This is an optimization exercise on Yosys and OpenROAD, whose aim is small area, a short achievable clock period and few clock cycles per item, not a production implementation. Where RTL was checked, it was by simulation tests only, not by an equivalence proof against the original. The series may have gaps, and a smaller design here may also do less where the tests do not look. For runs 8 and 9, only the layout was checked, not whether the RTL still works.

## flow/design.v in outline (module list and top-level ports)
// module booth_enc: 17 lines
// module modmul: 1118 lines
// module bfly_add1: 18 lines
// module bfly_red: 10 lines
// module g1_rom: 7 lines
// module ntt_core: 188 lines
module ntt_core #(
    parameter WIDTH = 24
)(
    input  wire          clk,
    input  wire          rst_n,
    input  wire          start,
    output reg           done,
    output reg  [7:0]    ram_addr_a,
    output reg           ram_we_a,
    output reg  [WIDTH-1:0] ram_wdata_a,
    input  wire [WIDTH-1:0] ram_rdata_a,
    output reg  [7:0]    ram_addr_b,
    output reg           ram_we_b,
    output reg  [WIDTH-1:0] ram_wdata_b,
    input  wire [WIDTH-1:0] ram_rdata_b
);
  // ...
==> flow/flow/run.sh <==
#!/bin/bash
# Layout flow: the standard ORFS flow (standard synthesis unchanged), with the
# setup repair aiming for more slack than the 10 ns clock needs, so that the
# resizer works on the design's real critical paths.
set -euo pipefail
MARGIN=$(cat flow/margin.txt)
bash standard.sh SETUP_SLACK_MARGIN=$MARGIN finish > standard.log 2>&1
==> flow/flow/margin.txt <==
6.5
==> flow/standard.sh <==
#!/bin/bash
# synth_recipe.tcl (not shown) runs the flow's synth.tcl, then flattens the netlist and writes it again
# the make line also repeats each setting of config.mk as NAME=value (left out here)
make -C /OpenROAD-flow-scripts/flow DESIGN_CONFIG=/design/flow/config.mk WORK_HOME=/design/flow/orfs CLKGATE_MAP_FILE= SYNTH_SCRIPT=/design/flow/synth_recipe.tcl "${@:-finish}"
==> flow/config.mk <==
export PLATFORM = sky130hd
export DESIGN_NAME = ntt_core
export DESIGN_NICKNAME = ntt_core
export VERILOG_FILES = /design/flow/design.v
export SDC_FILE = /design/flow/constraint.sdc
export NUM_CORES = 8
export LEC_CHECK = 0
export CAP_MARGIN = 20
export CORE_MARGIN = 2
export CORE_UTILIZATION = 40
export SLEW_MARGIN = 20
==> flow/constraint.sdc <==
create_clock -name core_clock -period 10.0 [get_ports {clk}]
set_input_delay 2.0000 -clock core_clock [delete_from_list [all_inputs] [get_ports {clk}]]
set_output_delay 2.0000 -clock core_clock [all_outputs]
set_load 0.01 [all_outputs]
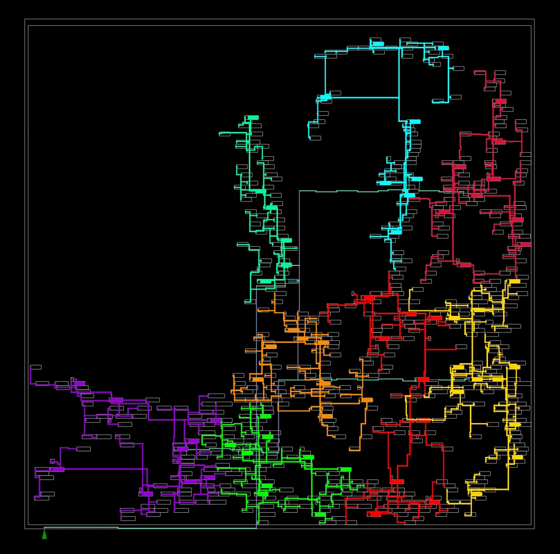
(run_1/clock_tree.png)
CTS Sinks: 596
Clk Tree Root Cell: clkbuf_16

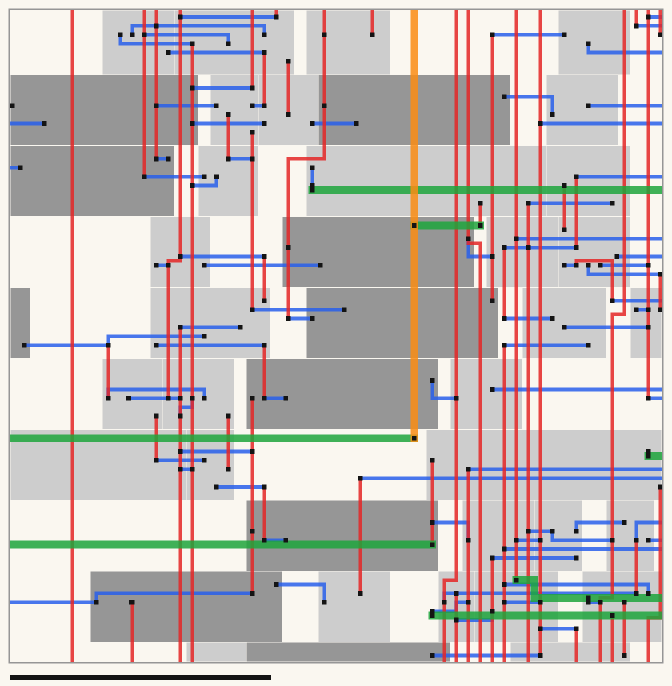
(run_1/detail.png)
The bar under the picture is 10 um long. Region (157, 157) to (182, 182) um. Cells in gray, sequential cells in the stronger gray; small squares are vias.
green -> metal 3
red -> metal 2
orange -> metal 4
blue -> metal 1
sequential cells in the window = 8
cells with their middle in the window = 36
most frequent = dfxtp_1 (8), buf_4 (6)

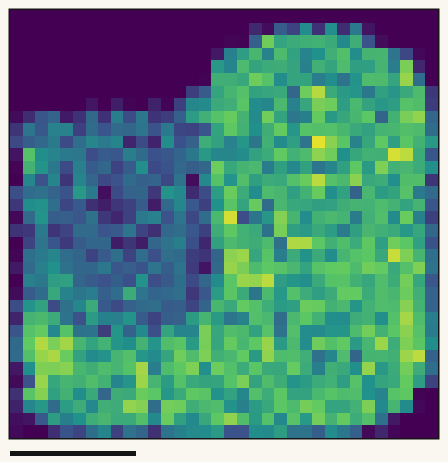
(run_1/cell_density.png)
The bar under the picture is 100 um long. 34 x 34 tiles, from dark purple (low) to yellow (high), 0 to 100% covered.
tiles over 75% full = 9.5%
emptiest ninth of the die = top left
fullest tile = 96%
nearly empty tiles = 15%
mean over tiles = 43%
core area: 0.1110 mm^2
initial core utilization: 40.42%
Layout Utilization: 46.59%

==> flow_summary.toml, run 1 <==
[run_status]
outcome = "finished clean"

[hold_path]
min_delay_path_depth = 0
hold_class = "reg2reg"

[flow_run]
cap_violations = 0

[sta]
setup_viol = 0
tightest_slew_ns = 1.028
hold_violations = 0
finalCritPeriodShare_pct = 35.93
fin_ws_ns = 6.407
grt_setup_unrepaired = "yes"
timing.fmax_mhz = 278.3
fin_skew_ns = 0.03206
fin_setup_tns_ns = 0

[critical_path]
worstSetupPathType = "reg2reg"
reg2reg_slack_ns = 6.41
required_ns = 10.43
path_cells = "buf_16 -> inv_2 -> buf_8 -> nor2_1 -> o31ai_1 -> mux4_2 -> o21ai_0 -> o21ai_2"
worst_setup_path_end_kind = "register"
critPathBufInv = 3
ff2ff_path_depth = 8
start_kind = "register"

[cts]
insertion_delay_ns = 0.63
clkSlewWorstSetupHoldPaths_ns = 0.06
cts_tree = "yes"
clk_path_buf_depth = 3

[routing]
avgViaCountPerCell = 6.050
drtIter0Drc = 4189
drt_pass1_iterations = 6
routed_wl_mm = 170.5
drcViolationCount = 0
wire_per_inst_um = 25.15

[grt]
track_usage_pct = 28.67
antenna_found_initial = 7
grt.overflow.total = 0

[floorplan]
placementRows = 122
die_h_um = 338.9
dieArea_mm2 = 0.1148

[final_layout]
nets = 5814
fillCellCount = 10890
final_layout_size_suffix_gt1_share_pct = 12.65

[synth]
yosysWarnings = 2
ys_seq_elements = 596
synth-seq-area-share_pct = 28.08
yosysTopAreaCellShare_pct = 21.73
async_flop_share_pct = 14.43
syn_inst = 5204
yosysTopAreaCell = "dfxtp_1"
synth_compound_area_share_pct = 22.68
yosys.area_share.xor_xnor_pct = 9.567

[placed_design]
io_buffers = 113
Testbench counts for the RTL of run 1, summed over its fixed seeds: cycles 29,240, transforms 24.
==> run 1: metrics by stage <==
stage / instance area, um^2 / utilization [%] / instances / hold slack [ns]
after detailed placement: 47310 / 42.63 / 6544 / 0.3121
final: 51700 / 46.59 / 6780 / 0.3234
after floorplan: 44870 / - / 5205 / 0.3096
after global placement: 47310 / 42.63 / 6544 / 0.3099
after CTS: 50690 / 45.68 / 6734 / 0.3239
after global routing: 51690 / 46.58 / 6777 / 0.3301
==> run 1: routing by layer <==
layer | GRT usage [%] | share of wire (%) | vias to the layer above
met5 | 0 | 0.015 | -
met4 | 14.10 | 5.5 | 4
met3 | 6.113 | 9.1 | 508
met2 | 44.67 | 45 | 2078
met1 | 37.60 | 41 | 20030
li1 | - | - | 18400
==> run 1: timing repair <==
| item | CTS | global route |
|---|---|---|
| gates resized for setup | 242 | 152 |
| setup buffers | 60 | 41 |
| hold buffers | 0 | 0 |
| setup endpoints to repair | 195 | 97 |
| pin swaps | 30 | 61 |
| cloned | 2 | 2 |
==> run 1: kinds of logic after synthesis <==
logic type      count (synthesis)
simple gates                 1135
flops                         596
compound gates               1578
xor+xnor                      490
fa+ha+maj                     533
other cells                     1
mux                            92
buf+inv                       779
==> run 1: cells in the final DEF (no fill, tap or decap), types with 63 or more instances in the layout <==
master and n:
clkbuf_16 71, xor2_1 98, dfxtp_1 468, nand3_1 79
xnor2_1 381, o21ai_0 374, dlygate4sd2_1 63, fa_1 221
nand2_1 400, ha_1 280, nor3_1 71, nor2_1 268
dfrtp_1 70, a21oi_1 309, buf_4 186, a31oi_1 78
a22oi_1 288, inv_1 387
==> run 1: cell type report <==
cell class	instances	area [um^2]	area share, %
Timing Repair Buffer	328	2861	5.535
Clock inverter	41	390.4	0.7551
Tap cell	1488	1862	3.601
Multi-Input combinational cell	3831	30480	58.96
Clock buffer	87	1876	3.628
Antenna cell	3	7.507	0.01452
Inverter	406	1563	3.023
Sequential cell	596	12660	24.48
==> run_1/clk_routes.png <==
The bar under the picture is 100 um long.
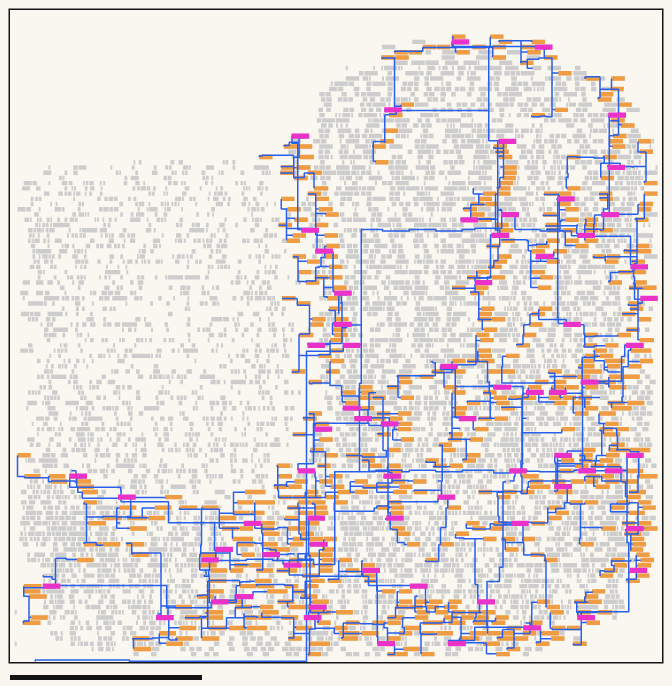

==> inputs of run 2 (changes only) <==
--- a/flow/design.v
+++ b/flow/design.v
@@ -1165,11 +1165,15 @@
 endmodule
 `timescale 1ns / 1ps
 module g1_rom (
-    input  wire [7:0]  k,
+    input  wire [7:0]  k,       
+    input  wire [7:0]  kn,      
     output wire [22:0] z
 );
-    localparam [5887:0] TAB = 5888'hc8bf504f1d6d824bd6cd5588338b98f90394729edfc62a5a382eb15dc7ad370d9f4b3dab1eb1753410b783b73e9e9207012f7460cdb0ccf863b60d1348e23cf0289a75c876c807a2c97160bdf381282940020ef5b5a14769ca8744850b2162c4481a628efb623f33d60edc11aa63fbf8833cb363539e28234e85cd1d06377c3bae64a453f53cfbcf711a8211f3404112d82d8c94fc5a2f58c3e580339c9497d8e5c56ec8c1f1e191178763e114b452e3d825a730c1d99b6646fe6deaad2f919ce37d67843406a0cd1e651c8283ada36765b7a966b8138caed2dc3be1edf7a258c225a9cf0615e888d57a010bc1713c8e5853c8b6c2d7ba674863b69ffc6ffccbc935d0498c0b2c54c95d083f52edb3fbc2ce0165f60b116ee85e9e57a052566e94d7fe1780c99e363dc8810fbc39df7d775c145f9ffbf983dfcd0aa1262f3cc425fa8658314e87b838c463f19238d89dc7eb25393c0b960acc762f230568bc5433c1b2cfe21ca1161dd9265e7f5a692b9dadc144380a3808fbb38bbf71243dec199fc7a23640f9b875bfd8cb35ff296595673271401f2877378590a80192df2742f87b8e0f1502887d6fe3351c123981ff3d6b01b099bd3de064d81dded8002b4e1422f482a45004162d2870773364e98a5ac1e2c45d73023575027f066ccf42fbb80bda9aa29775ab48209393c5f852a7641fc67ad33d9cc944d7d980fc491119b25ff1d4b277be86bff08e37af15adbe13397fc9a161265944595da9a65c3841c23ec199b5029c4a977b61a1d8fadf898e815b5acc450d4fa606b7b0258fd18f9f1e314a8b46c82d5919a067d1313e69c3560596c98b9b2d21f56f2ea1500d810fa62f55314ac3a21d74f6d745ccf75d3c8138d60f97c15ed73f99a8951ffaecb298aaebe731fb5525df7e89665c19e47e6469851883f65369b812f99cc24f99fd5d5dfc677e17dbedec05d01b4150925a652e2bba89ab69a3696b8ea02ffa497824d54292aa64f9701cf2befa167de42f7f07af383abed07148fe8a00fff8;
-    assign z = TAB[k*23 +: 23];
+    localparam [3071:0] TABL = 3072'hfa875b97a558c5c40e53d62ac177716e14b38f54d0f07e9e380d1861963b89a8f31348763d1c58e702940776853954850b12061df3f30766a97f1cb39cf8d39a3377d7314f9f711a8f90445b1fc5ac66009298e5764c782f0e11297096183b66f36b4b39c678035479905da32db9ae195dc3f6f963b5361546a042e275855b6ee90c7ffce65d7418154c841bb6785165588a17af45666bfe03c6c881e1cf5d28bfbfefea84e795fac181ee88c9234eec94817acc791a2f678cfe508764cfe92b6e0e0211f8bb921066f440f9adf2cd52c673a001dcb211923a1ee32a07d69a88e6e7a1b0e9e936bdb2b4117a9182c8709b2296c58730ba8c19e8580bd51d6a412c5f53bf1967b944cc024464bd4bdf4fc2f5edbecbf858b285da2e170833329cbbd876bf181566253ed6f58f7cfc528d959133e4f96ac6c9d96d5b42a81017a52b43a6d767bf20ac1c159fc2545d98aa398549fd15c13f36147ec9b8cce3e6bab677edf01768225a71526a46d8eafd20935254f9e79e85c8507a1d51c5d14ff8;
+    localparam [2815:0] TABH = 2816'hc8a4f1826cd8338f9475fc5a2b17ad59fdab1750b3739212f4cdcf860c8e302f5cc80c94bd9280035b4768740b2c4662b623d7c123f83363428285d06c3a4a753cf7821406d8494a2e3e73997dc56c1d917634b43da7359946feab91b7d4340ce5183a677a9413ed2be17a0224f0e897a3c148e3c82d674b696ffc9049b2c95df533fce0f616ee9e052e95e1499bdc0fbdf75c79f982d0a62c428654e838bf18d87eb93960763054541b221d61e65da69db442383b3f71dedfc364b87d8dff595271f2b78280df2f860f288fe3c101feb099be041d800e15481002d2772e9ac1c5d23427eccfbbda89774839385241fad1ccd7cfc519ff12766bce315a133c99264599a7843ec3504a9618fa98eb5a50e60302d191e28b02d9a11329c0598b921f2e80dfa75303a74f45d5d138f97ed79a9ffb29ebffb5df1669e44698853612ec25fd5fce16ded01d09653bab6996b02e979542a6700bee7df7ff39ed08f80f;
+    wire [7:0] kh = ~kn;
+    assign z[11:0]  = TABL[k*12 +: 12];
+    assign z[22:12] = TABH[kh*11 +: 11];
 endmodule
 `timescale 1ns / 1ps
 module ntt_core #(
@@ -1191,7 +1195,7 @@
     localparam [10:0] CC_LAST = 11'd1037;    
     reg        run;       
     reg        prm;       
-    reg [10:0] cc;        
+    reg [10:0] cn;        
     reg [2:0]  pj;        
     reg [3:0]  pd;        
     reg [1:0]  pm;        
@@ -1212,7 +1216,6 @@
         input [3:0] x;
         brv4 = {x[0], x[1], x[2], x[3]};
     endfunction
-    wire [10:0] cn   = cc + 11'd1;
     wire [8:0]  kn   = cn[10:2];
     wire [8:0]  kw1  = kn - 9'd3;               
     wire [8:0]  kw2  = kn - 9'd4;               
@@ -1238,6 +1241,7 @@
     reg  [24:0] SA, DA;             
     reg  [22:0] U1, U2, U3, U4, U5; 
     reg  [7:0]  tidx;               
+    reg  [7:0]  tidxn;              
     reg  [22:0] Z;                  
     reg  [11:0] Wn, W1, W2;         
     wire [23:0] T;                  
@@ -1245,10 +1249,10 @@
     wire [22:0] S_n, D_n;
     wire [22:0] z_rom;
     wire [11:0] zn, z1, z2;
-    wire [1:0]  ph = cc[1:0];
+    wire [1:0]  ph = cn[1:0] - 2'd1;     
     wire [22:0] S  = ram_wdata_a[22:0];    
     wire [22:0] D  = ram_wdata_b[22:0];
-    wire [10:0] ci  = cc + 11'd3;
+    wire [10:0] ci  = cn + 11'd2;
     wire [7:0]  gk  = ci[9:2];
     wire [7:0]  gz1 = (ci[1:0] == 2'd2) ? gk : gk - 8'd1;    
     wire [7:0]  gz2 = gk - 8'd2;                             
@@ -1272,7 +1276,7 @@
             endcase
         end
     end
-    g1_rom u_rom (.k(tidx), .z(z_rom));
+    g1_rom u_rom (.k(tidx), .kn(tidxn), .z(z_rom));
     booth_enc u_enc (.b(Z), .bn(zn), .b1(z1), .b2(z2));
     modmul u_mul (.clk(clk), .a(V), .bn(Wn), .b1(W1), .b2(W2), .r(T));
     bfly_add1 u_as1 (.u(U1), .x(T), .s(SA_n), .d(DA_n));
@@ -1280,6 +1284,7 @@
     bfly_red  u_rd  (.a(DA), .r(D_n));
     always @(posedge clk) begin
         tidx <= tidx_n;
+        tidxn <= ~tidx_n;
         Z    <= z_rom;
         Wn   <= zn;
         W1   <= z1;
@@ -1301,7 +1306,7 @@
     always @(posedge clk or negedge rst_n) begin
         if (!rst_n) begin
             run <= 1'b0; prm <= 1'b0; done <= 1'b0;
-            cc <= 11'd0; pj <= 3'd0; pd <= 4'd1; pm <= 2'd0;
+            cn <= 11'd1; pj <= 3'd0; pd <= 4'd1; pm <= 2'd0;
             ram_we_a <= 1'b0; ram_we_b <= 1'b0;
             ram_addr_a <= 8'd64; ram_addr_b <= 8'd192;
             ram_wdata_a <= {WIDTH{1'b0}}; ram_wdata_b <= {WIDTH{1'b0}};
@@ -1316,16 +1321,16 @@
             end
             if (idle) begin
                 ram_we_a <= 1'b0; ram_we_b <= 1'b0;
-                cc <= 11'd0;
+                cn <= 11'd1;
                 if (start) begin
                     run <= 1'b1;
-                    cc <= 11'd1;
+                    cn <= 11'd2;
                 end
             end else if (run) begin
-                cc <= cn;
-                if (cc == CC_LAST) begin
+                cn <= cn + 11'd1;
+                if (cn == CC_LAST + 11'd1) begin
                     run <= 1'b0; prm <= 1'b1;
-                    cc <= 11'd0;
+                    cn <= 11'd1;
                     pj <= 3'd0; pd <= 4'd1; pm <= 2'd0;
                     ram_we_a <= 1'b0; ram_we_b <= 1'b0;
                     ram_addr_a <= {4'd0, brv4(4'd1)};
--- a/flow/config.mk
+++ b/flow/config.mk
@@ -7,5 +7,5 @@
 export LEC_CHECK = 0
 export CAP_MARGIN = 20
 export CORE_MARGIN = 2
-export CORE_UTILIZATION = 40
+export CORE_UTILIZATION = 55
 export SLEW_MARGIN = 20
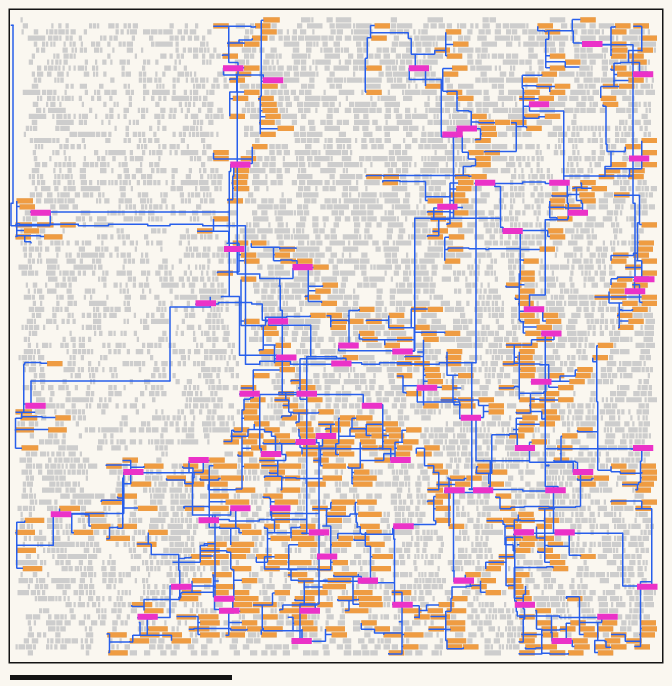
(run_2/clk_routes.png)
The bar under the picture is 100 um long.
magenta -> clock drivers  # count 69
blue -> clock wires  # length 8090 um
orange -> flip-flops  # count 604
flops lie = all over the die
Clock Skew: 0.02740 ns
worst skew pair latency: 0.64 ns

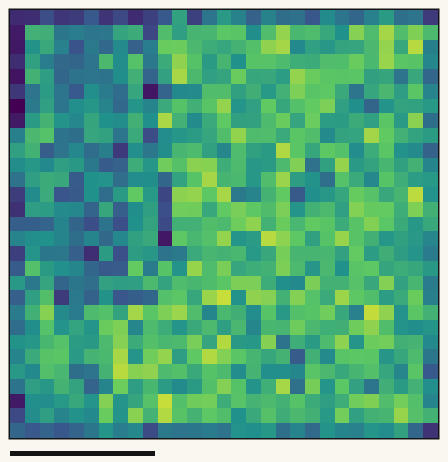
(run_2/cell_density.png)
The bar under the picture is 100 um long. 29 x 29 tiles, from dark purple (low) to yellow (high), 0 to 100% covered.
core area: 0.08356 mm^2
Layout Utilization: 60.79%
initial core utilization: 55.42%

==> flow_summary.toml, run 2 <==
[run_status]
outcome = "finished clean"

[sta]
hold_violations = 0
fin_setup_tns_ns = 0
fin_ws_ns = 6.509
setup_viol = 0
grt_setup_unrepaired = "yes"
finalCritPeriodShare_pct = 34.91
tightest_slew_ns = 1.060

[synth]
yosysTopAreaCell = "dfxtp_1"
yosys.area_share.xor_xnor_pct = 9.149

[grt]
antenna_found_initial = 4
grt.overflow.total = 0

[critical_path]
start_kind = "register"
critPathBufInv = 1
required_ns = 10.48

[final_layout]
layout_commonest_cell = "dfxtp_1"
nets = 5853
fillCellCount = 7461
final_cell_mix = "dfxtp_1 (482), nand2_1 (414), inv_1 (394)"

[hold_path]
hold_class = "reg2reg"
min_delay_path_depth = 0

[routing]
wire_per_inst_um = 24.07
drt_pass1_iterations = 8
routed_wl_mm = 153.8

[cts]
cts_hold_buf = 0
cts_num_sinks = 604

[placed_design]
io_buffers = 113

[floorplan]
die_h_um = 294.2
Testbench counts for the RTL of run 2, summed over its fixed seeds: cycles 29,240, transforms 24.
## run 2: changes by cell type after synthesis, moves of 11 or more
cell      change
nor2_1       -53
o21ai_0      -45
nand3_1      +42
clkbuf_1     +36
a21oi_1      +30
nor3_1       +29
ha_1         +20
a21o_1       +17
a211oi_1     +16
a311oi_1     +14
or2_2        +13
nand2b_1     +11
o311ai_0     +11
## run 2: cells by family (layout without fill, tap and decap cells)
family / Yosys count / count (layout)
other cells: 1 / 4
compound gates: 1632 / 1632
flops: 604 / 604
simple gates: 1170 / 1170
xor+xnor: 479 / 479
buf+inv: 809 / 763
fa+ha+maj: 552 / 552
mux: 106 / 106
## run 2: cell type report
cell class,instances,area (um^2),area share (%)
clock inverter,35,421.7,0.8301
antenna,2,5.005,0.009853
tap,1080,1351,2.660
timing repair buffer,226,1927,3.793
sequential,604,12790,25.18
clock buffer,92,2017,3.971
inverter,410,1554,3.059
multi-input combinational,3941,30730,60.49
## run 2: repair_timing
action                     in CTS  in global routing
setup endpoints to repair     133                 56
buffers inserted                9                 13
pin swaps                       2                  4
gates resized for setup        91                 45
## run 2: per-stage QoR
stage          instance area, um^2  hold slack (ns)  std cells  util [%]
6_report                     50790           0.3096       6390     60.79
5_1_grt                      50790           0.3290       6390     60.79
4_1_cts                      50500           0.3181       6375     60.44
3_5_place_dp                 47970           0.3121       6239     57.41
3_3_place_gp                 47970           0.3097       6239     57.41
2_1_floorplan                46310           0.3096       5354         -
## run 2: layer usage
layer	GRT usage (%)	vias to the layer above	part of all wire [%]
met4	14.73	2	4.6
met5	0	-	0.0085
met3	6.986	500	9.8
met2	53.55	2282	44
met1	47.10	19530	41
li1	-	18700	-
==> inputs of run 3 (changes only) <==
--- a/flow/config.mk
+++ b/flow/config.mk
@@ -5,7 +5,8 @@
 export SDC_FILE = /design/flow/constraint.sdc
 export NUM_CORES = 8
 export LEC_CHECK = 0
+export ABC_AREA = 1
 export CAP_MARGIN = 20
 export CORE_MARGIN = 2
-export CORE_UTILIZATION = 55
+export CORE_UTILIZATION = 40
 export SLEW_MARGIN = 20
==> flow_summary.toml, run 3 <==
[run_status]
outcome = "finished clean"

[cts]
cts_tree = "yes"
clkSlewWorstSetupHoldPaths_ns = 0.06
insertion_delay_ns = 0.64
cts_hold_buf = 0

[routing]
routed-wl-met3_mm = 16.61
routed_wl_mm = 185.4
avgViaCountPerCell = 5.742
drtIter0Drc = 5118
top_layer = "met5"

[sta]
fin_setup_tns_ns = 0
fin_ws_ns = 6.444
grt_setup_unrepaired = "yes"
setup_viol = 0
hold_violations = 0

[synth]
synth-seq-area-share_pct = 27.22
yosysTopAreaCellShare_pct = 21.14
async_flop_share_pct = 14.24
ys_seq_elements = 604
yosysWarnings = 2

[floorplan]
start_util_pct = 40.34
dieArea_mm2 = 0.1199
placementRows = 125

[grt]
antenna_found_initial = 7

[critical_path]
ff2ff_path_depth = 10
critPathBufInv = 2
reg2reg_slack_ns = 6.44
worstSetupPathType = "reg2reg"
required_ns = 10.48
start_kind = "register"

[final_layout]
final_layout_size_suffix_gt1_share_pct = 6.877
fillCellCount = 11920

[hold_path]
hold_class = "reg2reg"
## run 3: stage by stage
stage	std cells	instance area, um^2	utilization (%)	hold slack [ns]
final	7941	52290	45.00	0.3183
after global routing	7937	52280	44.99	0.3251
after CTS	7893	51870	44.64	0.3179
after detailed placement	7725	49220	42.35	0.3121
after global placement	7724	49200	42.34	0.3102
after floorplan	6310	46880	-	0.3096
## run 3: what timing repair did
item                                    4_1_cts  5_1_grt
gates resized for setup                     113       35
pin swaps                                     0        1
endpoints found under the setup margin      124       30
buffers inserted                             29       33
cloned                                       12       11
## run 3: area by class of cell
cell class / instances / area share [%]
multi-input combinational: 4593 / 57.08
sequential: 604 / 24.49
inverter: 827 / 6.140
timing repair buffer: 239 / 3.944
clock buffer: 97 / 3.798
tap: 1524 / 3.647
clock inverter: 30 / 0.6413
timing repair inverter: 23 / 0.2441
antenna: 4 / 0.01914
## run 3: per-layer routing
| metal | global-route usage, % | vias up |
|---|---|---|
| met5 | 0 | - |
| met1 | 39.76 | 21600 |
| li1 | - | 20990 |
| met2 | 46.80 | 2421 |
| met4 | 13.80 | 6 |
| met3 | 5.479 | 584 |
## run 3: logic make-up (layout without fill, tap and decap cells)
| kind of cell | after synthesis | after routing | synth area share [%] |
|---|---|---|---|
| AOI/OAI and AO/OA | 1234 | 1234 | 15.69 |
| xor gates and xnor gates | 422 | 422 | 7.901 |
| adders and majority gates | 552 | 552 | 18.33 |
| buffers and inverters | 1113 | 1216 | 9.209 |
| DFF | 604 | 604 | 27.22 |
| muxes | 6 | 6 | 0.1441 |
| other | 1 | 6 | 0.008000 |
| and+or+nand+nor | 2377 | 2377 | 21.50 |
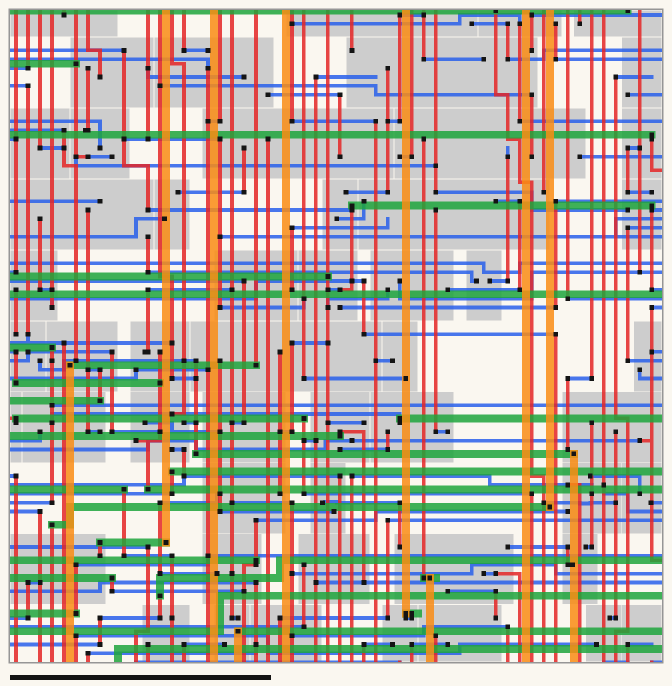
(run_3/detail.png)
The bar under the picture is 10 um long. Region (161, 161) to (186, 186) um. Cells in gray, sequential cells in the stronger gray; small squares are vias.
red -> metal 2
blue -> metal 1
orange -> metal 4
green -> metal 3
cells with their middle in the window = 41
most frequent = xor2_1 (10), inv_1 (9), o22ai_1 (9)
sequential cells in the window = 0

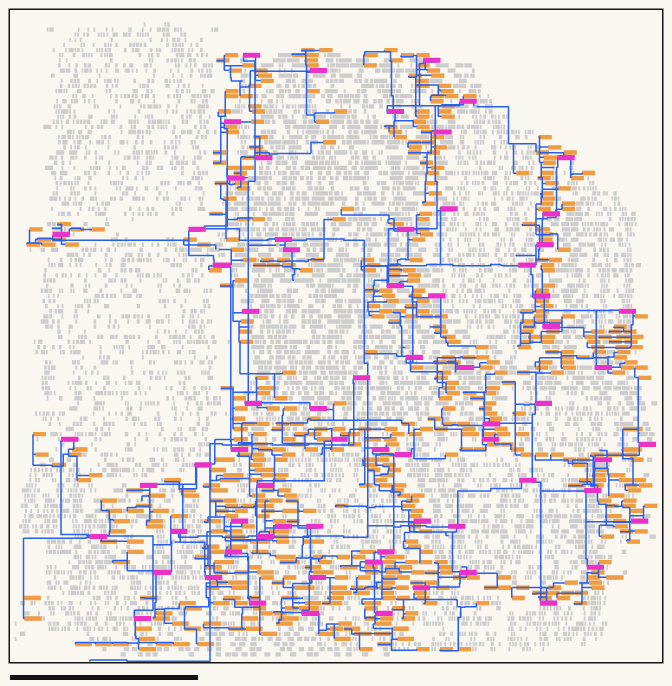
(run_3/clk_routes.png)
The bar under the picture is 100 um long.
magenta -> clock drivers  # count 70
blue -> clock wires  # length 8670 um
orange -> flip-flops  # count 604
routed clock nets = 71
Clock Skew: 0.03093 ns

==> inputs of run 4 (changes only) <==
==> flow/flow/margin.txt (replaced) <==
6.4
--- a/flow/config.mk
+++ b/flow/config.mk
@@ -5,7 +5,6 @@
 export SDC_FILE = /design/flow/constraint.sdc
 export NUM_CORES = 8
 export LEC_CHECK = 0
-export ABC_AREA = 1
 export CAP_MARGIN = 20
 export CORE_MARGIN = 2
 export CORE_UTILIZATION = 40
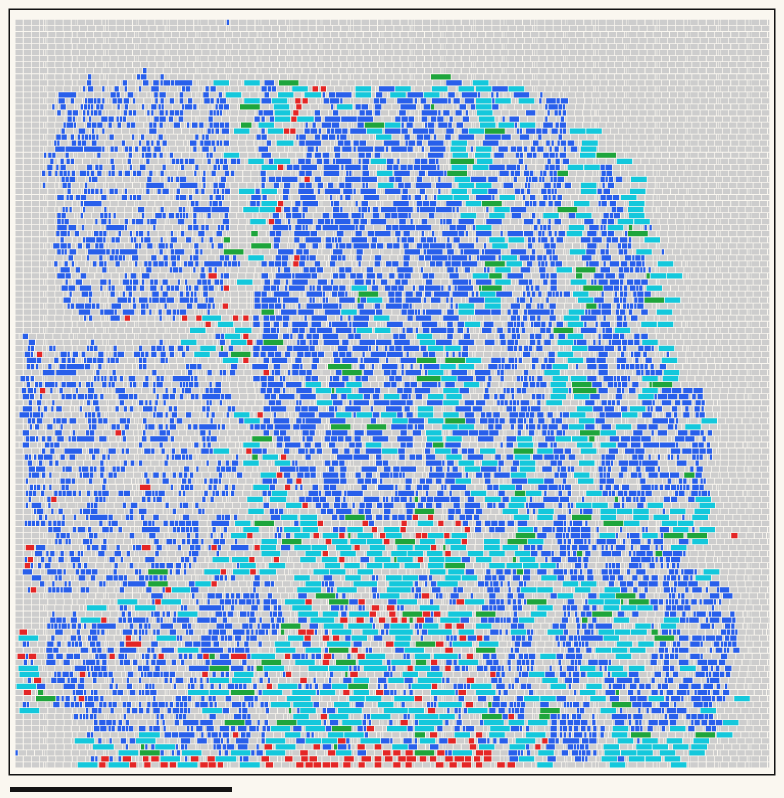
(run_4/placement_by_type.png)
The bar under the picture is 100 um long. Fill, decap, tap and diode cells in gray.
red -> other buffers and delay cells  # cells 220
cyan -> flops  # cells 604
green -> clock drivers and dummy loads  # cells 126
blue -> combinational and other logic  # cells 4351
FP Rows: 124
register share of the cell area: 24.99%
final design area excluding fillers: 0.05123 mm^2
Layout Utilization: 44.68%
core area: 0.1147 mm^2

==> flow_summary.toml, run 4 <==
[run_status]
outcome = "finished clean"

[sta]
finalCritPeriodShare_pct = 37.00
tightest_slew_ns = 0.9018
grt_setup_unrepaired = "yes"
fin_skew_ns = 0.02585
fin_setup_tns_ns = 0
timing.fmax_mhz = 270.3
holdWs_ns = 0.3253

[cts]
cts_hold_buf = 0
clkSlewWorstSetupHoldPaths_ns = 0.06

[synth]
yosysTopAreaCell = "dfxtp_1"
yosysWarnings = 2
synth_compound_area_share_pct = 23.02
synth-seq-area-share_pct = 27.55
synth_top_family_by_area = "compound AO/OA/AOI/OAI gates"
synthMuxAreaShare_pct = 3.123

[critical_path]
ff2ff_path_depth = 10
start_kind = "register"
required_ns = 10.49
worst_setup_path_end_kind = "register"
reg2reg_slack_ns = 6.30
worstSetupPathType = "reg2reg"

[routing]
routed_wl_mm = 158.6
drt_pass1_iterations = 6
drtIter0Drc = 4316
drcViolationCount = 0
avgViaCountPerCell = 6.003

[placed_design]
io_buffers = 113

[final_layout]
nets = 5849
final_layout_size_suffix_gt1_share_pct = 8.206
final_cell_mix = "dfxtp_1 (475), nand2_1 (416), inv_1 (394)"

[flow_run]
cap_violations = 0

[grt]
track_usage_pct = 26.24

[floorplan]
start_util_pct = 40.39
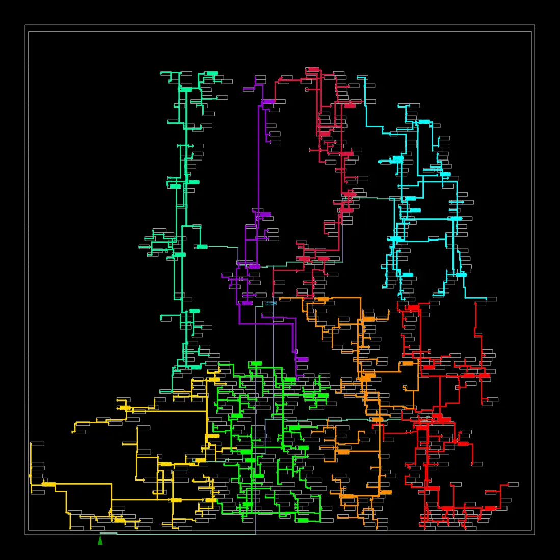
(run_4/clock_tree.png)
Seq Cell Count: 604
CTS Sinks: 604
htree depth: 3

run 4: cell count changes in the layout (fill, tap and decap cells not counted), moves of 95 or more:
cell / before / now
inv_1: 769 / 394
xor2_1: 377 / 92
o22ai_1: 292 / 35
a22oi_1: 27 / 291
nand3_1: 482 / 122
nor2_1: 462 / 237
a21oi_1: 268 / 363
nand2_1: 1222 / 416
xnor2_1: 43 / 379
run 4: critical path: stages (launching register included):
cell and delay (ns):
dfxtp_1 0.30, buf_4 0.29, clkinv_2 0.35, ha_4 0.44
nor2b_1 0.17, buf_4 0.22, a21oi_1 0.72, a32oi_1 0.28
mux4_2 0.58, nand2_1 0.10, o31ai_1 0.07
run 4: repair_timing:
item | CTS | global route
buffers inserted | 12 | 11
endpoints found under the setup margin | 133 | 69
gates resized for setup | 69 | 44
pin swaps | 2 | 3
run 4: final cells by class:
type | instances | area (um^2) | area share, %
antenna | 4 | 10.01 | 0.01954
tap | 1512 | 1892 | 3.693
inverter | 410 | 1548 | 3.021
sequential | 604 | 12800 | 24.99
timing repair buffer | 220 | 1943 | 3.793
multi-input combinational | 3941 | 30670 | 59.87
clock buffer | 94 | 2017 | 3.937
clock inverter | 32 | 349.1 | 0.6814
run 4: per-stage QoR:
| step | std cells | setup WS (ns) |
|---|---|---|
| after floorplan | 5354 | 6.549 |
| after global placement | 6664 | 5.607 |
| after detailed placement | 6664 | 5.609 |
| after CTS | 6802 | 6.376 |
| after global routing | 6817 | 6.246 |
| final | 6817 | 6.300 |
run 4: cell families after synthesis:
family / count (synthesis)
compound gates: 1632
xor+xnor: 479
fa+ha+maj: 552
buf+inv: 809
flops: 604
mux: 106
other cells: 1
simple gates: 1170
run 4: per-layer routing:
metal,part of all wire (%),GRT usage (%)
met5,0.0082,0
met1,42,35.82
met3,7.9,3.803
met2,45,40.66
met4,5.2,12.80
==> inputs of run 5 (changes only) <==
==> flow/flow/margin.txt (replaced) <==
6.5
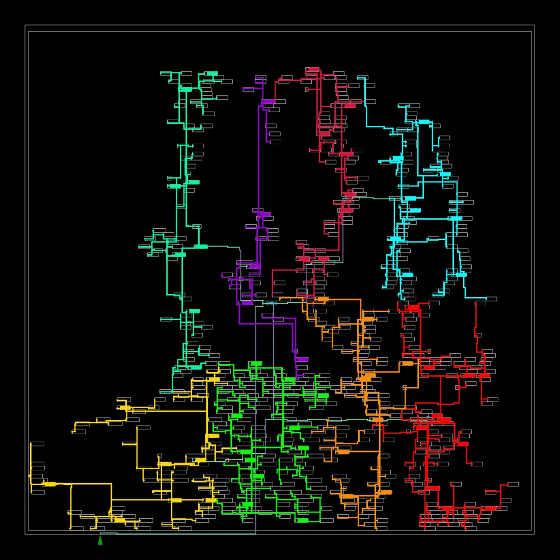
(run_5/clock_tree.png)
cts bufs inserted: 71

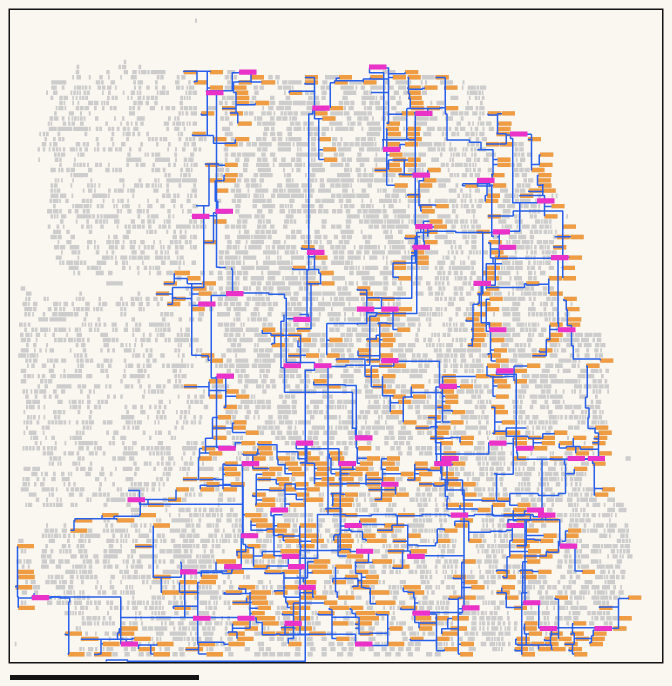
(run_5/clk_routes.png)
The bar under the picture is 100 um long.
blue -> clock wires  # length 8270 um
magenta -> clock drivers  # count 71
orange -> flip-flops  # count 604
routed clock nets = 72

==> flow_summary.toml, run 5 <==
[synth]
yosysTopAreaCellShare_pct = 21.40
yosysWarnings = 2
synth-seq-area-share_pct = 27.55
syn_inst = 5353
async_flop_share_pct = 14.24

[flow_run]
cap_violations = 0

[floorplan]
start_util_pct = 40.39
die_h_um = 344.2

[grt]
use_met2_pct = 40.78
track_usage_pct = 26.26

[routing]
drtIter0Drc = 4328
drt_pass1_iterations = 6
avgViaCountPerCell = 6.001
routed_wl_mm = 158.9

[final_layout]
final_layout_size_suffix_gt1_share_pct = 8.693
multiInputGateArea_mm2 = 0.03083
register_area_mm2 = 0.01281

[cts]
insertion_delay_ns = 0.63
cts_tree = "yes"
htreeDepth = 3
clk_path_buf_depth = 3

[critical_path]
ff2ff_path_depth = 10
worstSetupPathType = "reg2reg"
worst_setup_path_end_kind = "register"
required_ns = 10.55
reg2reg_slack_ns = 6.52

[run_status]
outcome = "finished clean"

[sta]
fin_skew_ns = 0.02804
hold_violations = 0
finalCritPeriodShare_pct = 34.84
setup_viol = 0

[placed_design]
placed_cells = 6664
==> run 5: kinds of logic after synthesis <==
logic type | count (synthesis) | synth area share [%]
compound gates | 1632 | 23.02
buf+inv | 809 | 6.644
flops | 604 | 27.55
other cells | 1 | 0.008098
fa+ha+maj | 552 | 18.55
simple gates | 1170 | 11.96
mux | 106 | 3.123
xor+xnor | 479 | 9.149
==> run 5: worst max-delay path: stages (launching register included) <==
cell      delay, ns
dfxtp_1        0.29
buf_4          0.24
clkinv_1       0.08
buf_4          0.29
ha_2           0.55
nand2b_1       0.34
o21ai_1        0.65
o22ai_1        0.15
o21ai_0        0.41
o21ai_0        0.20
a21oi_1        0.18
==> run 5: stage by stage <==
stage | util, % | area, um^2 | setup WS, ns
final | 44.83 | 51400 | 6.516
after floorplan | - | 46310 | 6.549
after CTS | 44.49 | 51010 | 6.395
after global placement | 42.27 | 48460 | 5.607
after detailed placement | 42.27 | 48460 | 5.609
after global routing | 44.83 | 51400 | 6.473
==> run 5: layout make-up <==
| class | instances | share of cell area [%] |
|---|---|---|
| sequential | 604 | 24.92 |
| inverter | 410 | 3.023 |
| clock inverter | 32 | 0.6792 |
| tap | 1512 | 3.681 |
| antenna | 5 | 0.02434 |
| clock buffer | 94 | 3.924 |
| multi-input combinational | 3941 | 59.99 |
| timing repair buffer | 222 | 3.754 |
==> run 5: timing repair <==
| action | CTS | global route |
|---|---|---|
| endpoints found under the setup margin | 170 | 65 |
| gates cloned | 0 | 0 |
| hold endpoints to repair | 0 | 0 |
| gates resized for setup | 107 | 70 |
| hold buffers | 0 | 0 |
| pin swaps | 3 | 8 |
| buffers inserted | 17 | 8 |
==> run 5: routing by layer <==
metal,up-vias,routed length [um]
met1,19750,67460
met3,458,12180
met5,-,13
met4,2,8204
met2,1974,70990
li1,18750,-
==> run_5/placement_by_type.png <==
The bar under the picture is 100 um long. Fill, decap, tap and diode cells in gray.
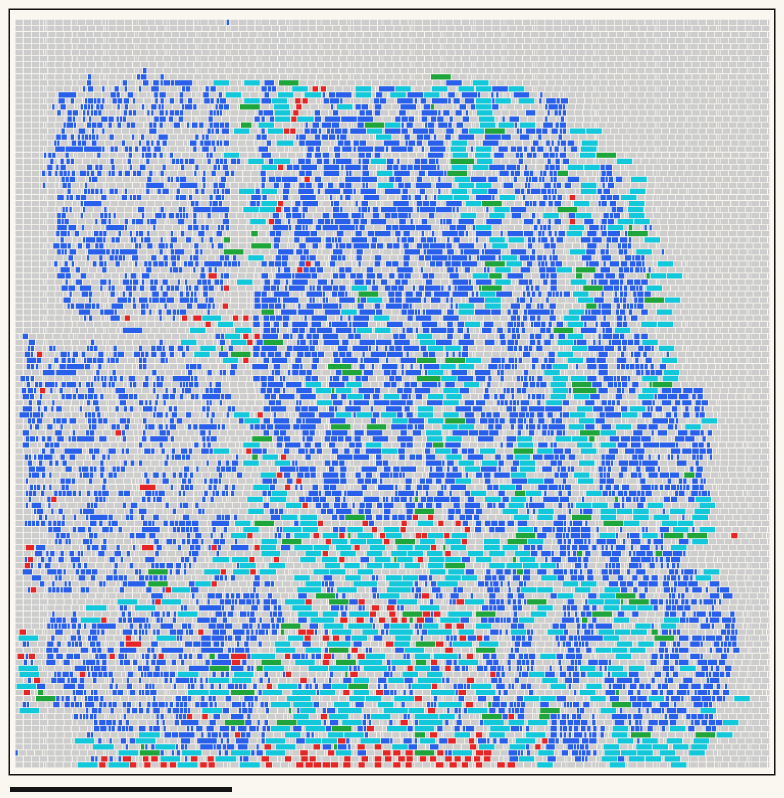

==> inputs of run 6 (changes only) <==
--- a/flow/design.v
+++ b/flow/design.v
@@ -1297,6 +1297,13 @@
             2'd0:       V <= S;
             default:    V <= H;
         endcase
+        if (prm) begin
+            ram_wdata_a <= {1'b0, ram_rdata_a[22:0]};
+            ram_wdata_b <= {1'b0, ram_rdata_b[22:0]};
+        end else begin
+            ram_wdata_a <= {1'b0, S_n};
+            ram_wdata_b <= {1'b0, D_n};
+        end
         U1 <= U2;
         U2 <= U3;
         U3 <= (ph == 2'd2) ? S : U4;
@@ -1309,16 +1316,8 @@
             cn <= 11'd1; pj <= 3'd0; pd <= 4'd1; pm <= 2'd0;
             ram_we_a <= 1'b0; ram_we_b <= 1'b0;
             ram_addr_a <= 8'd64; ram_addr_b <= 8'd192;
-            ram_wdata_a <= {WIDTH{1'b0}}; ram_wdata_b <= {WIDTH{1'b0}};
         end else begin
             done <= 1'b0;
-            if (prm) begin
-                ram_wdata_a <= {1'b0, ram_rdata_a[22:0]};
-                ram_wdata_b <= {1'b0, ram_rdata_b[22:0]};
-            end else begin
-                ram_wdata_a <= {1'b0, S_n};
-                ram_wdata_b <= {1'b0, D_n};
-            end
             if (idle) begin
                 ram_we_a <= 1'b0; ram_we_b <= 1'b0;
                 cn <= 11'd1;
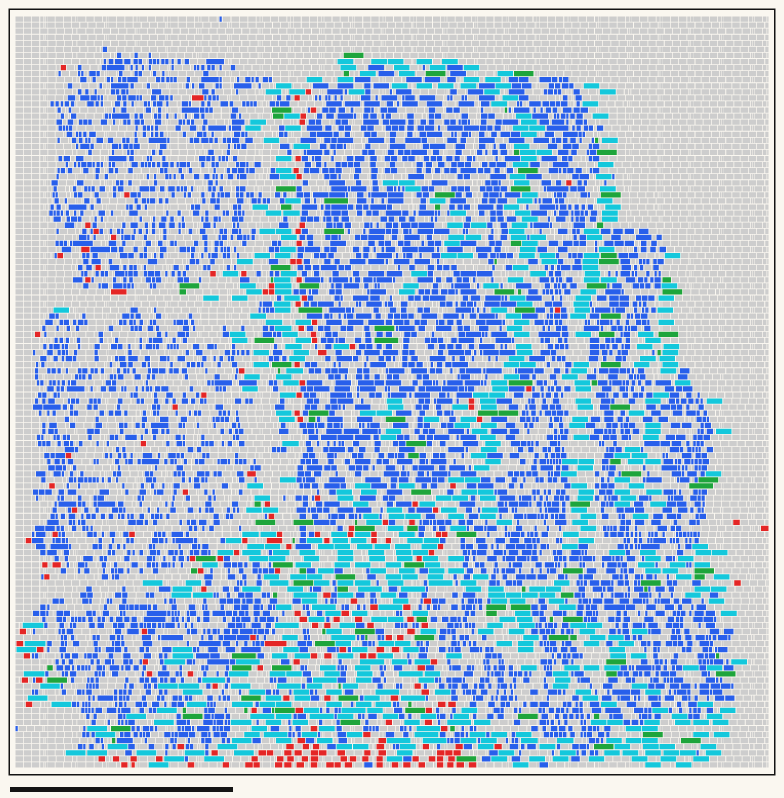
(run_6/placement_by_type.png)
The bar under the picture is 100 um long. Fill, decap, tap and diode cells in gray.
green -> clock drivers and dummy loads  # cells 128
blue -> combinational and other logic  # cells 4353
red -> other buffers and delay cells  # cells 217
cyan -> flops  # cells 604
register share of the cell area: 24.70%
Layout Utilization: 44.66%

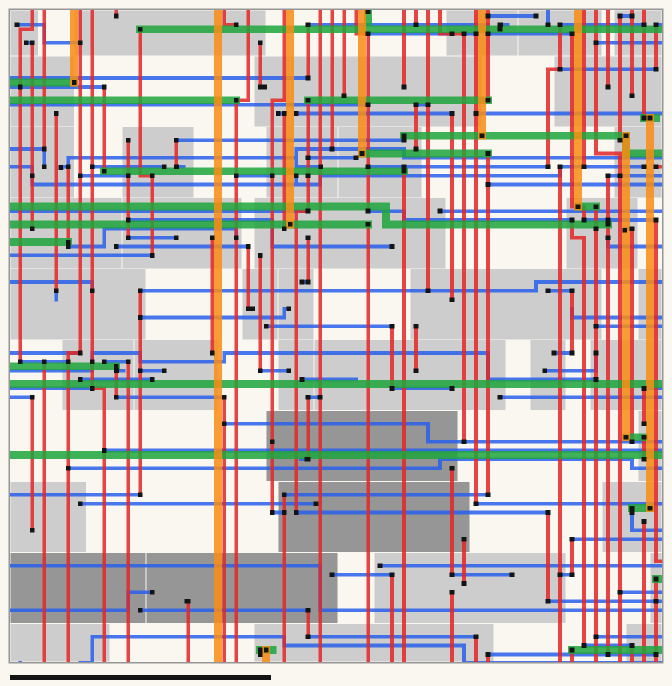
(run_6/detail.png)
The bar under the picture is 10 um long. Region (159, 159) to (184, 184) um. Cells in gray, sequential cells in the stronger gray; small squares are vias.
blue -> metal 1
green -> metal 3
orange -> metal 4
red -> metal 2
most frequent = fa_1 (10), a22oi_1 (7)
cells with their middle in the window = 35
sequential cells in the window = 4

==> flow_summary.toml, run 6 <==
[synth]
synth-simple-area-share_pct = 12.43
ys_seq_elements = 604
yosysTopAreaCell = "dfxtp_1"
yosysTopAreaCellShare_pct = 23.60
synth_top_family_by_area = "compound AO/OA/AOI/OAI gates"
synth-seq-area-share_pct = 27.30
async_flop_share_pct = 6.623
yosysWarnings = 2
synthMuxAreaShare_pct = 2.966
synth_compound_area_share_pct = 22.70
syn_inst = 5353

[final_layout]
fin_cells = 6819
final_layout_size_suffix_gt1_share_pct = 8.242
final_cell_mix = "dfxtp_1 (516), nand2_1 (410), inv_1 (390)"
stdcell_area_mm2 = 0.05093
nets = 5848

[run_status]
outcome = "finished clean"

[critical_path]
required_ns = 10.50
path_cells = "buf_4 -> clkinvlp_4 -> buf_12 -> ha_4 -> nand2b_1 -> nand2_1 -> mux4_2 -> a211oi_1 -> a211oi_1 -> a21oi_1"
cpMaxStageDelayCell = "mux4_2"
ff2ff_path_depth = 10
path_common_cell = "a211oi_1"
worst_setup_path_end_kind = "register"
worstSetupPathType = "reg2reg"

[routing]
routed_wl_mm = 161.5
drtIter0Drc = 4846
wire_per_inst_um = 23.69
drcViolationCount = 0
drt_pass1_iterations = 7

[sta]
setup_viol = 0
grt_setup_unrepaired = "yes"
fin_skew_ns = 0.02546
fin_setup_tns_ns = 0
timing.fmax_mhz = 286.8
tightest_slew_ns = 1.004
hold_violations = 0
holdWs_ns = 0.3219
finalCritPeriodShare_pct = 34.87

[floorplan]
dieArea_mm2 = 0.1175
coreArea_mm2 = 0.1140
start_util_pct = 40.24

[placed_design]
io_buffers = 113
placed_cells = 6669
pre_cts_slack_ns = 5.311
dpl_cell_area_mm2 = 0.04806

[hold_path]
min_delay_path_depth = 0

[cts]
cts_tree = "yes"
htreeDepth = 3
root_buffer = "clkbuf_16"
cts_num_sinks = 604
insertion_delay_ns = 0.65
clkSlewWorstSetupHoldPaths_ns = 0.06

[grt]
track_usage_pct = 26.68
grt.overflow.total = 0

[flow_run]
cap_violations = 0
Testbench counts for the RTL of run 6, summed over its fixed seeds: cycles 29,240, transforms 24.
-- run 6: what timing repair did --
action,in CTS,in global routing
hold buffers,0,0
pin swaps,3,8
cloned,0,1
gates resized for setup,115,47
endpoints found under the setup margin,156,59
setup buffers,5,11
-- run 6: critical path: cells and delay by family, from the launching register on --
kind	cells	cell delay [ns]
mux	1	0.53
simple gates	2	0.56
buf+inv	3	0.79
flops	1	0.30
fa+ha+maj	1	0.39
compound gates	3	0.75
-- run 6: cell families after synthesis --
| group | after synthesis |
|---|---|
| fa+ha+maj | 552 |
| other cells | 1 |
| xor+xnor | 479 |
| buf+inv | 800 |
| simple gates | 1224 |
| flops | 604 |
| compound gates | 1590 |
| mux | 103 |
-- run 6: layout make-up --
class | count | area (um^2)
fillers | 11230 | 63100
multi-input cells | 3951 | 30640
flip-flops and latches | 604 | 12580
clock buffers | 90 | 1958
repair buffers | 217 | 1893
well taps | 1512 | 1892
inverters | 402 | 1529
clock inverters | 38 | 430.4
diodes | 5 | 12.51
-- run 6: layer usage --
layer / global-route usage [%] / up-vias / share of wire, % / routed length [um]
li1: - / 18660 / - / -
met1: 35.61 / 19530 / 42 / 67710
met2: 41.47 / 2061 / 45 / 72130
met3: 5.031 / 480 / 8.7 / 14010
met4: 12.85 / 6 / 4.7 / 7645
met5: 0 / - / 0.025 / 40
==> inputs of run 7 (changes only) <==
==> flow/flow/margin.txt (replaced) <==
6.6
==> flow_summary.toml, run 7 <==
[sta]
fin_setup_tns_ns = 0
setup_viol = 0
hold_violations = 0
fin_ws_ns = 6.579
timing.fmax_mhz = 292.3
tightest_slew_ns = 0.9857
fin_skew_ns = 0.02235
grt_setup_unrepaired = "yes"
finalCritPeriodShare_pct = 34.21

[critical_path]
worst_setup_path_end_kind = "register"
start_kind = "register"
critPathBufInv = 3
path_depth = 11
crit_family = "simple AND/OR/NAND/NOR gates"
reg2reg_slack_ns = 6.58
cpMaxStageDelayCell = "mux4_2"
required_ns = 10.51

[final_layout]
final_layout_size_suffix_gt1_share_pct = 9.132
final_cell_mix = "dfxtp_1 (505), nand2_1 (408), inv_1 (389)"
nets = 5857
layout_commonest_cell = "dfxtp_1"

[synth]
yosysTopAreaCell = "dfxtp_1"
synth-seq-area-share_pct = 27.30
ys_seq_elements = 604
yosysTopAreaCellShare_pct = 23.60
syn_inst = 5353
yosysWarnings = 2
async_flop_share_pct = 6.623

[floorplan]
dieArea_mm2 = 0.1175
placementRows = 124
die_h_um = 342.7
start_util_pct = 40.24

[grt]
antenna_found_initial = 4
grt.overflow.total = 0
track_usage_pct = 25.98

[cts]
cts_tree = "yes"
cts_hold_buf = 0
clkSlewWorstSetupHoldPaths_ns = 0.06
clk_path_buf_depth = 3
root_buffer = "clkbuf_16"
insertion_delay_ns = 0.64
htreeDepth = 3

[placed_design]
dpl_cell_area_mm2 = 0.04803
io_buffers = 113

[routing]
drcViolationCount = 0
drtIter0Drc = 4652
wire_per_inst_um = 22.90

[run_status]
outcome = "finished clean"

[hold_path]
min_delay_path_depth = 0
## run 7: cell counts after synthesis
Identical to the previous run, type by type.
## run 7: cell families after synthesis
logic type	Yosys count	synth area share [%]
adder cells (fa/ha/maj)	552	18.72
XOR/XNOR	479	9.215
multiplexers	103	2.966
AO/OA/AOI/OAI	1590	22.70
other	1	0.008171
flip-flops	604	27.30
buffers and inverters	800	6.661
AND/OR/NAND/NOR	1224	12.43
## run 7: stage by stage
stage	instances	hold slack, ns
2_1_floorplan	5354	0.3096
3_5_place_dp	6665	0.3121
3_3_place_gp	6665	0.3104
6_report	6827	0.3190
4_1_cts	6795	0.3188
5_1_grt	6826	0.3274
## run 7: cell type report
type                            count  area [um^2]
Fill cell                       11090        62820
Multi-Input combinational cell   3951        30780
Sequential cell                   604        12620
Clock buffer                       92         1976
Timing Repair Buffer              226         1943
Tap cell                         1512         1892
Inverter                          402         1533
Clock inverter                     35        459.2
Antenna cell                        4        10.01
Timing Repair inverter              1        5.005
## run 7: layer usage
| metal | track usage, % | vias to the layer above | routed length (um) | part of all wire (%) |
|---|---|---|---|---|
| li1 | - | 18690 | - | - |
| met1 | 35.06 | 19450 | 65850 | 42 |
| met2 | 40.27 | 2179 | 68430 | 44 |
| met3 | 4.699 | 563 | 13690 | 8.8 |
| met4 | 12.03 | 0 | 8394 | 5.4 |
| met5 | 0 | - | 0 | 0 |
## run 7: repair_timing
action                                  CTS  global route
buffers inserted                          3            26
resized for setup                       150            80
endpoints found under the setup margin  166            81
cloned                                    0             2
pin swaps                                 6            17
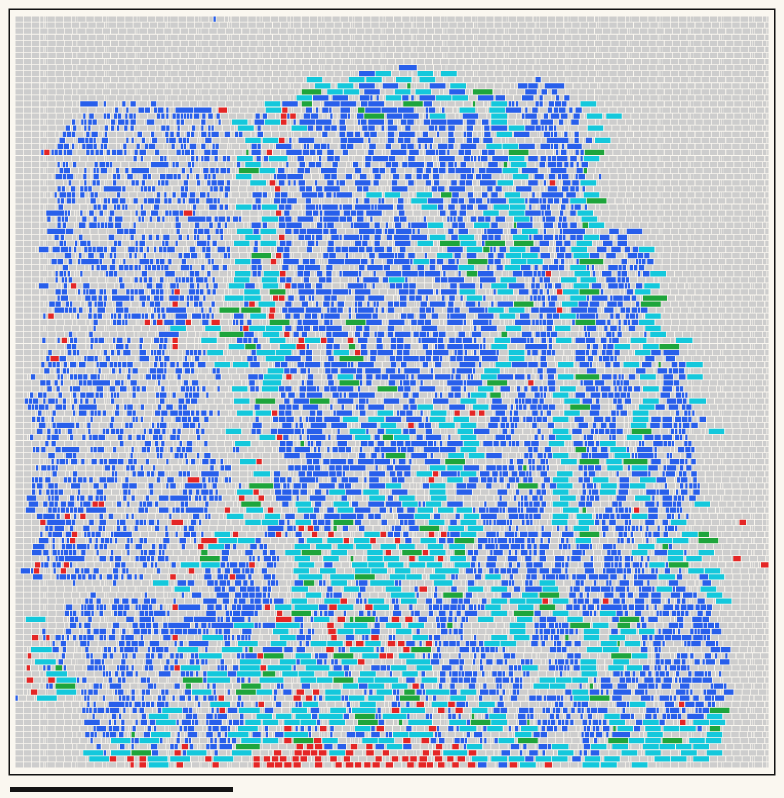
(run_7/placement_by_type.png)
The bar under the picture is 100 um long. Fill, decap, tap and diode cells in gray.
cyan -> flops  # cells 604
blue -> combinational and other logic  # cells 4354
green -> clock drivers and dummy loads  # cells 127
red -> other buffers and delay cells  # cells 226
final design area excluding fillers: 0.05121 mm^2
Layout Utilization: 44.91%
register share of the cell area: 24.63%
core area: 0.1140 mm^2

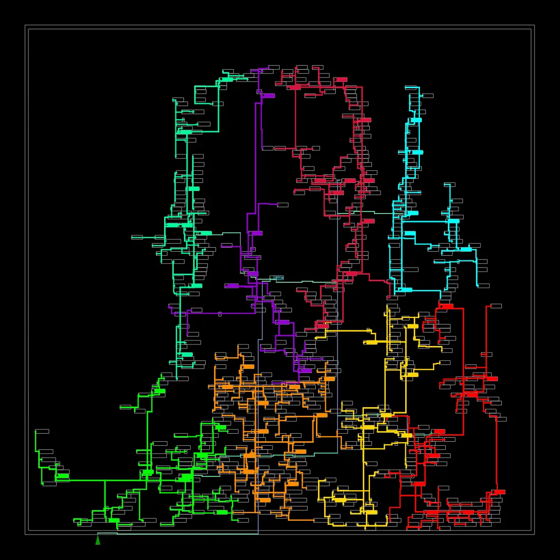
(run_7/clock_tree.png)
cts bufs inserted: 70

==> inputs of run 8 (changes only) <==
--- a/flow/design.v
+++ b/flow/design.v
@@ -22,9 +22,10 @@
     input  wire [11:0] bn,
     input  wire [11:0] b1,
     input  wire [11:0] b2,
-    output reg  [23:0] r
+    output reg  [24:0] r
 );
     localparam [24:0] Q = 25'd8380417;
+    localparam [24:0] NE = -25'd1055743;
     reg c0;
     reg c1;
     reg c2;
@@ -1128,30 +1129,25 @@
     wire [23:0] r2c = {1'b0, ~t1[12:0], 10'd0};
     wire [23:0] sm2 = r2a ^ r2b ^ r2c;
     wire [23:0] cy2 = (r2a & r2b) | (r2a & r2c) | (r2b & r2c);
+    wire [24:0] q2a = {1'b0, sm2};
+    wire [24:0] q2b = {cy2, 1'b0};
+    wire [24:0] sm3 = q2a ^ q2b ^ NE;
+    wire [24:0] cy3 = (q2a & q2b) | (q2a & NE) | (q2b & NE);
     always @(posedge clk) begin
         p  <= ps + pc;
         t1 <= sm1 + {cy1[32:0], 1'b0};
-        r  <= sm2 + {cy2[22:0], 1'b0};
+        r  <= sm3 + {cy3[23:0], 1'b0};
     end
 endmodule
 `timescale 1ns / 1ps
 module bfly_add1 (
     input  wire [22:0] u,
-    input  wire [23:0] x,      
+    input  wire [24:0] x,      
     output wire [24:0] s,      
     output wire [24:0] d       
 );
-    localparam [24:0] KS = -25'd1055743;        
-    localparam [24:0] KD = 25'd1055744;         
-    wire [24:0] uu = {2'd0, u};
-    wire [24:0] xs = {1'b0, x};
-    wire [24:0] xd = ~{1'b0, x};
-    wire [24:0] ss = uu ^ xs ^ KS;
-    wire [24:0] sc = (uu & xs) | (uu & KS) | (xs & KS);
-    wire [24:0] ds = uu ^ xd ^ KD;
-    wire [24:0] dc = (uu & xd) | (uu & KD) | (xd & KD);
-    assign s = ss + {sc[23:0], 1'b0};
-    assign d = ds + {dc[23:0], 1'b0};
+    assign s = {2'd0, u} + x;
+    assign d = {2'd0, u} - x;
 endmodule
 module bfly_red (
     input  wire [24:0] a,      
@@ -1244,7 +1240,7 @@
     reg  [7:0]  tidxn;              
     reg  [22:0] Z;                  
     reg  [11:0] Wn, W1, W2;         
-    wire [23:0] T;                  
+    wire [24:0] T;                  
     wire [24:0] SA_n, DA_n;
     wire [22:0] S_n, D_n;
     wire [22:0] z_rom;
@@ -1297,13 +1293,6 @@
             2'd0:       V <= S;
             default:    V <= H;
         endcase
-        if (prm) begin
-            ram_wdata_a <= {1'b0, ram_rdata_a[22:0]};
-            ram_wdata_b <= {1'b0, ram_rdata_b[22:0]};
-        end else begin
-            ram_wdata_a <= {1'b0, S_n};
-            ram_wdata_b <= {1'b0, D_n};
-        end
         U1 <= U2;
         U2 <= U3;
         U3 <= (ph == 2'd2) ? S : U4;
@@ -1316,8 +1305,16 @@
             cn <= 11'd1; pj <= 3'd0; pd <= 4'd1; pm <= 2'd0;
             ram_we_a <= 1'b0; ram_we_b <= 1'b0;
             ram_addr_a <= 8'd64; ram_addr_b <= 8'd192;
+            ram_wdata_a <= {WIDTH{1'b0}}; ram_wdata_b <= {WIDTH{1'b0}};
         end else begin
             done <= 1'b0;
+            if (prm) begin
+                ram_wdata_a <= {1'b0, ram_rdata_a[22:0]};
+                ram_wdata_b <= {1'b0, ram_rdata_b[22:0]};
+            end else begin
+                ram_wdata_a <= {1'b0, S_n};
+                ram_wdata_b <= {1'b0, D_n};
+            end
             if (idle) begin
                 ram_we_a <= 1'b0; ram_we_b <= 1'b0;
                 cn <= 11'd1;
==> flow/flow/margin.txt (replaced) <==
6.5
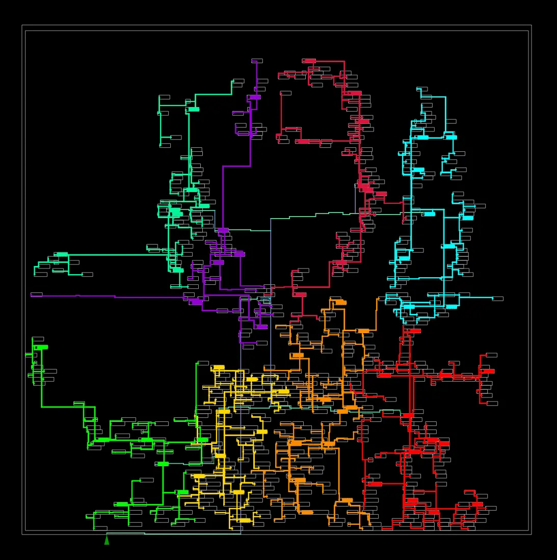
(run_8/clock_tree.png)
CTS Sinks: 605
Seq Cell Count: 605
cts bufs inserted: 71

==> flow_summary.toml, run 8 <==
[sta]
tightest_slew_ns = 0.9985
timing.fmax_mhz = 276.6
fin_setup_tns_ns = 0
finalCritPeriodShare_pct = 36.15

[critical_path]
ff2ff_path_depth = 9
worstSetupPathType = "reg2reg"
start_kind = "register"

[cts]
root_buffer = "clkbuf_16"
cts_tree = "yes"
clkSlewWorstSetupHoldPaths_ns = 0.06

[synth]
ys_seq_elements = 605
synth-seq-area-share_pct = 27.66
syn_inst = 5390
yosysTopAreaCell = "dfxtp_1"

[routing]
drcViolationCount = 0
drtIter0Drc = 4958
avgViaCountPerCell = 5.954

[floorplan]
die_h_um = 343.9

[placed_design]
dpl_cell_area_mm2 = 0.04831
io_buffers = 113

[run_status]
outcome = "finished clean"

[final_layout]
finish.utilization_pct = 44.80

[hold_path]
hold_class = "reg2reg"

[grt]
grt.overflow.total = 0
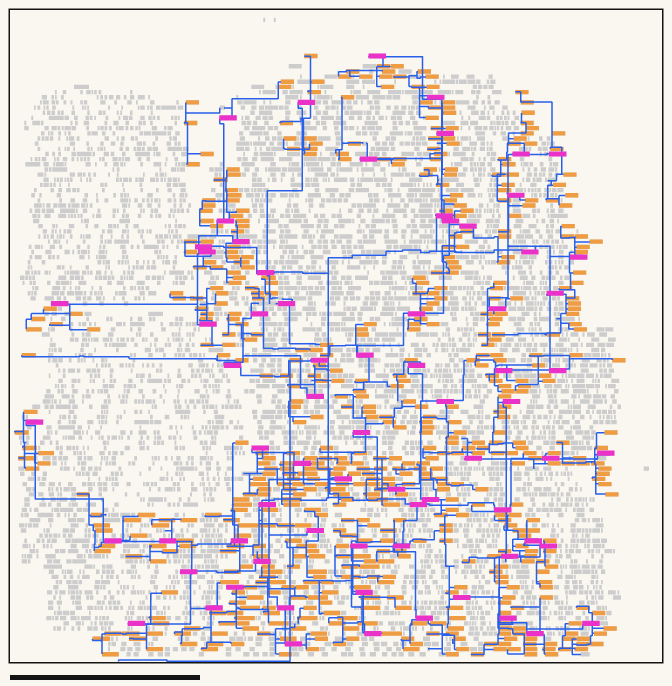
(run_8/clk_routes.png)
The bar under the picture is 100 um long.
orange -> flip-flops  # count 605
blue -> clock wires  # length 8320 um
magenta -> clock drivers  # count 71
routed clock nets = 72

==> run 8: metrics by stage <==
stage | std cells | worst slack (ns) | hold slack, ns
CTS | 6837 | 6.487 | 0.3071
detailed placement | 6691 | 5.735 | 0.3121
finish | 6859 | 6.385 | 0.3049
global route | 6858 | 6.275 | 0.3257
global placement | 6691 | 5.735 | 0.3107
floorplan | 5391 | 6.549 | 0.3096
==> run 8: final cells by class <==
type	count	area [um^2]
Timing Repair Buffer	231	1952
Clock inverter	41	553.0
Antenna cell	3	7.507
Tap cell	1512	1892
Fill cell	11240	63210
Clock buffer	90	1919
Sequential cell	605	12820
Inverter	421	1599
Multi-Input combinational cell	3956	30550
==> run 8: cell families after synthesis <==
family / count (synthesis) / synth area share (%)
flip-flops: 605 / 27.66
buffers and inverters: 830 / 6.855
AO/OA/AOI/OAI: 1614 / 22.77
XOR/XNOR: 480 / 9.189
adder cells (fa/ha/maj): 531 / 18.03
multiplexers: 105 / 3.104
other: 1 / 0.008117
AND/OR/NAND/NOR: 1224 / 12.39
==> run 8: critical path: stages (launching register included) <==
cell        delay (ns)
dfxtp_1           0.31
buf_4             0.32
clkinvlp_4        0.32
buf_4             0.21
ha_1              0.45
a21oi_2           0.46
inv_1             0.17
a211oi_1          0.62
a221oi_1          0.11
mux4_2            0.49
==> run 8: metal layers <==
metal	part of all wire, %	global-route usage, %
met2	44	40.97
met3	8.4	4.443
met5	0.040	0.4006
met4	4.7	11.23
met1	42	35.60
==> run 8: timing repair <==
item / CTS / global route
setup buffers: 15 / 19
resized for setup: 106 / 52
setup endpoints to repair: 147 / 67
pin swaps: 2 / 9
==> inputs of run 9 (changes only) <==
--- a/flow/design.v
+++ b/flow/design.v
@@ -22,10 +22,9 @@
     input  wire [11:0] bn,
     input  wire [11:0] b1,
     input  wire [11:0] b2,
-    output reg  [24:0] r
+    output reg  [23:0] r
 );
     localparam [24:0] Q = 25'd8380417;
-    localparam [24:0] NE = -25'd1055743;
     reg c0;
     reg c1;
     reg c2;
@@ -1129,25 +1128,30 @@
     wire [23:0] r2c = {1'b0, ~t1[12:0], 10'd0};
     wire [23:0] sm2 = r2a ^ r2b ^ r2c;
     wire [23:0] cy2 = (r2a & r2b) | (r2a & r2c) | (r2b & r2c);
-    wire [24:0] q2a = {1'b0, sm2};
-    wire [24:0] q2b = {cy2, 1'b0};
-    wire [24:0] sm3 = q2a ^ q2b ^ NE;
-    wire [24:0] cy3 = (q2a & q2b) | (q2a & NE) | (q2b & NE);
     always @(posedge clk) begin
         p  <= ps + pc;
         t1 <= sm1 + {cy1[32:0], 1'b0};
-        r  <= sm3 + {cy3[23:0], 1'b0};
+        r  <= sm2 + {cy2[22:0], 1'b0};
     end
 endmodule
 `timescale 1ns / 1ps
 module bfly_add1 (
     input  wire [22:0] u,
-    input  wire [24:0] x,      
+    input  wire [23:0] x,      
     output wire [24:0] s,      
     output wire [24:0] d       
 );
-    assign s = {2'd0, u} + x;
-    assign d = {2'd0, u} - x;
+    localparam [24:0] KS = -25'd1055743;        
+    localparam [24:0] KD = 25'd1055744;         
+    wire [24:0] uu = {2'd0, u};
+    wire [24:0] xs = {1'b0, x};
+    wire [24:0] xd = ~{1'b0, x};
+    wire [24:0] ss = uu ^ xs ^ KS;
+    wire [24:0] sc = (uu & xs) | (uu & KS) | (xs & KS);
+    wire [24:0] ds = uu ^ xd ^ KD;
+    wire [24:0] dc = (uu & xd) | (uu & KD) | (xd & KD);
+    assign s = ss + {sc[23:0], 1'b0};
+    assign d = ds + {dc[23:0], 1'b0};
 endmodule
 module bfly_red (
     input  wire [24:0] a,      
@@ -1190,27 +1194,44 @@
 );
     localparam [10:0] CC_LAST = 11'd1037;    
     reg        run;       
-    reg        prm;       
     reg [10:0] cn;        
-    reg [2:0]  pj;        
-    reg [3:0]  pd;        
-    reg [1:0]  pm;        
-    wire idle = !run && !prm;
-    function [7:0] pos;
+    function [1:0] r2;
+        input [1:0] x;
+        r2 = {x[0], x[1]};
+    endfunction
+    function [7:0] posr;
         input [7:0] g;
         input [1:0] e;
         begin
             case (g[7:6])
-                2'd0: pos = {e, g[5:0]};
-                2'd1: pos = {g[5:4], e, g[3:0]};
-                2'd2: pos = {g[5:2], e, g[1:0]};
-                default: pos = {g[5:0], e};
+                2'd0: posr = {e, g[5:0]};
+                2'd1: posr = {g[5:4], e, g[3:0]};
+                2'd2: posr = {g[5:4], g[1:0], e, g[3:2]};
+                default: posr = {g[1:0], r2(g[3:2]), r2(g[5:4]), e};
             endcase
         end
     endfunction
-    function [3:0] brv4;
-        input [3:0] x;
-        brv4 = {x[0], x[1], x[2], x[3]};
+    function [7:0] posw;
+        input [7:0] g;
+        input [1:0] e;
+        begin
+            case (g[7:6])
+                2'd0: posw = {e, g[5:0]};
+                2'd1: posw = {g[5:4], e, g[3:0]};
+                2'd2: posw = {g[5:4], r2(e), r2(g[1:0]), g[3:2]};
+                default: posw = {r2(e), r2(g[3:2]), r2(g[5:4]), r2(g[1:0])};
+            endcase
+        end
+    endfunction
+    function [5:0] nat;
+        input [7:0] g;
+        begin
+            case (g[7:6])
+                2'd0, 2'd1: nat = g[5:0];
+                2'd2: nat = {g[5:4], g[1:0], g[3:2]};
+                default: nat = {g[1:0], g[5:4], g[3:2]};
+            endcase
+        end
     endfunction
     wire [8:0]  kn   = cn[10:2];
     wire [8:0]  kw1  = kn - 9'd3;               
@@ -1218,20 +1239,6 @@
     wire        rd_n = run && (kn[8] == 1'b0) && (cn[0] == 1'b0);
     wire        w1_n = run && (cn[1:0] == 2'd3) && (kn >= 9'd3) && (kw1[8] == 1'b0);
     wire        w2_n = run && (cn[1:0] == 2'd1) && (kn >= 9'd4) && (kw2[8] == 1'b0);
-    wire [2:0]  pj_n   = (pj == 3'd5) ? 3'd0 : pj + 3'd1;
-    wire        pf_end = (pj == 3'd5);
-    wire        plast  = pf_end && (pd == 4'd8) && (pm == 2'd1);
-    wire [3:0]  pd_n   = (pf_end && ((pd != 4'd8 && pm == 2'd3))) ? pd + 4'd1 : pd;
-    wire [1:0]  pm_n   = pf_end ? ((pm == 2'd3 || (pd == 4'd8 && pm == 2'd1)) ? 2'd0 : pm + 2'd1) : pm;
-    wire        sec_n  = pj_n[0];
-    wire [3:0]  xa_n   = {pm_n, sec_n, 1'b0};
-    wire [3:0]  xb_n   = {pm_n, sec_n, 1'b1};
-    wire [3:0]  ya_n   = xa_n + pd_n;
-    wire [3:0]  yb_n   = xb_n + pd_n;
-    wire        useb_n = (pj_n[2:1] == 2'd1);     
-    wire [7:0]  pa_n   = useb_n ? {ya_n, brv4(xa_n)} : {xa_n, brv4(ya_n)};
-    wire [7:0]  pb_n   = useb_n ? {yb_n, brv4(xb_n)} : {xb_n, brv4(yb_n)};
-    wire        pwe_n  = (pj_n >= 3'd2);
     reg  [22:0] V;                  
     reg  [22:0] H;                  
     reg  [24:0] SA, DA;             
@@ -1240,7 +1247,7 @@
     reg  [7:0]  tidxn;              
     reg  [22:0] Z;                  
     reg  [11:0] Wn, W1, W2;         
-    wire [24:0] T;                  
+    wire [23:0] T;                  
     wire [24:0] SA_n, DA_n;
     wire [22:0] S_n, D_n;
     wire [22:0] z_rom;
@@ -1250,8 +1257,10 @@
     wire [22:0] D  = ram_wdata_b[22:0];
     wire [10:0] ci  = cn + 11'd2;
     wire [7:0]  gk  = ci[9:2];
-    wire [7:0]  gz1 = (ci[1:0] == 2'd2) ? gk : gk - 8'd1;    
-    wire [7:0]  gz2 = gk - 8'd2;                             
+    wire [7:0]  gq1 = (ci[1:0] == 2'd2) ? gk : gk - 8'd1;    
+    wire [7:0]  gq2 = gk - 8'd2;                             
+    wire [7:0]  gz1 = {gq1[7:6], nat(gq1)};
+    wire [7:0]  gz2 = {gq2[7:6], nat(gq2)};
     reg  [7:0]  tidx_n;
     always @(*) begin
         if (!run) begin
@@ -1293,6 +1302,8 @@
             2'd0:       V <= S;
             default:    V <= H;
         endcase
+        ram_wdata_a <= {1'b0, S_n};
+        ram_wdata_b <= {1'b0, D_n};
         U1 <= U2;
         U2 <= U3;
         U3 <= (ph == 2'd2) ? S : U4;
@@ -1301,21 +1312,13 @@
     end
     always @(posedge clk or negedge rst_n) begin
         if (!rst_n) begin
-            run <= 1'b0; prm <= 1'b0; done <= 1'b0;
-            cn <= 11'd1; pj <= 3'd0; pd <= 4'd1; pm <= 2'd0;
+            run <= 1'b0; done <= 1'b0;
+            cn <= 11'd1;
             ram_we_a <= 1'b0; ram_we_b <= 1'b0;
             ram_addr_a <= 8'd64; ram_addr_b <= 8'd192;
-            ram_wdata_a <= {WIDTH{1'b0}}; ram_wdata_b <= {WIDTH{1'b0}};
         end else begin
             done <= 1'b0;
-            if (prm) begin
-                ram_wdata_a <= {1'b0, ram_rdata_a[22:0]};
-                ram_wdata_b <= {1'b0, ram_rdata_b[22:0]};
-            end else begin
-                ram_wdata_a <= {1'b0, S_n};
-                ram_wdata_b <= {1'b0, D_n};
-            end
-            if (idle) begin
+            if (!run) begin
                 ram_we_a <= 1'b0; ram_we_b <= 1'b0;
                 cn <= 11'd1;
                 if (start) begin
@@ -1325,38 +1328,26 @@
             end else if (run) begin
                 cn <= cn + 11'd1;
                 if (cn == CC_LAST + 11'd1) begin
-                    run <= 1'b0; prm <= 1'b1;
+                    run <= 1'b0;
+                    done <= 1'b1;
                     cn <= 11'd1;
-                    pj <= 3'd0; pd <= 4'd1; pm <= 2'd0;
                     ram_we_a <= 1'b0; ram_we_b <= 1'b0;
-                    ram_addr_a <= {4'd0, brv4(4'd1)};
-                    ram_addr_b <= {4'd1, brv4(4'd2)};
+                    ram_addr_a <= 8'd64; ram_addr_b <= 8'd192;
                 end else if (rd_n) begin
                     ram_we_a <= 1'b0; ram_we_b <= 1'b0;
-                    ram_addr_a <= pos(kn[7:0], cn[1] ? 2'd0 : 2'd1);
-                    ram_addr_b <= pos(kn[7:0], cn[1] ? 2'd2 : 2'd3);
+                    ram_addr_a <= posr(kn[7:0], cn[1] ? 2'd0 : 2'd1);
+                    ram_addr_b <= posr(kn[7:0], cn[1] ? 2'd2 : 2'd3);
                 end else if (w1_n) begin
                     ram_we_a <= 1'b1; ram_we_b <= 1'b1;
-                    ram_addr_a <= pos(kw1[7:0], 2'd0);
-                    ram_addr_b <= pos(kw1[7:0], 2'd1);
+                    ram_addr_a <= posw(kw1[7:0], 2'd0);
+                    ram_addr_b <= posw(kw1[7:0], 2'd1);
                 end else if (w2_n) begin
                     ram_we_a <= 1'b1; ram_we_b <= 1'b1;
-                    ram_addr_a <= pos(kw2[7:0], 2'd2);
-                    ram_addr_b <= pos(kw2[7:0], 2'd3);
+                    ram_addr_a <= posw(kw2[7:0], 2'd2);
+                    ram_addr_b <= posw(kw2[7:0], 2'd3);
                 end else begin
                     ram_we_a <= 1'b0; ram_we_b <= 1'b0;
                 end
-            end else begin
-                pj <= pj_n; pd <= pd_n; pm <= pm_n;
-                if (plast) begin
-                    prm <= 1'b0;
-                    done <= 1'b1;
-                    ram_we_a <= 1'b0; ram_we_b <= 1'b0;
-                    ram_addr_a <= 8'd64; ram_addr_b <= 8'd192;
-                end else begin
-                    ram_we_a <= pwe_n; ram_we_b <= pwe_n;
-                    ram_addr_a <= pa_n; ram_addr_b <= pb_n;
-                end
             end
         end
     end
==> flow/flow/margin.txt (replaced) <==
6.7
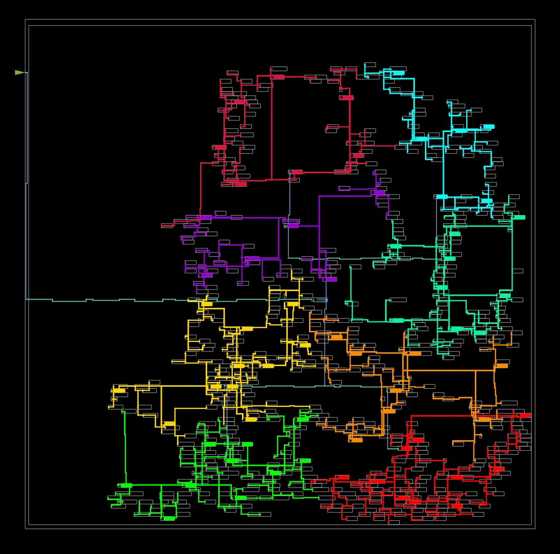
(run_9/clock_tree.png)
CTS Sinks: 592
cts bufs inserted: 68
Seq Cell Count: 592

==> flow_summary.toml, run 9 <==
[critical_path]
required_ns = 10.47
worstSetupPathType = "reg2reg"
reg2reg_slack_ns = 6.67
ff2ff_path_depth = 7
cpMaxStageDelayCell = "nor2_1"
path_common_cell = "mux4_2"
worst_setup_path_end_kind = "register"
path_cells = "buf_4 -> ha_1 -> nor2_1 -> or3_1 -> nand2_1 -> mux4_2 -> mux4_2"
start_kind = "register"

[flow_run]
cap_violations = 0

[sta]
grt_setup_unrepaired = "yes"
hold_violations = 0
tightest_slew_ns = 1.077
fin_skew_ns = 0.02722
finalCritPeriodShare_pct = 33.34
setup_viol = 0

[final_layout]
finish.utilization_pct = 45.72
final_layout_size_suffix_gt1_share_pct = 11.65
fin_cells = 6462
nets = 5582
layout_commonest_cell = "dfxtp_1"
final_cell_mix = "dfxtp_1 (489), xnor2_1 (364), inv_1 (345)"

[cts]
clkSlewWorstSetupHoldPaths_ns = 0.06
cts_tree = "yes"
insertion_delay_ns = 0.63
clk_path_buf_depth = 3
htreeDepth = 3
cts_hold_buf = 0
root_buffer = "clkbuf_16"

[grt]
antenna_found_initial = 6
track_usage_pct = 25.89
grt.overflow.total = 0

[synth]
synth-seq-area-share_pct = 27.74
synth_top_family_by_area = "compound AO/OA/AOI/OAI gates"
synthMuxAreaShare_pct = 2.816
yosys.area_share.xor_xnor_pct = 9.632
synth-simple-area-share_pct = 11.88
yosysTopAreaCellShare_pct = 24.57
yosysTopAreaCell = "dfxtp_1"
synth_fa_ha_area_share_pct = 19.20
ys_seq_elements = 592
async_flop_share_pct = 4.730
synth_compound_area_share_pct = 22.33

[routing]
drt_pass1_iterations = 8
drtIter0Drc = 4325
drcViolationCount = 0
wire_per_inst_um = 23.26

[floorplan]
start_util_pct = 40.43
die_h_um = 335.9
dieArea_mm2 = 0.1129

[placed_design]
dpl_cell_area_mm2 = 0.04624

[hold_path]
hold_class = "reg2reg"

[run_status]
outcome = "finished clean"
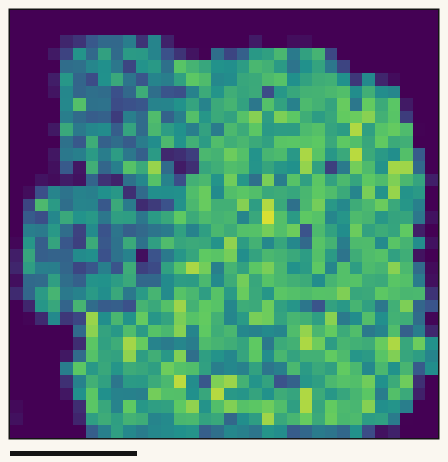
(run_9/cell_density.png)
The bar under the picture is 100 um long. 34 x 34 tiles, from dark purple (low) to yellow (high), 0 to 100% covered.
nearly empty tiles = 19%
mean over tiles = 43%
emptiest ninth of the die = top left
fullest tile = 94%
tiles over 75% full = 7.7%

[run 9: changes by cell type after synthesis, moves of 21 or more]
cell,delta
dfxtp_1,+45
nor2_1,-22
o21ai_0,-76
nand2_1,-73
inv_1,-59
nor3_1,-21
dfrtp_1,-57
[run 9: area by class of cell]
| type | count | area (um^2) |
|---|---|---|
| well taps | 1414 | 1769 |
| clock inverters | 27 | 417.9 |
| multi-input cells | 3729 | 29710 |
| flip-flops and latches | 592 | 12340 |
| fillers | 10630 | 59170 |
| inverters | 367 | 1428 |
| clock buffers | 98 | 2052 |
| repair buffers | 233 | 2110 |
| diodes | 2 | 5.005 |
[run 9: metal layers]
metal / up-vias / GRT usage (%) / part of all wire (%) / wire [um]
met5: - / 0 / 0.036 / 54
met3: 474 / 4.758 / 9.4 / 14160
met2: 2048 / 39.68 / 44 / 65650
li1: 17690 / - / - / -
met1: 18570 / 35.14 / 42 / 62860
met4: 8 / 12.35 / 5.0 / 7560
[run 9: metrics by stage]
step | setup slack (ns) | hold slack (ns)
global placement | 5.368 | 0.3101
finish | 6.666 | 0.3152
floorplan | 6.722 | 0.3096
CTS | 6.698 | 0.3182
detailed placement | 5.321 | 0.3121
global route | 6.643 | 0.3238
[run 9: kinds of logic (layout without fill, tap and decap cells)]
| logic type | after synthesis | after routing |
|---|---|---|
| AO/OA/AOI/OAI | 1500 | 1500 |
| XOR/XNOR | 483 | 483 |
| adder cells (fa/ha/maj) | 543 | 543 |
| buffers and inverters | 742 | 725 |
| flip-flops | 592 | 592 |
| multiplexers | 93 | 93 |
| other | 1 | 4 |
| AND/OR/NAND/NOR | 1108 | 1108 |
[run 9: timing repair]
item                                    4_1_cts  5_1_grt
gates resized for setup                     290      139
setup buffers                                19       15
endpoints found under the setup margin      198      114
pin swaps                                    12       25
hold endpoints to repair                      0        0
[run 9: critical path, delay by kind of cell, from the launching register on]
kind / cells / cell delay, ns
fa+ha+maj: 1 / 0.54
flops: 1 / 0.29
buf+inv: 1 / 0.23
mux: 2 / 1.03
simple gates: 3 / 1.06
==> inputs of run 10 (changes only) <==
--- a/flow/design.v
+++ b/flow/design.v
@@ -1165,15 +1165,20 @@
 endmodule
 `timescale 1ns / 1ps
 module g1_rom (
-    input  wire [7:0]  k,       
-    input  wire [7:0]  kn,      
-    output wire [22:0] z
+    input  wire [6:0]  k,       
+    input  wire [6:0]  kn,      
+    output wire [22:0] z0,      
+    output wire [22:0] z1       
 );
-    localparam [3071:0] TABL = 3072'hfa875b97a558c5c40e53d62ac177716e14b38f54d0f07e9e380d1861963b89a8f31348763d1c58e702940776853954850b12061df3f30766a97f1cb39cf8d39a3377d7314f9f711a8f90445b1fc5ac66009298e5764c782f0e11297096183b66f36b4b39c678035479905da32db9ae195dc3f6f963b5361546a042e275855b6ee90c7ffce65d7418154c841bb6785165588a17af45666bfe03c6c881e1cf5d28bfbfefea84e795fac181ee88c9234eec94817acc791a2f678cfe508764cfe92b6e0e0211f8bb921066f440f9adf2cd52c673a001dcb211923a1ee32a07d69a88e6e7a1b0e9e936bdb2b4117a9182c8709b2296c58730ba8c19e8580bd51d6a412c5f53bf1967b944cc024464bd4bdf4fc2f5edbecbf858b285da2e170833329cbbd876bf181566253ed6f58f7cfc528d959133e4f96ac6c9d96d5b42a81017a52b43a6d767bf20ac1c159fc2545d98aa398549fd15c13f36147ec9b8cce3e6bab677edf01768225a71526a46d8eafd20935254f9e79e85c8507a1d51c5d14ff8;
-    localparam [2815:0] TABH = 2816'hc8a4f1826cd8338f9475fc5a2b17ad59fdab1750b3739212f4cdcf860c8e302f5cc80c94bd9280035b4768740b2c4662b623d7c123f83363428285d06c3a4a753cf7821406d8494a2e3e73997dc56c1d917634b43da7359946feab91b7d4340ce5183a677a9413ed2be17a0224f0e897a3c148e3c82d674b696ffc9049b2c95df533fce0f616ee9e052e95e1499bdc0fbdf75c79f982d0a62c428654e838bf18d87eb93960763054541b221d61e65da69db442383b3f71dedfc364b87d8dff595271f2b78280df2f860f288fe3c101feb099be041d800e15481002d2772e9ac1c5d23427eccfbbda89774839385241fad1ccd7cfc519ff12766bce315a133c99264599a7843ec3504a9618fa98eb5a50e60302d191e28b02d9a11329c0598b921f2e80dfa75303a74f45d5d138f97ed79a9ffb29ebffb5df1669e44698853612ec25fd5fce16ded01d09653bab6996b02e979542a6700bee7df7ff39ed08f80f;
-    wire [7:0] kh = ~kn;
-    assign z[11:0]  = TABL[k*12 +: 12];
-    assign z[22:12] = TABH[kh*11 +: 11];
+    localparam [1535:0] TL0 = 1536'h6e0e0211f8bb921066f440f9adf2cd52c673a001dcb211923a1ee32a07d69a88e6e7a1b0e9e936bdb2b4117a9182c8709b2296c58730ba8c19e8580bd51d6a412c5f53bf1967b944cc024464bd4bdf4fc2f5edbecbf858b285da2e170833329cbbd876bf181566253ed6f58f7cfc528d959133e4f96ac6c9d96d5b42a81017a52b43a6d767bf20ac1c159fc2545d98aa398549fd15c13f36147ec9b8cce3e6bab677edf01768225a71526a46d8eafd20935254f9e79e85c8507a1d51c5d14ff8;
+    localparam [1407:0] TH0 = 1408'h9db442383b3f71dedfc364b87d8dff595271f2b78280df2f860f288fe3c101feb099be041d800e15481002d2772e9ac1c5d23427eccfbbda89774839385241fad1ccd7cfc519ff12766bce315a133c99264599a7843ec3504a9618fa98eb5a50e60302d191e28b02d9a11329c0598b921f2e80dfa75303a74f45d5d138f97ed79a9ffb29ebffb5df1669e44698853612ec25fd5fce16ded01d09653bab6996b02e979542a6700bee7df7ff39ed08f80f;
+    localparam [1535:0] TL1 = 1536'hfa875b97a558c5c40e53d62ac177716e14b38f54d0f07e9e380d1861963b89a8f31348763d1c58e702940776853954850b12061df3f30766a97f1cb39cf8d39a3377d7314f9f711a8f90445b1fc5ac66009298e5764c782f0e11297096183b66f36b4b39c678035479905da32db9ae195dc3f6f963b5361546a042e275855b6ee90c7ffce65d7418154c841bb6785165588a17af45666bfe03c6c881e1cf5d28bfbfefea84e795fac181ee88c9234eec94817acc791a2f678cfe508764cfe92b;
+    localparam [1407:0] TH1 = 1408'hc8a4f1826cd8338f9475fc5a2b17ad59fdab1750b3739212f4cdcf860c8e302f5cc80c94bd9280035b4768740b2c4662b623d7c123f83363428285d06c3a4a753cf7821406d8494a2e3e73997dc56c1d917634b43da7359946feab91b7d4340ce5183a677a9413ed2be17a0224f0e897a3c148e3c82d674b696ffc9049b2c95df533fce0f616ee9e052e95e1499bdc0fbdf75c79f982d0a62c428654e838bf18d87eb93960763054541b221d61e65da6;
+    wire [6:0] kh = ~kn;
+    assign z0[11:0]  = TL0[k*12 +: 12];
+    assign z0[22:12] = TH0[kh*11 +: 11];
+    assign z1[11:0]  = TL1[k*12 +: 12];
+    assign z1[22:12] = TH1[kh*11 +: 11];
 endmodule
 `timescale 1ns / 1ps
 module ntt_core #(
@@ -1244,13 +1249,15 @@
     reg  [24:0] SA, DA;             
     reg  [22:0] U1, U2, U3, U4, U5; 
     reg  [7:0]  tidx;               
-    reg  [7:0]  tidxn;              
-    reg  [22:0] Z;                  
+    reg  [6:0]  tidxn;              
+    reg  [22:0] Z0, Z1;             
+    reg         Zs;                 
+    wire [22:0] Z = Zs ? Z1 : Z0;   
     reg  [11:0] Wn, W1, W2;         
     wire [23:0] T;                  
     wire [24:0] SA_n, DA_n;
     wire [22:0] S_n, D_n;
-    wire [22:0] z_rom;
+    wire [22:0] z_rom0, z_rom1;
     wire [11:0] zn, z1, z2;
     wire [1:0]  ph = cn[1:0] - 2'd1;     
     wire [22:0] S  = ram_wdata_a[22:0];    
@@ -1281,7 +1288,7 @@
             endcase
         end
     end
-    g1_rom u_rom (.k(tidx), .kn(tidxn), .z(z_rom));
+    g1_rom u_rom (.k(tidx[6:0]), .kn(tidxn), .z0(z_rom0), .z1(z_rom1));
     booth_enc u_enc (.b(Z), .bn(zn), .b1(z1), .b2(z2));
     modmul u_mul (.clk(clk), .a(V), .bn(Wn), .b1(W1), .b2(W2), .r(T));
     bfly_add1 u_as1 (.u(U1), .x(T), .s(SA_n), .d(DA_n));
@@ -1289,8 +1296,10 @@
     bfly_red  u_rd  (.a(DA), .r(D_n));
     always @(posedge clk) begin
         tidx <= tidx_n;
-        tidxn <= ~tidx_n;
-        Z    <= z_rom;
+        tidxn <= ~tidx_n[6:0];
+        Z0   <= z_rom0;
+        Z1   <= z_rom1;
+        Zs   <= tidx[7];
         Wn   <= zn;
         W1   <= z1;
         W2   <= z2;
==> flow/flow/margin.txt (replaced) <==
6.5
==> flow_summary.toml, run 10 <==
[hold_path]
hold_class = "reg2reg"
min_delay_path_depth = 0

[routing]
drt_pass1_iterations = 8
avgViaCountPerCell = 5.929
drcViolationCount = 0
drtIter0Drc = 4286

[flow_run]
cap_violations = 0

[final_layout]
final_layout_size_suffix_gt1_share_pct = 8.690
antenna_cells = 0
nets = 5559
final_cell_mix = "dfxtp_1 (528), nand2_1 (368), xnor2_1 (367)"
layout_commonest_cell = "dfxtp_1"

[critical_path]
worstSetupPathType = "reg2out"
reg2reg_slack_ns = 6.59
required_ns = 8.00
path_depth = 1
worst_setup_path_end_kind = "output port"
worst_path_largest_cell_delay_ns = 0.44
cpMaxStageDelayCell = "dfxtp_1"
crit_family = "flip-flops"

[grt]
antenna_found_initial = 3
grt.overflow.total = 0

[cts]
htreeDepth = 3
clk_path_buf_depth = 3
cts_buffers = 74
cts_tree = "yes"
root_buffer = "clkbuf_16"
cts_hold_buf = 0

[sta]
timing.fmax_mhz = 290.4
fin_setup_tns_ns = 0
grt_setup_unrepaired = "yes"
setup_viol = 0
hold_violations = 0

[synth]
ys_seq_elements = 615
yosysTopAreaCellShare_pct = 25.55
yosysTopAreaCell = "dfxtp_1"
syn_inst = 5044
yosysWarnings = 2

[floorplan]
dieArea_mm2 = 0.1131
die_h_um = 336.4

[placed_design]
io_buffers = 113

[run_status]
outcome = "finished clean"
Testbench counts for the RTL of run 10, summed over its fixed seeds: cycles 24,920, transforms 24.
## run 10: cell count changes after synthesis, moves of 18 or more
cell	change
clkbuf_1	-19
dfxtp_1	+23
mux2i_1	+18
inv_1	+18
nor2b_1	-26
nand2_1	+33
a31oi_1	-20
## run 10: logic make-up (layout without fill, tap and decap cells)
family          Yosys count  after routing  synth area share [%]
buf+inv                 743            727                 6.399
xor+xnor                481            481                 9.551
simple gates           1068           1068                 10.96
other cells               1              2              0.008487
compound gates         1482           1482                 22.04
flops                   615            615                 28.71
fa+ha+maj               543            543                 19.15
mux                     111            111                 3.191
## run 10: cell type report
cell class / instances / area (um^2)
clock buffers: 100 / 2110
clock inverters: 37 / 513.0
fillers: 10700 / 59760
inverters: 378 / 1430
multi-input cells: 3687 / 28940
flip-flops and latches: 615 / 12750
well taps: 1476 / 1847
repair buffers: 212 / 1807
## run 10: metrics by stage
step	hold WS (ns)	setup slack, ns	util (%)	cells
3_3_place_gp	0.3098	5.968	42.54	6353
2_1_floorplan	0.3096	6.560	-	5045
4_1_cts	0.3105	6.503	45.03	6496
3_5_place_dp	0.3121	6.023	42.54	6353
5_1_grt	0.3272	6.426	45.26	6505
6_report	0.3159	6.557	45.26	6505
## run 10: what timing repair did
item / CTS / global route
setup buffers: 6 / 9
gates cloned: 0 / 0
pin swaps: 4 / 12
resized for setup: 118 / 42
setup endpoints to repair: 165 / 70
endpoints found under the hold margin: 0 / 0
## run 10: layer usage
layer	vias to the layer above	global-route usage (%)	part of all wire [%]
li1	17580	-	-
met1	18410	35.18	42
met2	2109	39.17	43
met3	472	4.625	9.2
met4	0	12.23	5.1
met5	-	0	0
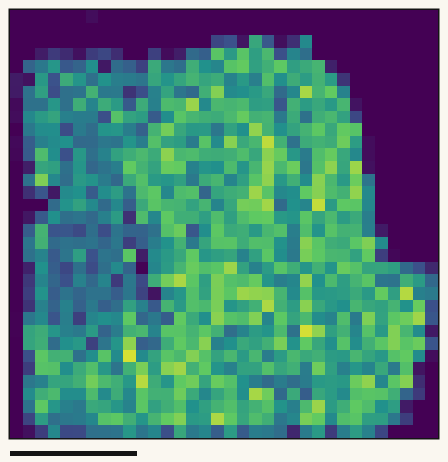
(run_10/cell_density.png)
The bar under the picture is 100 um long. 34 x 34 tiles, from dark purple (low) to yellow (high), 0 to 100% covered.
initial core utilization: 40.48%
Layout Utilization: 45.26%
core area: 0.1092 mm^2

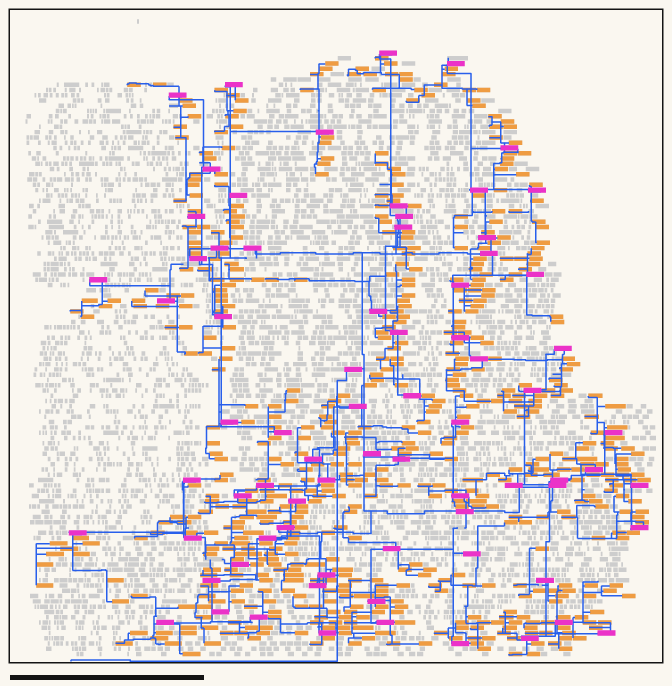
(run_10/clk_routes.png)
The bar under the picture is 100 um long.
worst skew pair latency: 0.66 ns
Clock Skew: 0.03403 ns

==> run_10/clock_tree.png <==
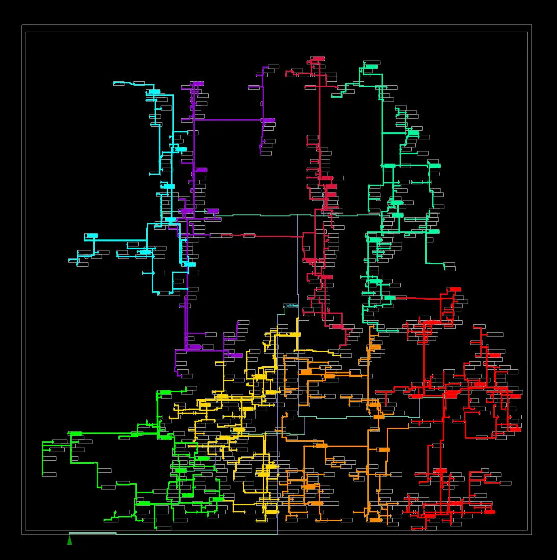

==> inputs of run 11 (changes only) <==
==> flow/flow/margin.txt (replaced) <==
6.9
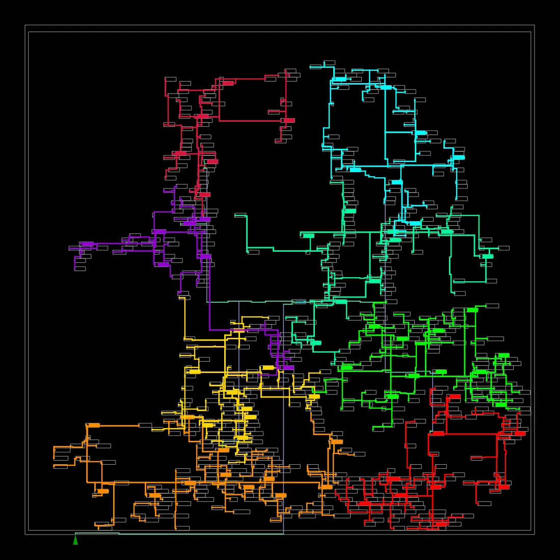
(run_11/clock_tree.png)
CTS Sinks: 615
Seq Cell Count: 615
cts bufs inserted: 71

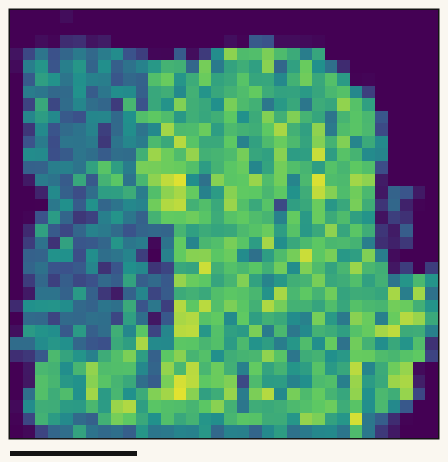
(run_11/cell_density.png)
The bar under the picture is 100 um long. 34 x 34 tiles, from dark purple (low) to yellow (high), 0 to 100% covered.
mean over tiles = 45%
nearly empty tiles = 18%
tiles over 75% full = 14%
emptiest ninth of the die = top right
Layout Utilization: 47.81%

==> flow_summary.toml, run 11 <==
[floorplan]
coreArea_mm2 = 0.1092
die_h_um = 336.4
dieArea_mm2 = 0.1131
start_util_pct = 40.48

[final_layout]
fin_cells = 6637
nets = 5693
final_layout_size_suffix_gt1_share_pct = 16.26
layout_commonest_cell = "dfxtp_1"
final_cell_mix = "dfxtp_1 (472), nand2_1 (369), inv_1 (359)"

[critical_path]
worst_path_largest_cell_delay_ns = 0.54
cpMaxStageDelayCell = "dfstp_2"
worst_setup_path_end_kind = "output port"
path_depth = 1
critPathBufInv = 1
worstSetupPathType = "reg2out"

[synth]
yosys.area_share.xor_xnor_pct = 9.551
yosysTopAreaCellShare_pct = 25.55
synth-simple-area-share_pct = 10.96
synth_top_family_by_area = "compound AO/OA/AOI/OAI gates"
synth_fa_ha_area_share_pct = 19.15
synth_compound_area_share_pct = 22.04
yosysWarnings = 2

[sta]
hold_violations = 0
tightest_slew_ns = 1.209
holdWs_ns = 0.3102
fin_skew_ns = 0.03737
setup_viol = 0
fin_setup_tns_ns = 0
finalCritPeriodShare_pct = 32.96

[routing]
drtIter0Drc = 4413
drcViolationCount = 0
routed_wl_mm = 160.0

[cts]
root_buffer = "clkbuf_16"
clk_path_buf_depth = 3
cts_hold_buf = 0
clkSlewWorstSetupHoldPaths_ns = 0.06

[placed_design]
placed_cells = 6355
io_buffers = 113

[flow_run]
cap_violations = 0

[grt]
track_usage_pct = 26.78

[run_status]
outcome = "finished clean"

[hold_path]
hold_class = "reg2reg"
min_delay_path_depth = 0
run 11: cell counts after synthesis:
No cell type changed its count.
run 11: layout make-up:
type / count / area, um^2
clock buffers: 93 / 1981
well taps: 1476 / 1847
repair buffers: 349 / 3578
multi-input cells: 3687 / 29890
inverters: 378 / 1474
flip-flops and latches: 615 / 12950
diodes: 1 / 2.502
fillers: 10380 / 56970
clock inverters: 38 / 465.4
run 11: repair_timing:
item                       in CTS  in global routing
resized for setup             592                214
setup endpoints to repair     259                182
cloned                          0                 14
pin swaps                      40                 56
buffers inserted               72                 64
run 11: per-stage QoR:
step | area [um^2]
floorplan | 44270
global placement | 46470
detailed placement | 46480
CTS | 50400
global route | 52190
finish | 52190
run 11: cell families after synthesis:
family	count (synthesis)
simple gates	1068
mux	111
buf+inv	743
compound gates	1482
flops	615
xor+xnor	481
fa+ha+maj	543
other cells	1
run 11: metal layers:
| metal | vias to the layer above | part of all wire, % | track usage (%) | routed length (um) |
|---|---|---|---|---|
| met5 | - | 0 | 0 | 0 |
| met4 | 0 | 5.3 | 13.31 | 8464 |
| met3 | 504 | 9.4 | 4.458 | 14980 |
| met2 | 2127 | 44 | 41.71 | 71090 |
| met1 | 18900 | 41 | 35.84 | 65440 |
| li1 | 17870 | - | - | - |
==> inputs of run 12 (changes only) <==
==> flow/flow/margin.txt (replaced) <==
6.6
==> flow_summary.toml, run 12 <==
[run_status]
outcome = "finished clean"

[grt]
grt_most_used_layer = "met2"
track_usage_pct = 25.32
use_met1_pct = 34.53

[floorplan]
placementRows = 121
coreArea_mm2 = 0.1092

[final_layout]
layout_commonest_cell = "dfxtp_1"

[sta]
grt_setup_unrepaired = "yes"
fin_ws_ns = 6.596
setup_viol = 0
timing.fmax_mhz = 293.8
finalCritPeriodShare_pct = 34.04

[critical_path]
start_kind = "register"
path_depth = 10
worst_path_largest_cell_delay_ns = 0.58
worst_setup_path_end_kind = "register"
crit_family = "compound AO/OA/AOI/OAI gates"

[flow_run]
cap_violations = 0

[cts]
cts_num_sinks = 615
cts_hold_buf = 0
cts_buffers = 70
clk_path_buf_depth = 3
cts_tree = "yes"

[routing]
drtIter0Drc = 4273
drcViolationCount = 0
drt_pass1_iterations = 6

[hold_path]
min_delay_path_depth = 0
hold_class = "reg2reg"

[synth]
syn_inst = 5044
[run 12: cell count changes in the layout (fill, tap and decap cells not counted), moves of 26 or more]
| cell | change |
|---|---|
| buf_6 | -72 |
| buf_4 | -61 |
| dlygate4sd2_1 | +56 |
| dfxtp_1 | +44 |
| dfxtp_4 | -40 |
| a22oi_1 | +26 |
| a22oi_2 | -26 |
[run 12: metal layers]
metal | share of wire [%] | routed length, um
met3 | 8.6 | 12610
met1 | 43 | 62580
met5 | 0 | 0
met4 | 5.1 | 7553
met2 | 44 | 64160
[run 12: cells by family after synthesis]
| kind of cell | count (synthesis) | synth area share, % |
|---|---|---|
| compound gates | 1482 | 22.04 |
| simple gates | 1068 | 10.96 |
| buf+inv | 743 | 6.399 |
| flops | 615 | 28.71 |
| fa+ha+maj | 543 | 19.15 |
| xor+xnor | 481 | 9.551 |
| mux | 111 | 3.191 |
| other cells | 1 | 0.008487 |
[run 12: area by class of cell]
| type | count | area (um^2) |
|---|---|---|
| Multi-Input combinational cell | 3687 | 29100 |
| Clock buffer | 95 | 1998 |
| Antenna cell | 1 | 2.502 |
| Timing Repair Buffer | 219 | 1858 |
| Sequential cell | 615 | 12800 |
| Tap cell | 1476 | 1847 |
| Fill cell | 10700 | 59550 |
| Clock inverter | 32 | 556.8 |
| Inverter | 378 | 1443 |
[run 12: what timing repair did]
item                       CTS  global route
gates cloned                 0             0
setup endpoints to repair  174            87
gates resized for setup    147            84
hold endpoints to repair     0             0
setup buffers                7            19
pin swaps                    5            20
[run 12: worst reg2reg max path, delay by kind of cell, from the launching register on]
| kind | cells | cell delay, ns |
|---|---|---|
| DFF | 1 | 0.30 |
| and+or+nand+nor | 2 | 0.56 |
| AOI/OAI and AO/OA | 4 | 1.17 |
| adders and majority gates | 1 | 0.31 |
| buffers and inverters | 3 | 0.90 |
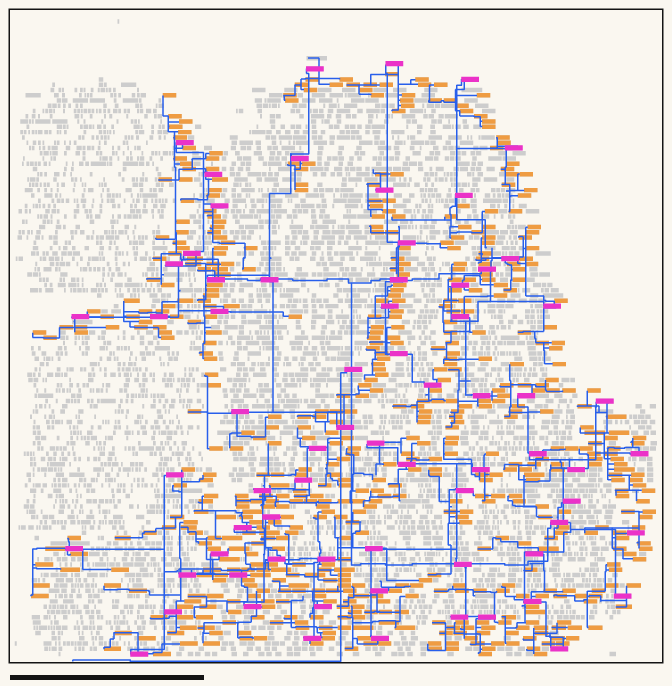
(run_12/clk_routes.png)
The bar under the picture is 100 um long.
magenta -> clock drivers  # count 70
orange -> flip-flops  # count 615
blue -> clock wires  # length 8140 um
routed clock nets = 71
worst skew pair latency: 0.65 ns
Clock Skew: 0.02886 ns

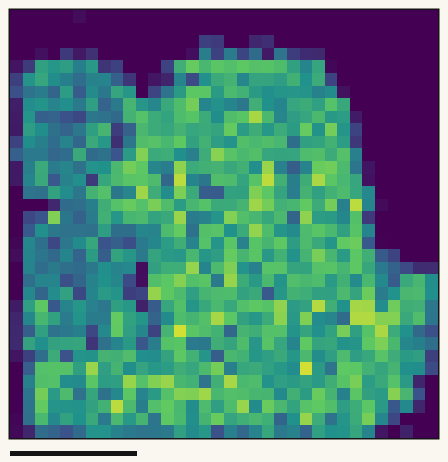
(run_12/cell_density.png)
The bar under the picture is 100 um long. 34 x 34 tiles, from dark purple (low) to yellow (high), 0 to 100% covered.
Layout Utilization: 45.44%

==> inputs of run 13 (changes only) <==
==> flow/flow/margin.txt (replaced) <==
6.7
==> flow_summary.toml, run 13 <==
[critical_path]
worst_path_largest_cell_delay_ns = 0.54
ff2ff_path_depth = 11
worstSetupPathType = "reg2out"
path_cells = "buf_6"
critPathBufInv = 1
reg2reg_slack_ns = 6.76

[final_layout]
layout_commonest_cell = "dfxtp_1"
fin_cells = 6533
multiInputGateArea_mm2 = 0.02925
finish.utilization_pct = 45.81
stdcell_area_mm2 = 0.05001
final_cell_mix = "dfxtp_1 (497), nand2_1 (369), xnor2_1 (364)"
antenna_cells = 0
register_area_mm2 = 0.01286

[routing]
drt_pass1_iterations = 7
routed_wl_mm = 150.6
avgViaCountPerCell = 5.923
drtIter0Drc = 4409
wire_per_inst_um = 23.06

[grt]
grt.overflow.total = 0
antenna_found_initial = 3
track_usage_pct = 25.93

[hold_path]
hold_class = "reg2reg"
min_delay_path_depth = 0

[sta]
finalCritPeriodShare_pct = 32.74
fin_setup_tns_ns = 0
fin_ws_ns = 6.726
grt_setup_unrepaired = "yes"
hold_violations = 0
tightest_slew_ns = 1.194

[synth]
syn_inst = 5044
async_flop_share_pct = 4.553
ys_seq_elements = 615
yosysTopAreaCellShare_pct = 25.55

[run_status]
outcome = "finished clean"

[cts]
clkSlewWorstSetupHoldPaths_ns = 0.06
root_buffer = "clkbuf_16"
htreeDepth = 3
clk_path_buf_depth = 3
insertion_delay_ns = 0.65

[floorplan]
placementRows = 121
start_util_pct = 40.48
coreArea_mm2 = 0.1092

[placed_design]
io_buffers = 113
pre_cts_slack_ns = 5.799
-- run 13: cell counts after synthesis --
Identical to the previous run, type by type.
-- run 13: repair_timing --
item                                    in CTS  in global routing
resized for setup                          333                116
hold buffers                                 0                  0
endpoints found under the setup margin     209                122
gates cloned                                 0                  2
endpoints found under the hold margin        0                  0
pin swaps                                   19                 29
buffers inserted                            24                 18
-- run 13: cell families (layout without fill, tap and decap cells) --
logic type,count (synthesis),count (layout),share of synthesized area [%]
fa+ha+maj,543,543,19.15
buf+inv,743,755,6.399
other cells,1,2,0.008487
compound gates,1482,1482,22.04
mux,111,111,3.191
flops,615,615,28.71
simple gates,1068,1068,10.96
xor+xnor,481,481,9.551
-- run 13: cell type report --
cell class / count / area share [%]
clock buffers: 95 / 3.956
repair buffers: 242 / 4.206
repair inverters: 1 / 0.01001
well taps: 1476 / 3.693
flip-flops and latches: 615 / 25.71
clock inverters: 39 / 1.028
multi-input cells: 3687 / 58.49
inverters: 378 / 2.912
-- run 13: per-layer routing --
metal,GRT usage (%),up-vias,routed length [um]
li1,-,17630,-
met1,35.43,18550,63860
met2,39.62,2022,65960
met3,4.181,484,12830
met4,12.87,4,7963
met5,0,-,26
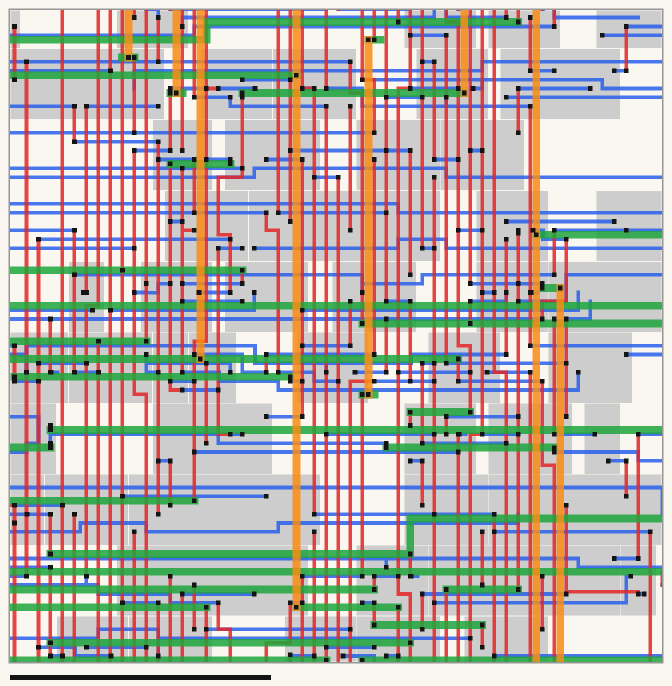
(run_13/detail.png)
The bar under the picture is 10 um long. Region (156, 156) to (181, 181) um. Cells in gray, sequential cells in the stronger gray; small squares are vias.
red -> metal 2
orange -> metal 4
blue -> metal 1
green -> metal 3
most frequent = a22oi_1 (15), xnor2_1 (12), fa_1 (7)
sequential cells in the window = 0
cells with their middle in the window = 46

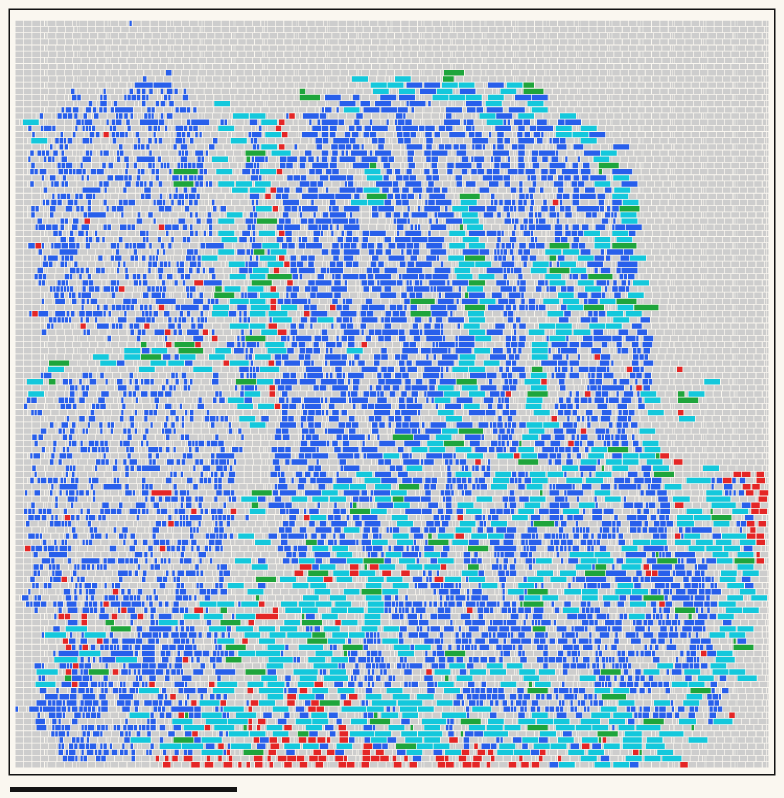
(run_13/placement_by_type.png)
The bar under the picture is 100 um long. Fill, decap, tap and diode cells in gray.
blue -> combinational and other logic  # cells 4066
green -> clock drivers and dummy loads  # cells 134
cyan -> flops  # cells 615
red -> other buffers and delay cells  # cells 242


==> notes/layouts.md <==
Pictures saved along the way, in no particular order.

Cell classes on the final placement.
The bar under the picture is 100 um long. Fill, decap, tap and diode cells in gray.
panel A
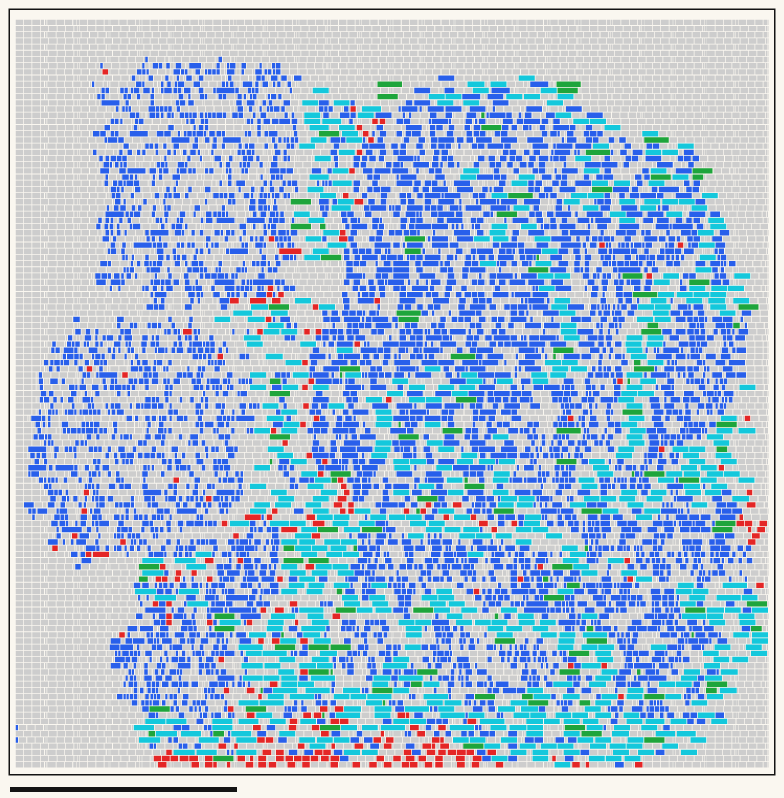
panel B
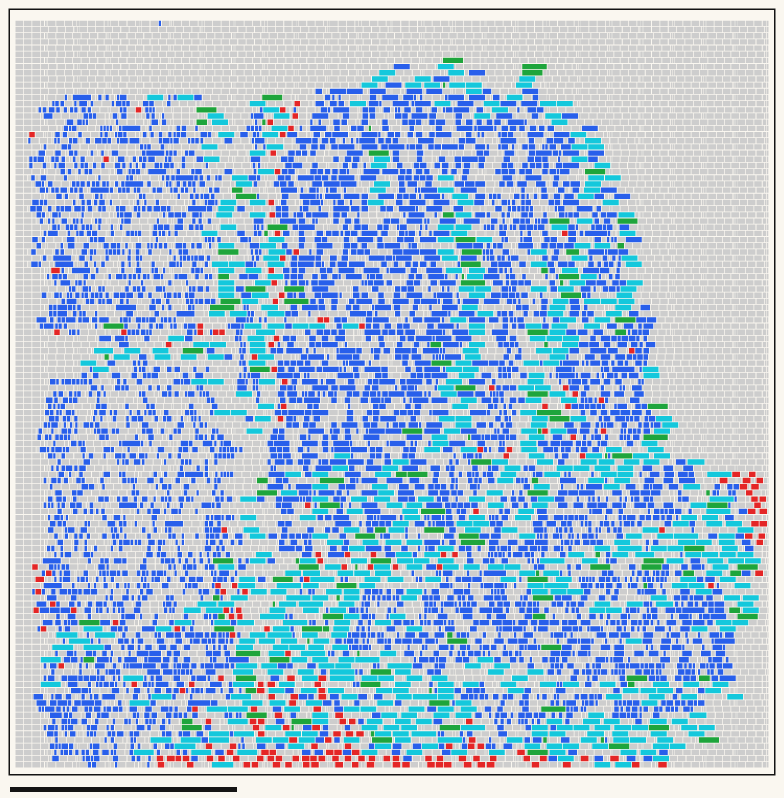
panel C
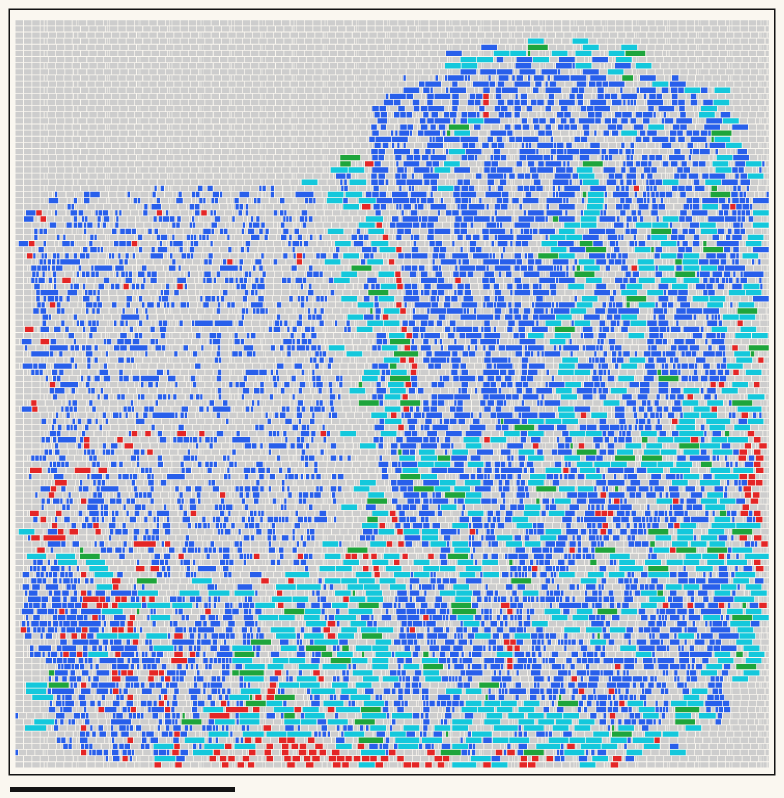
panel D
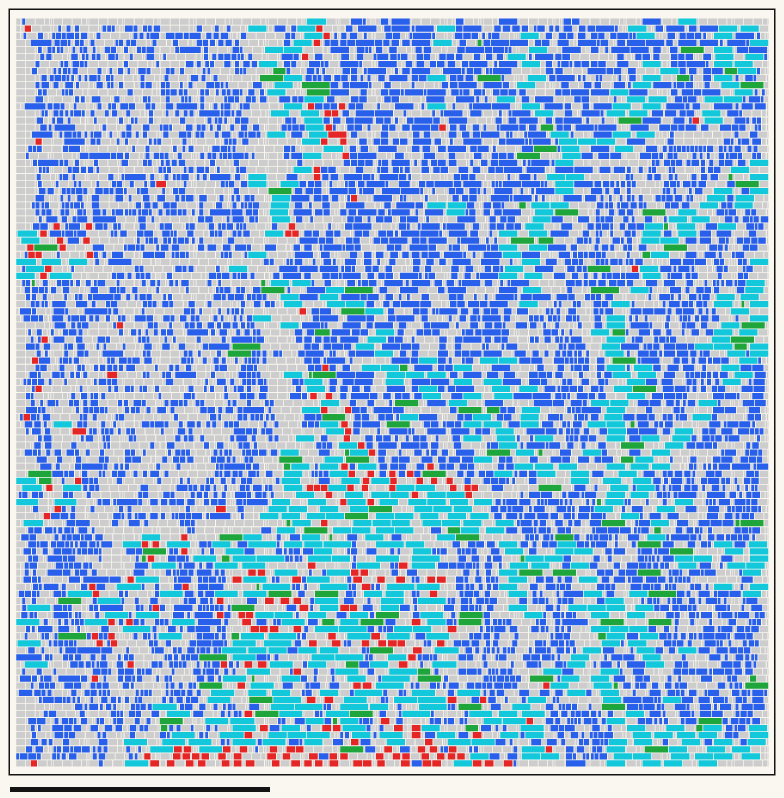
The one with the smallest die is panel D.
The one with the highest utilization is panel D.
| from | picture |
|---|---|
| run 2 | panel D |
| run 9 | panel A |
| run 10 | panel B |
| run 1 | panel C |

Key to panel D:
green -> clock drivers and dummy loads  # cells 127
red -> other buffers and delay cells  # cells 226
cyan -> flops  # cells 604
blue -> combinational and other logic  # cells 4351

## re-timing with driven ports
In the flow no input, the clock included, has a driving cell. The finished layouts below were timed again as built, in two steps.
Step 1, drivers: a clkbuf_16 drives clk and a buf_2 each remaining input, both assumed.
Step 2 times the ports against the registers' clock, not the clock port: input delays grow and output delays shrink by t, the midpoint of the rising clock arrivals with the driver on.
a / b / c = ideal ports / drivers / drivers and shift; a / b = the first two.
| run | shift t [ns] | setup slack, ns | worst hold slack (ns) | worst setup path at the end | worst register clock-pin slew, ns |
|---|---|---|---|---|---|
| run 1 | 0.682 | 6.407 / 6.407 / 6.407 | 0.323 / 0.323 / 0.323 | register to register | 0.07 / 0.07 |
| run 2 | 0.684 | 6.509 / 6.509 / 6.509 | 0.310 / 0.310 / 0.310 | register to register | 0.07 / 0.07 |
| run 3 | 0.695 | 6.444 / 6.444 / 6.444 | 0.318 / 0.318 / 0.318 | register to register | 0.07 / 0.07 |
| run 4 | 0.681 | 6.300 / 6.300 / 6.300 | 0.325 / 0.325 / 0.325 | register to register | 0.07 / 0.07 |
| run 5 | 0.687 | 6.516 / 6.499 / 6.516 | 0.325 / 0.325 / 0.325 | register to register | 0.07 / 0.07 |
| run 6 | 0.703 | 6.513 / 6.490 / 6.451 | 0.322 / 0.322 / 0.322 | input to register | 0.06 / 0.06 |
| run 7 | 0.704 | 6.579 / 6.570 / 6.423 | 0.319 / 0.319 / 0.319 | input to register | 0.07 / 0.07 |
| run 8 | 0.706 | 6.385 / 6.385 / 6.385 | 0.305 / 0.305 / 0.305 | register to register | 0.07 / 0.07 |
| run 9 | 0.694 | 6.666 / 6.648 / 6.561 | 0.315 / 0.315 / 0.315 | input to register | 0.06 / 0.06 |
| run 10 | 0.708 | 6.557 / 6.493 / 6.511 | 0.316 / 0.316 / 0.316 | input to register | 0.06 / 0.06 |
| run 11 | 0.700 | 6.704 / 6.640 / 6.247 | 0.310 / 0.310 / 0.310 | input to register | 0.07 / 0.07 |
| run 12 | 0.697 | 6.596 / 6.591 / 6.419 | 0.311 / 0.311 / 0.311 | input to register | 0.07 / 0.07 |
| run 13 | 0.693 | 6.726 / 6.663 / 6.509 | 0.305 / 0.305 / 0.305 | input to register | 0.07 / 0.07 |
After both steps setup and hold are still met in every run listed. The setup slack of run 11, which loses most, moves by -0.064 ns with the drivers and by -0.457 ns with both steps.
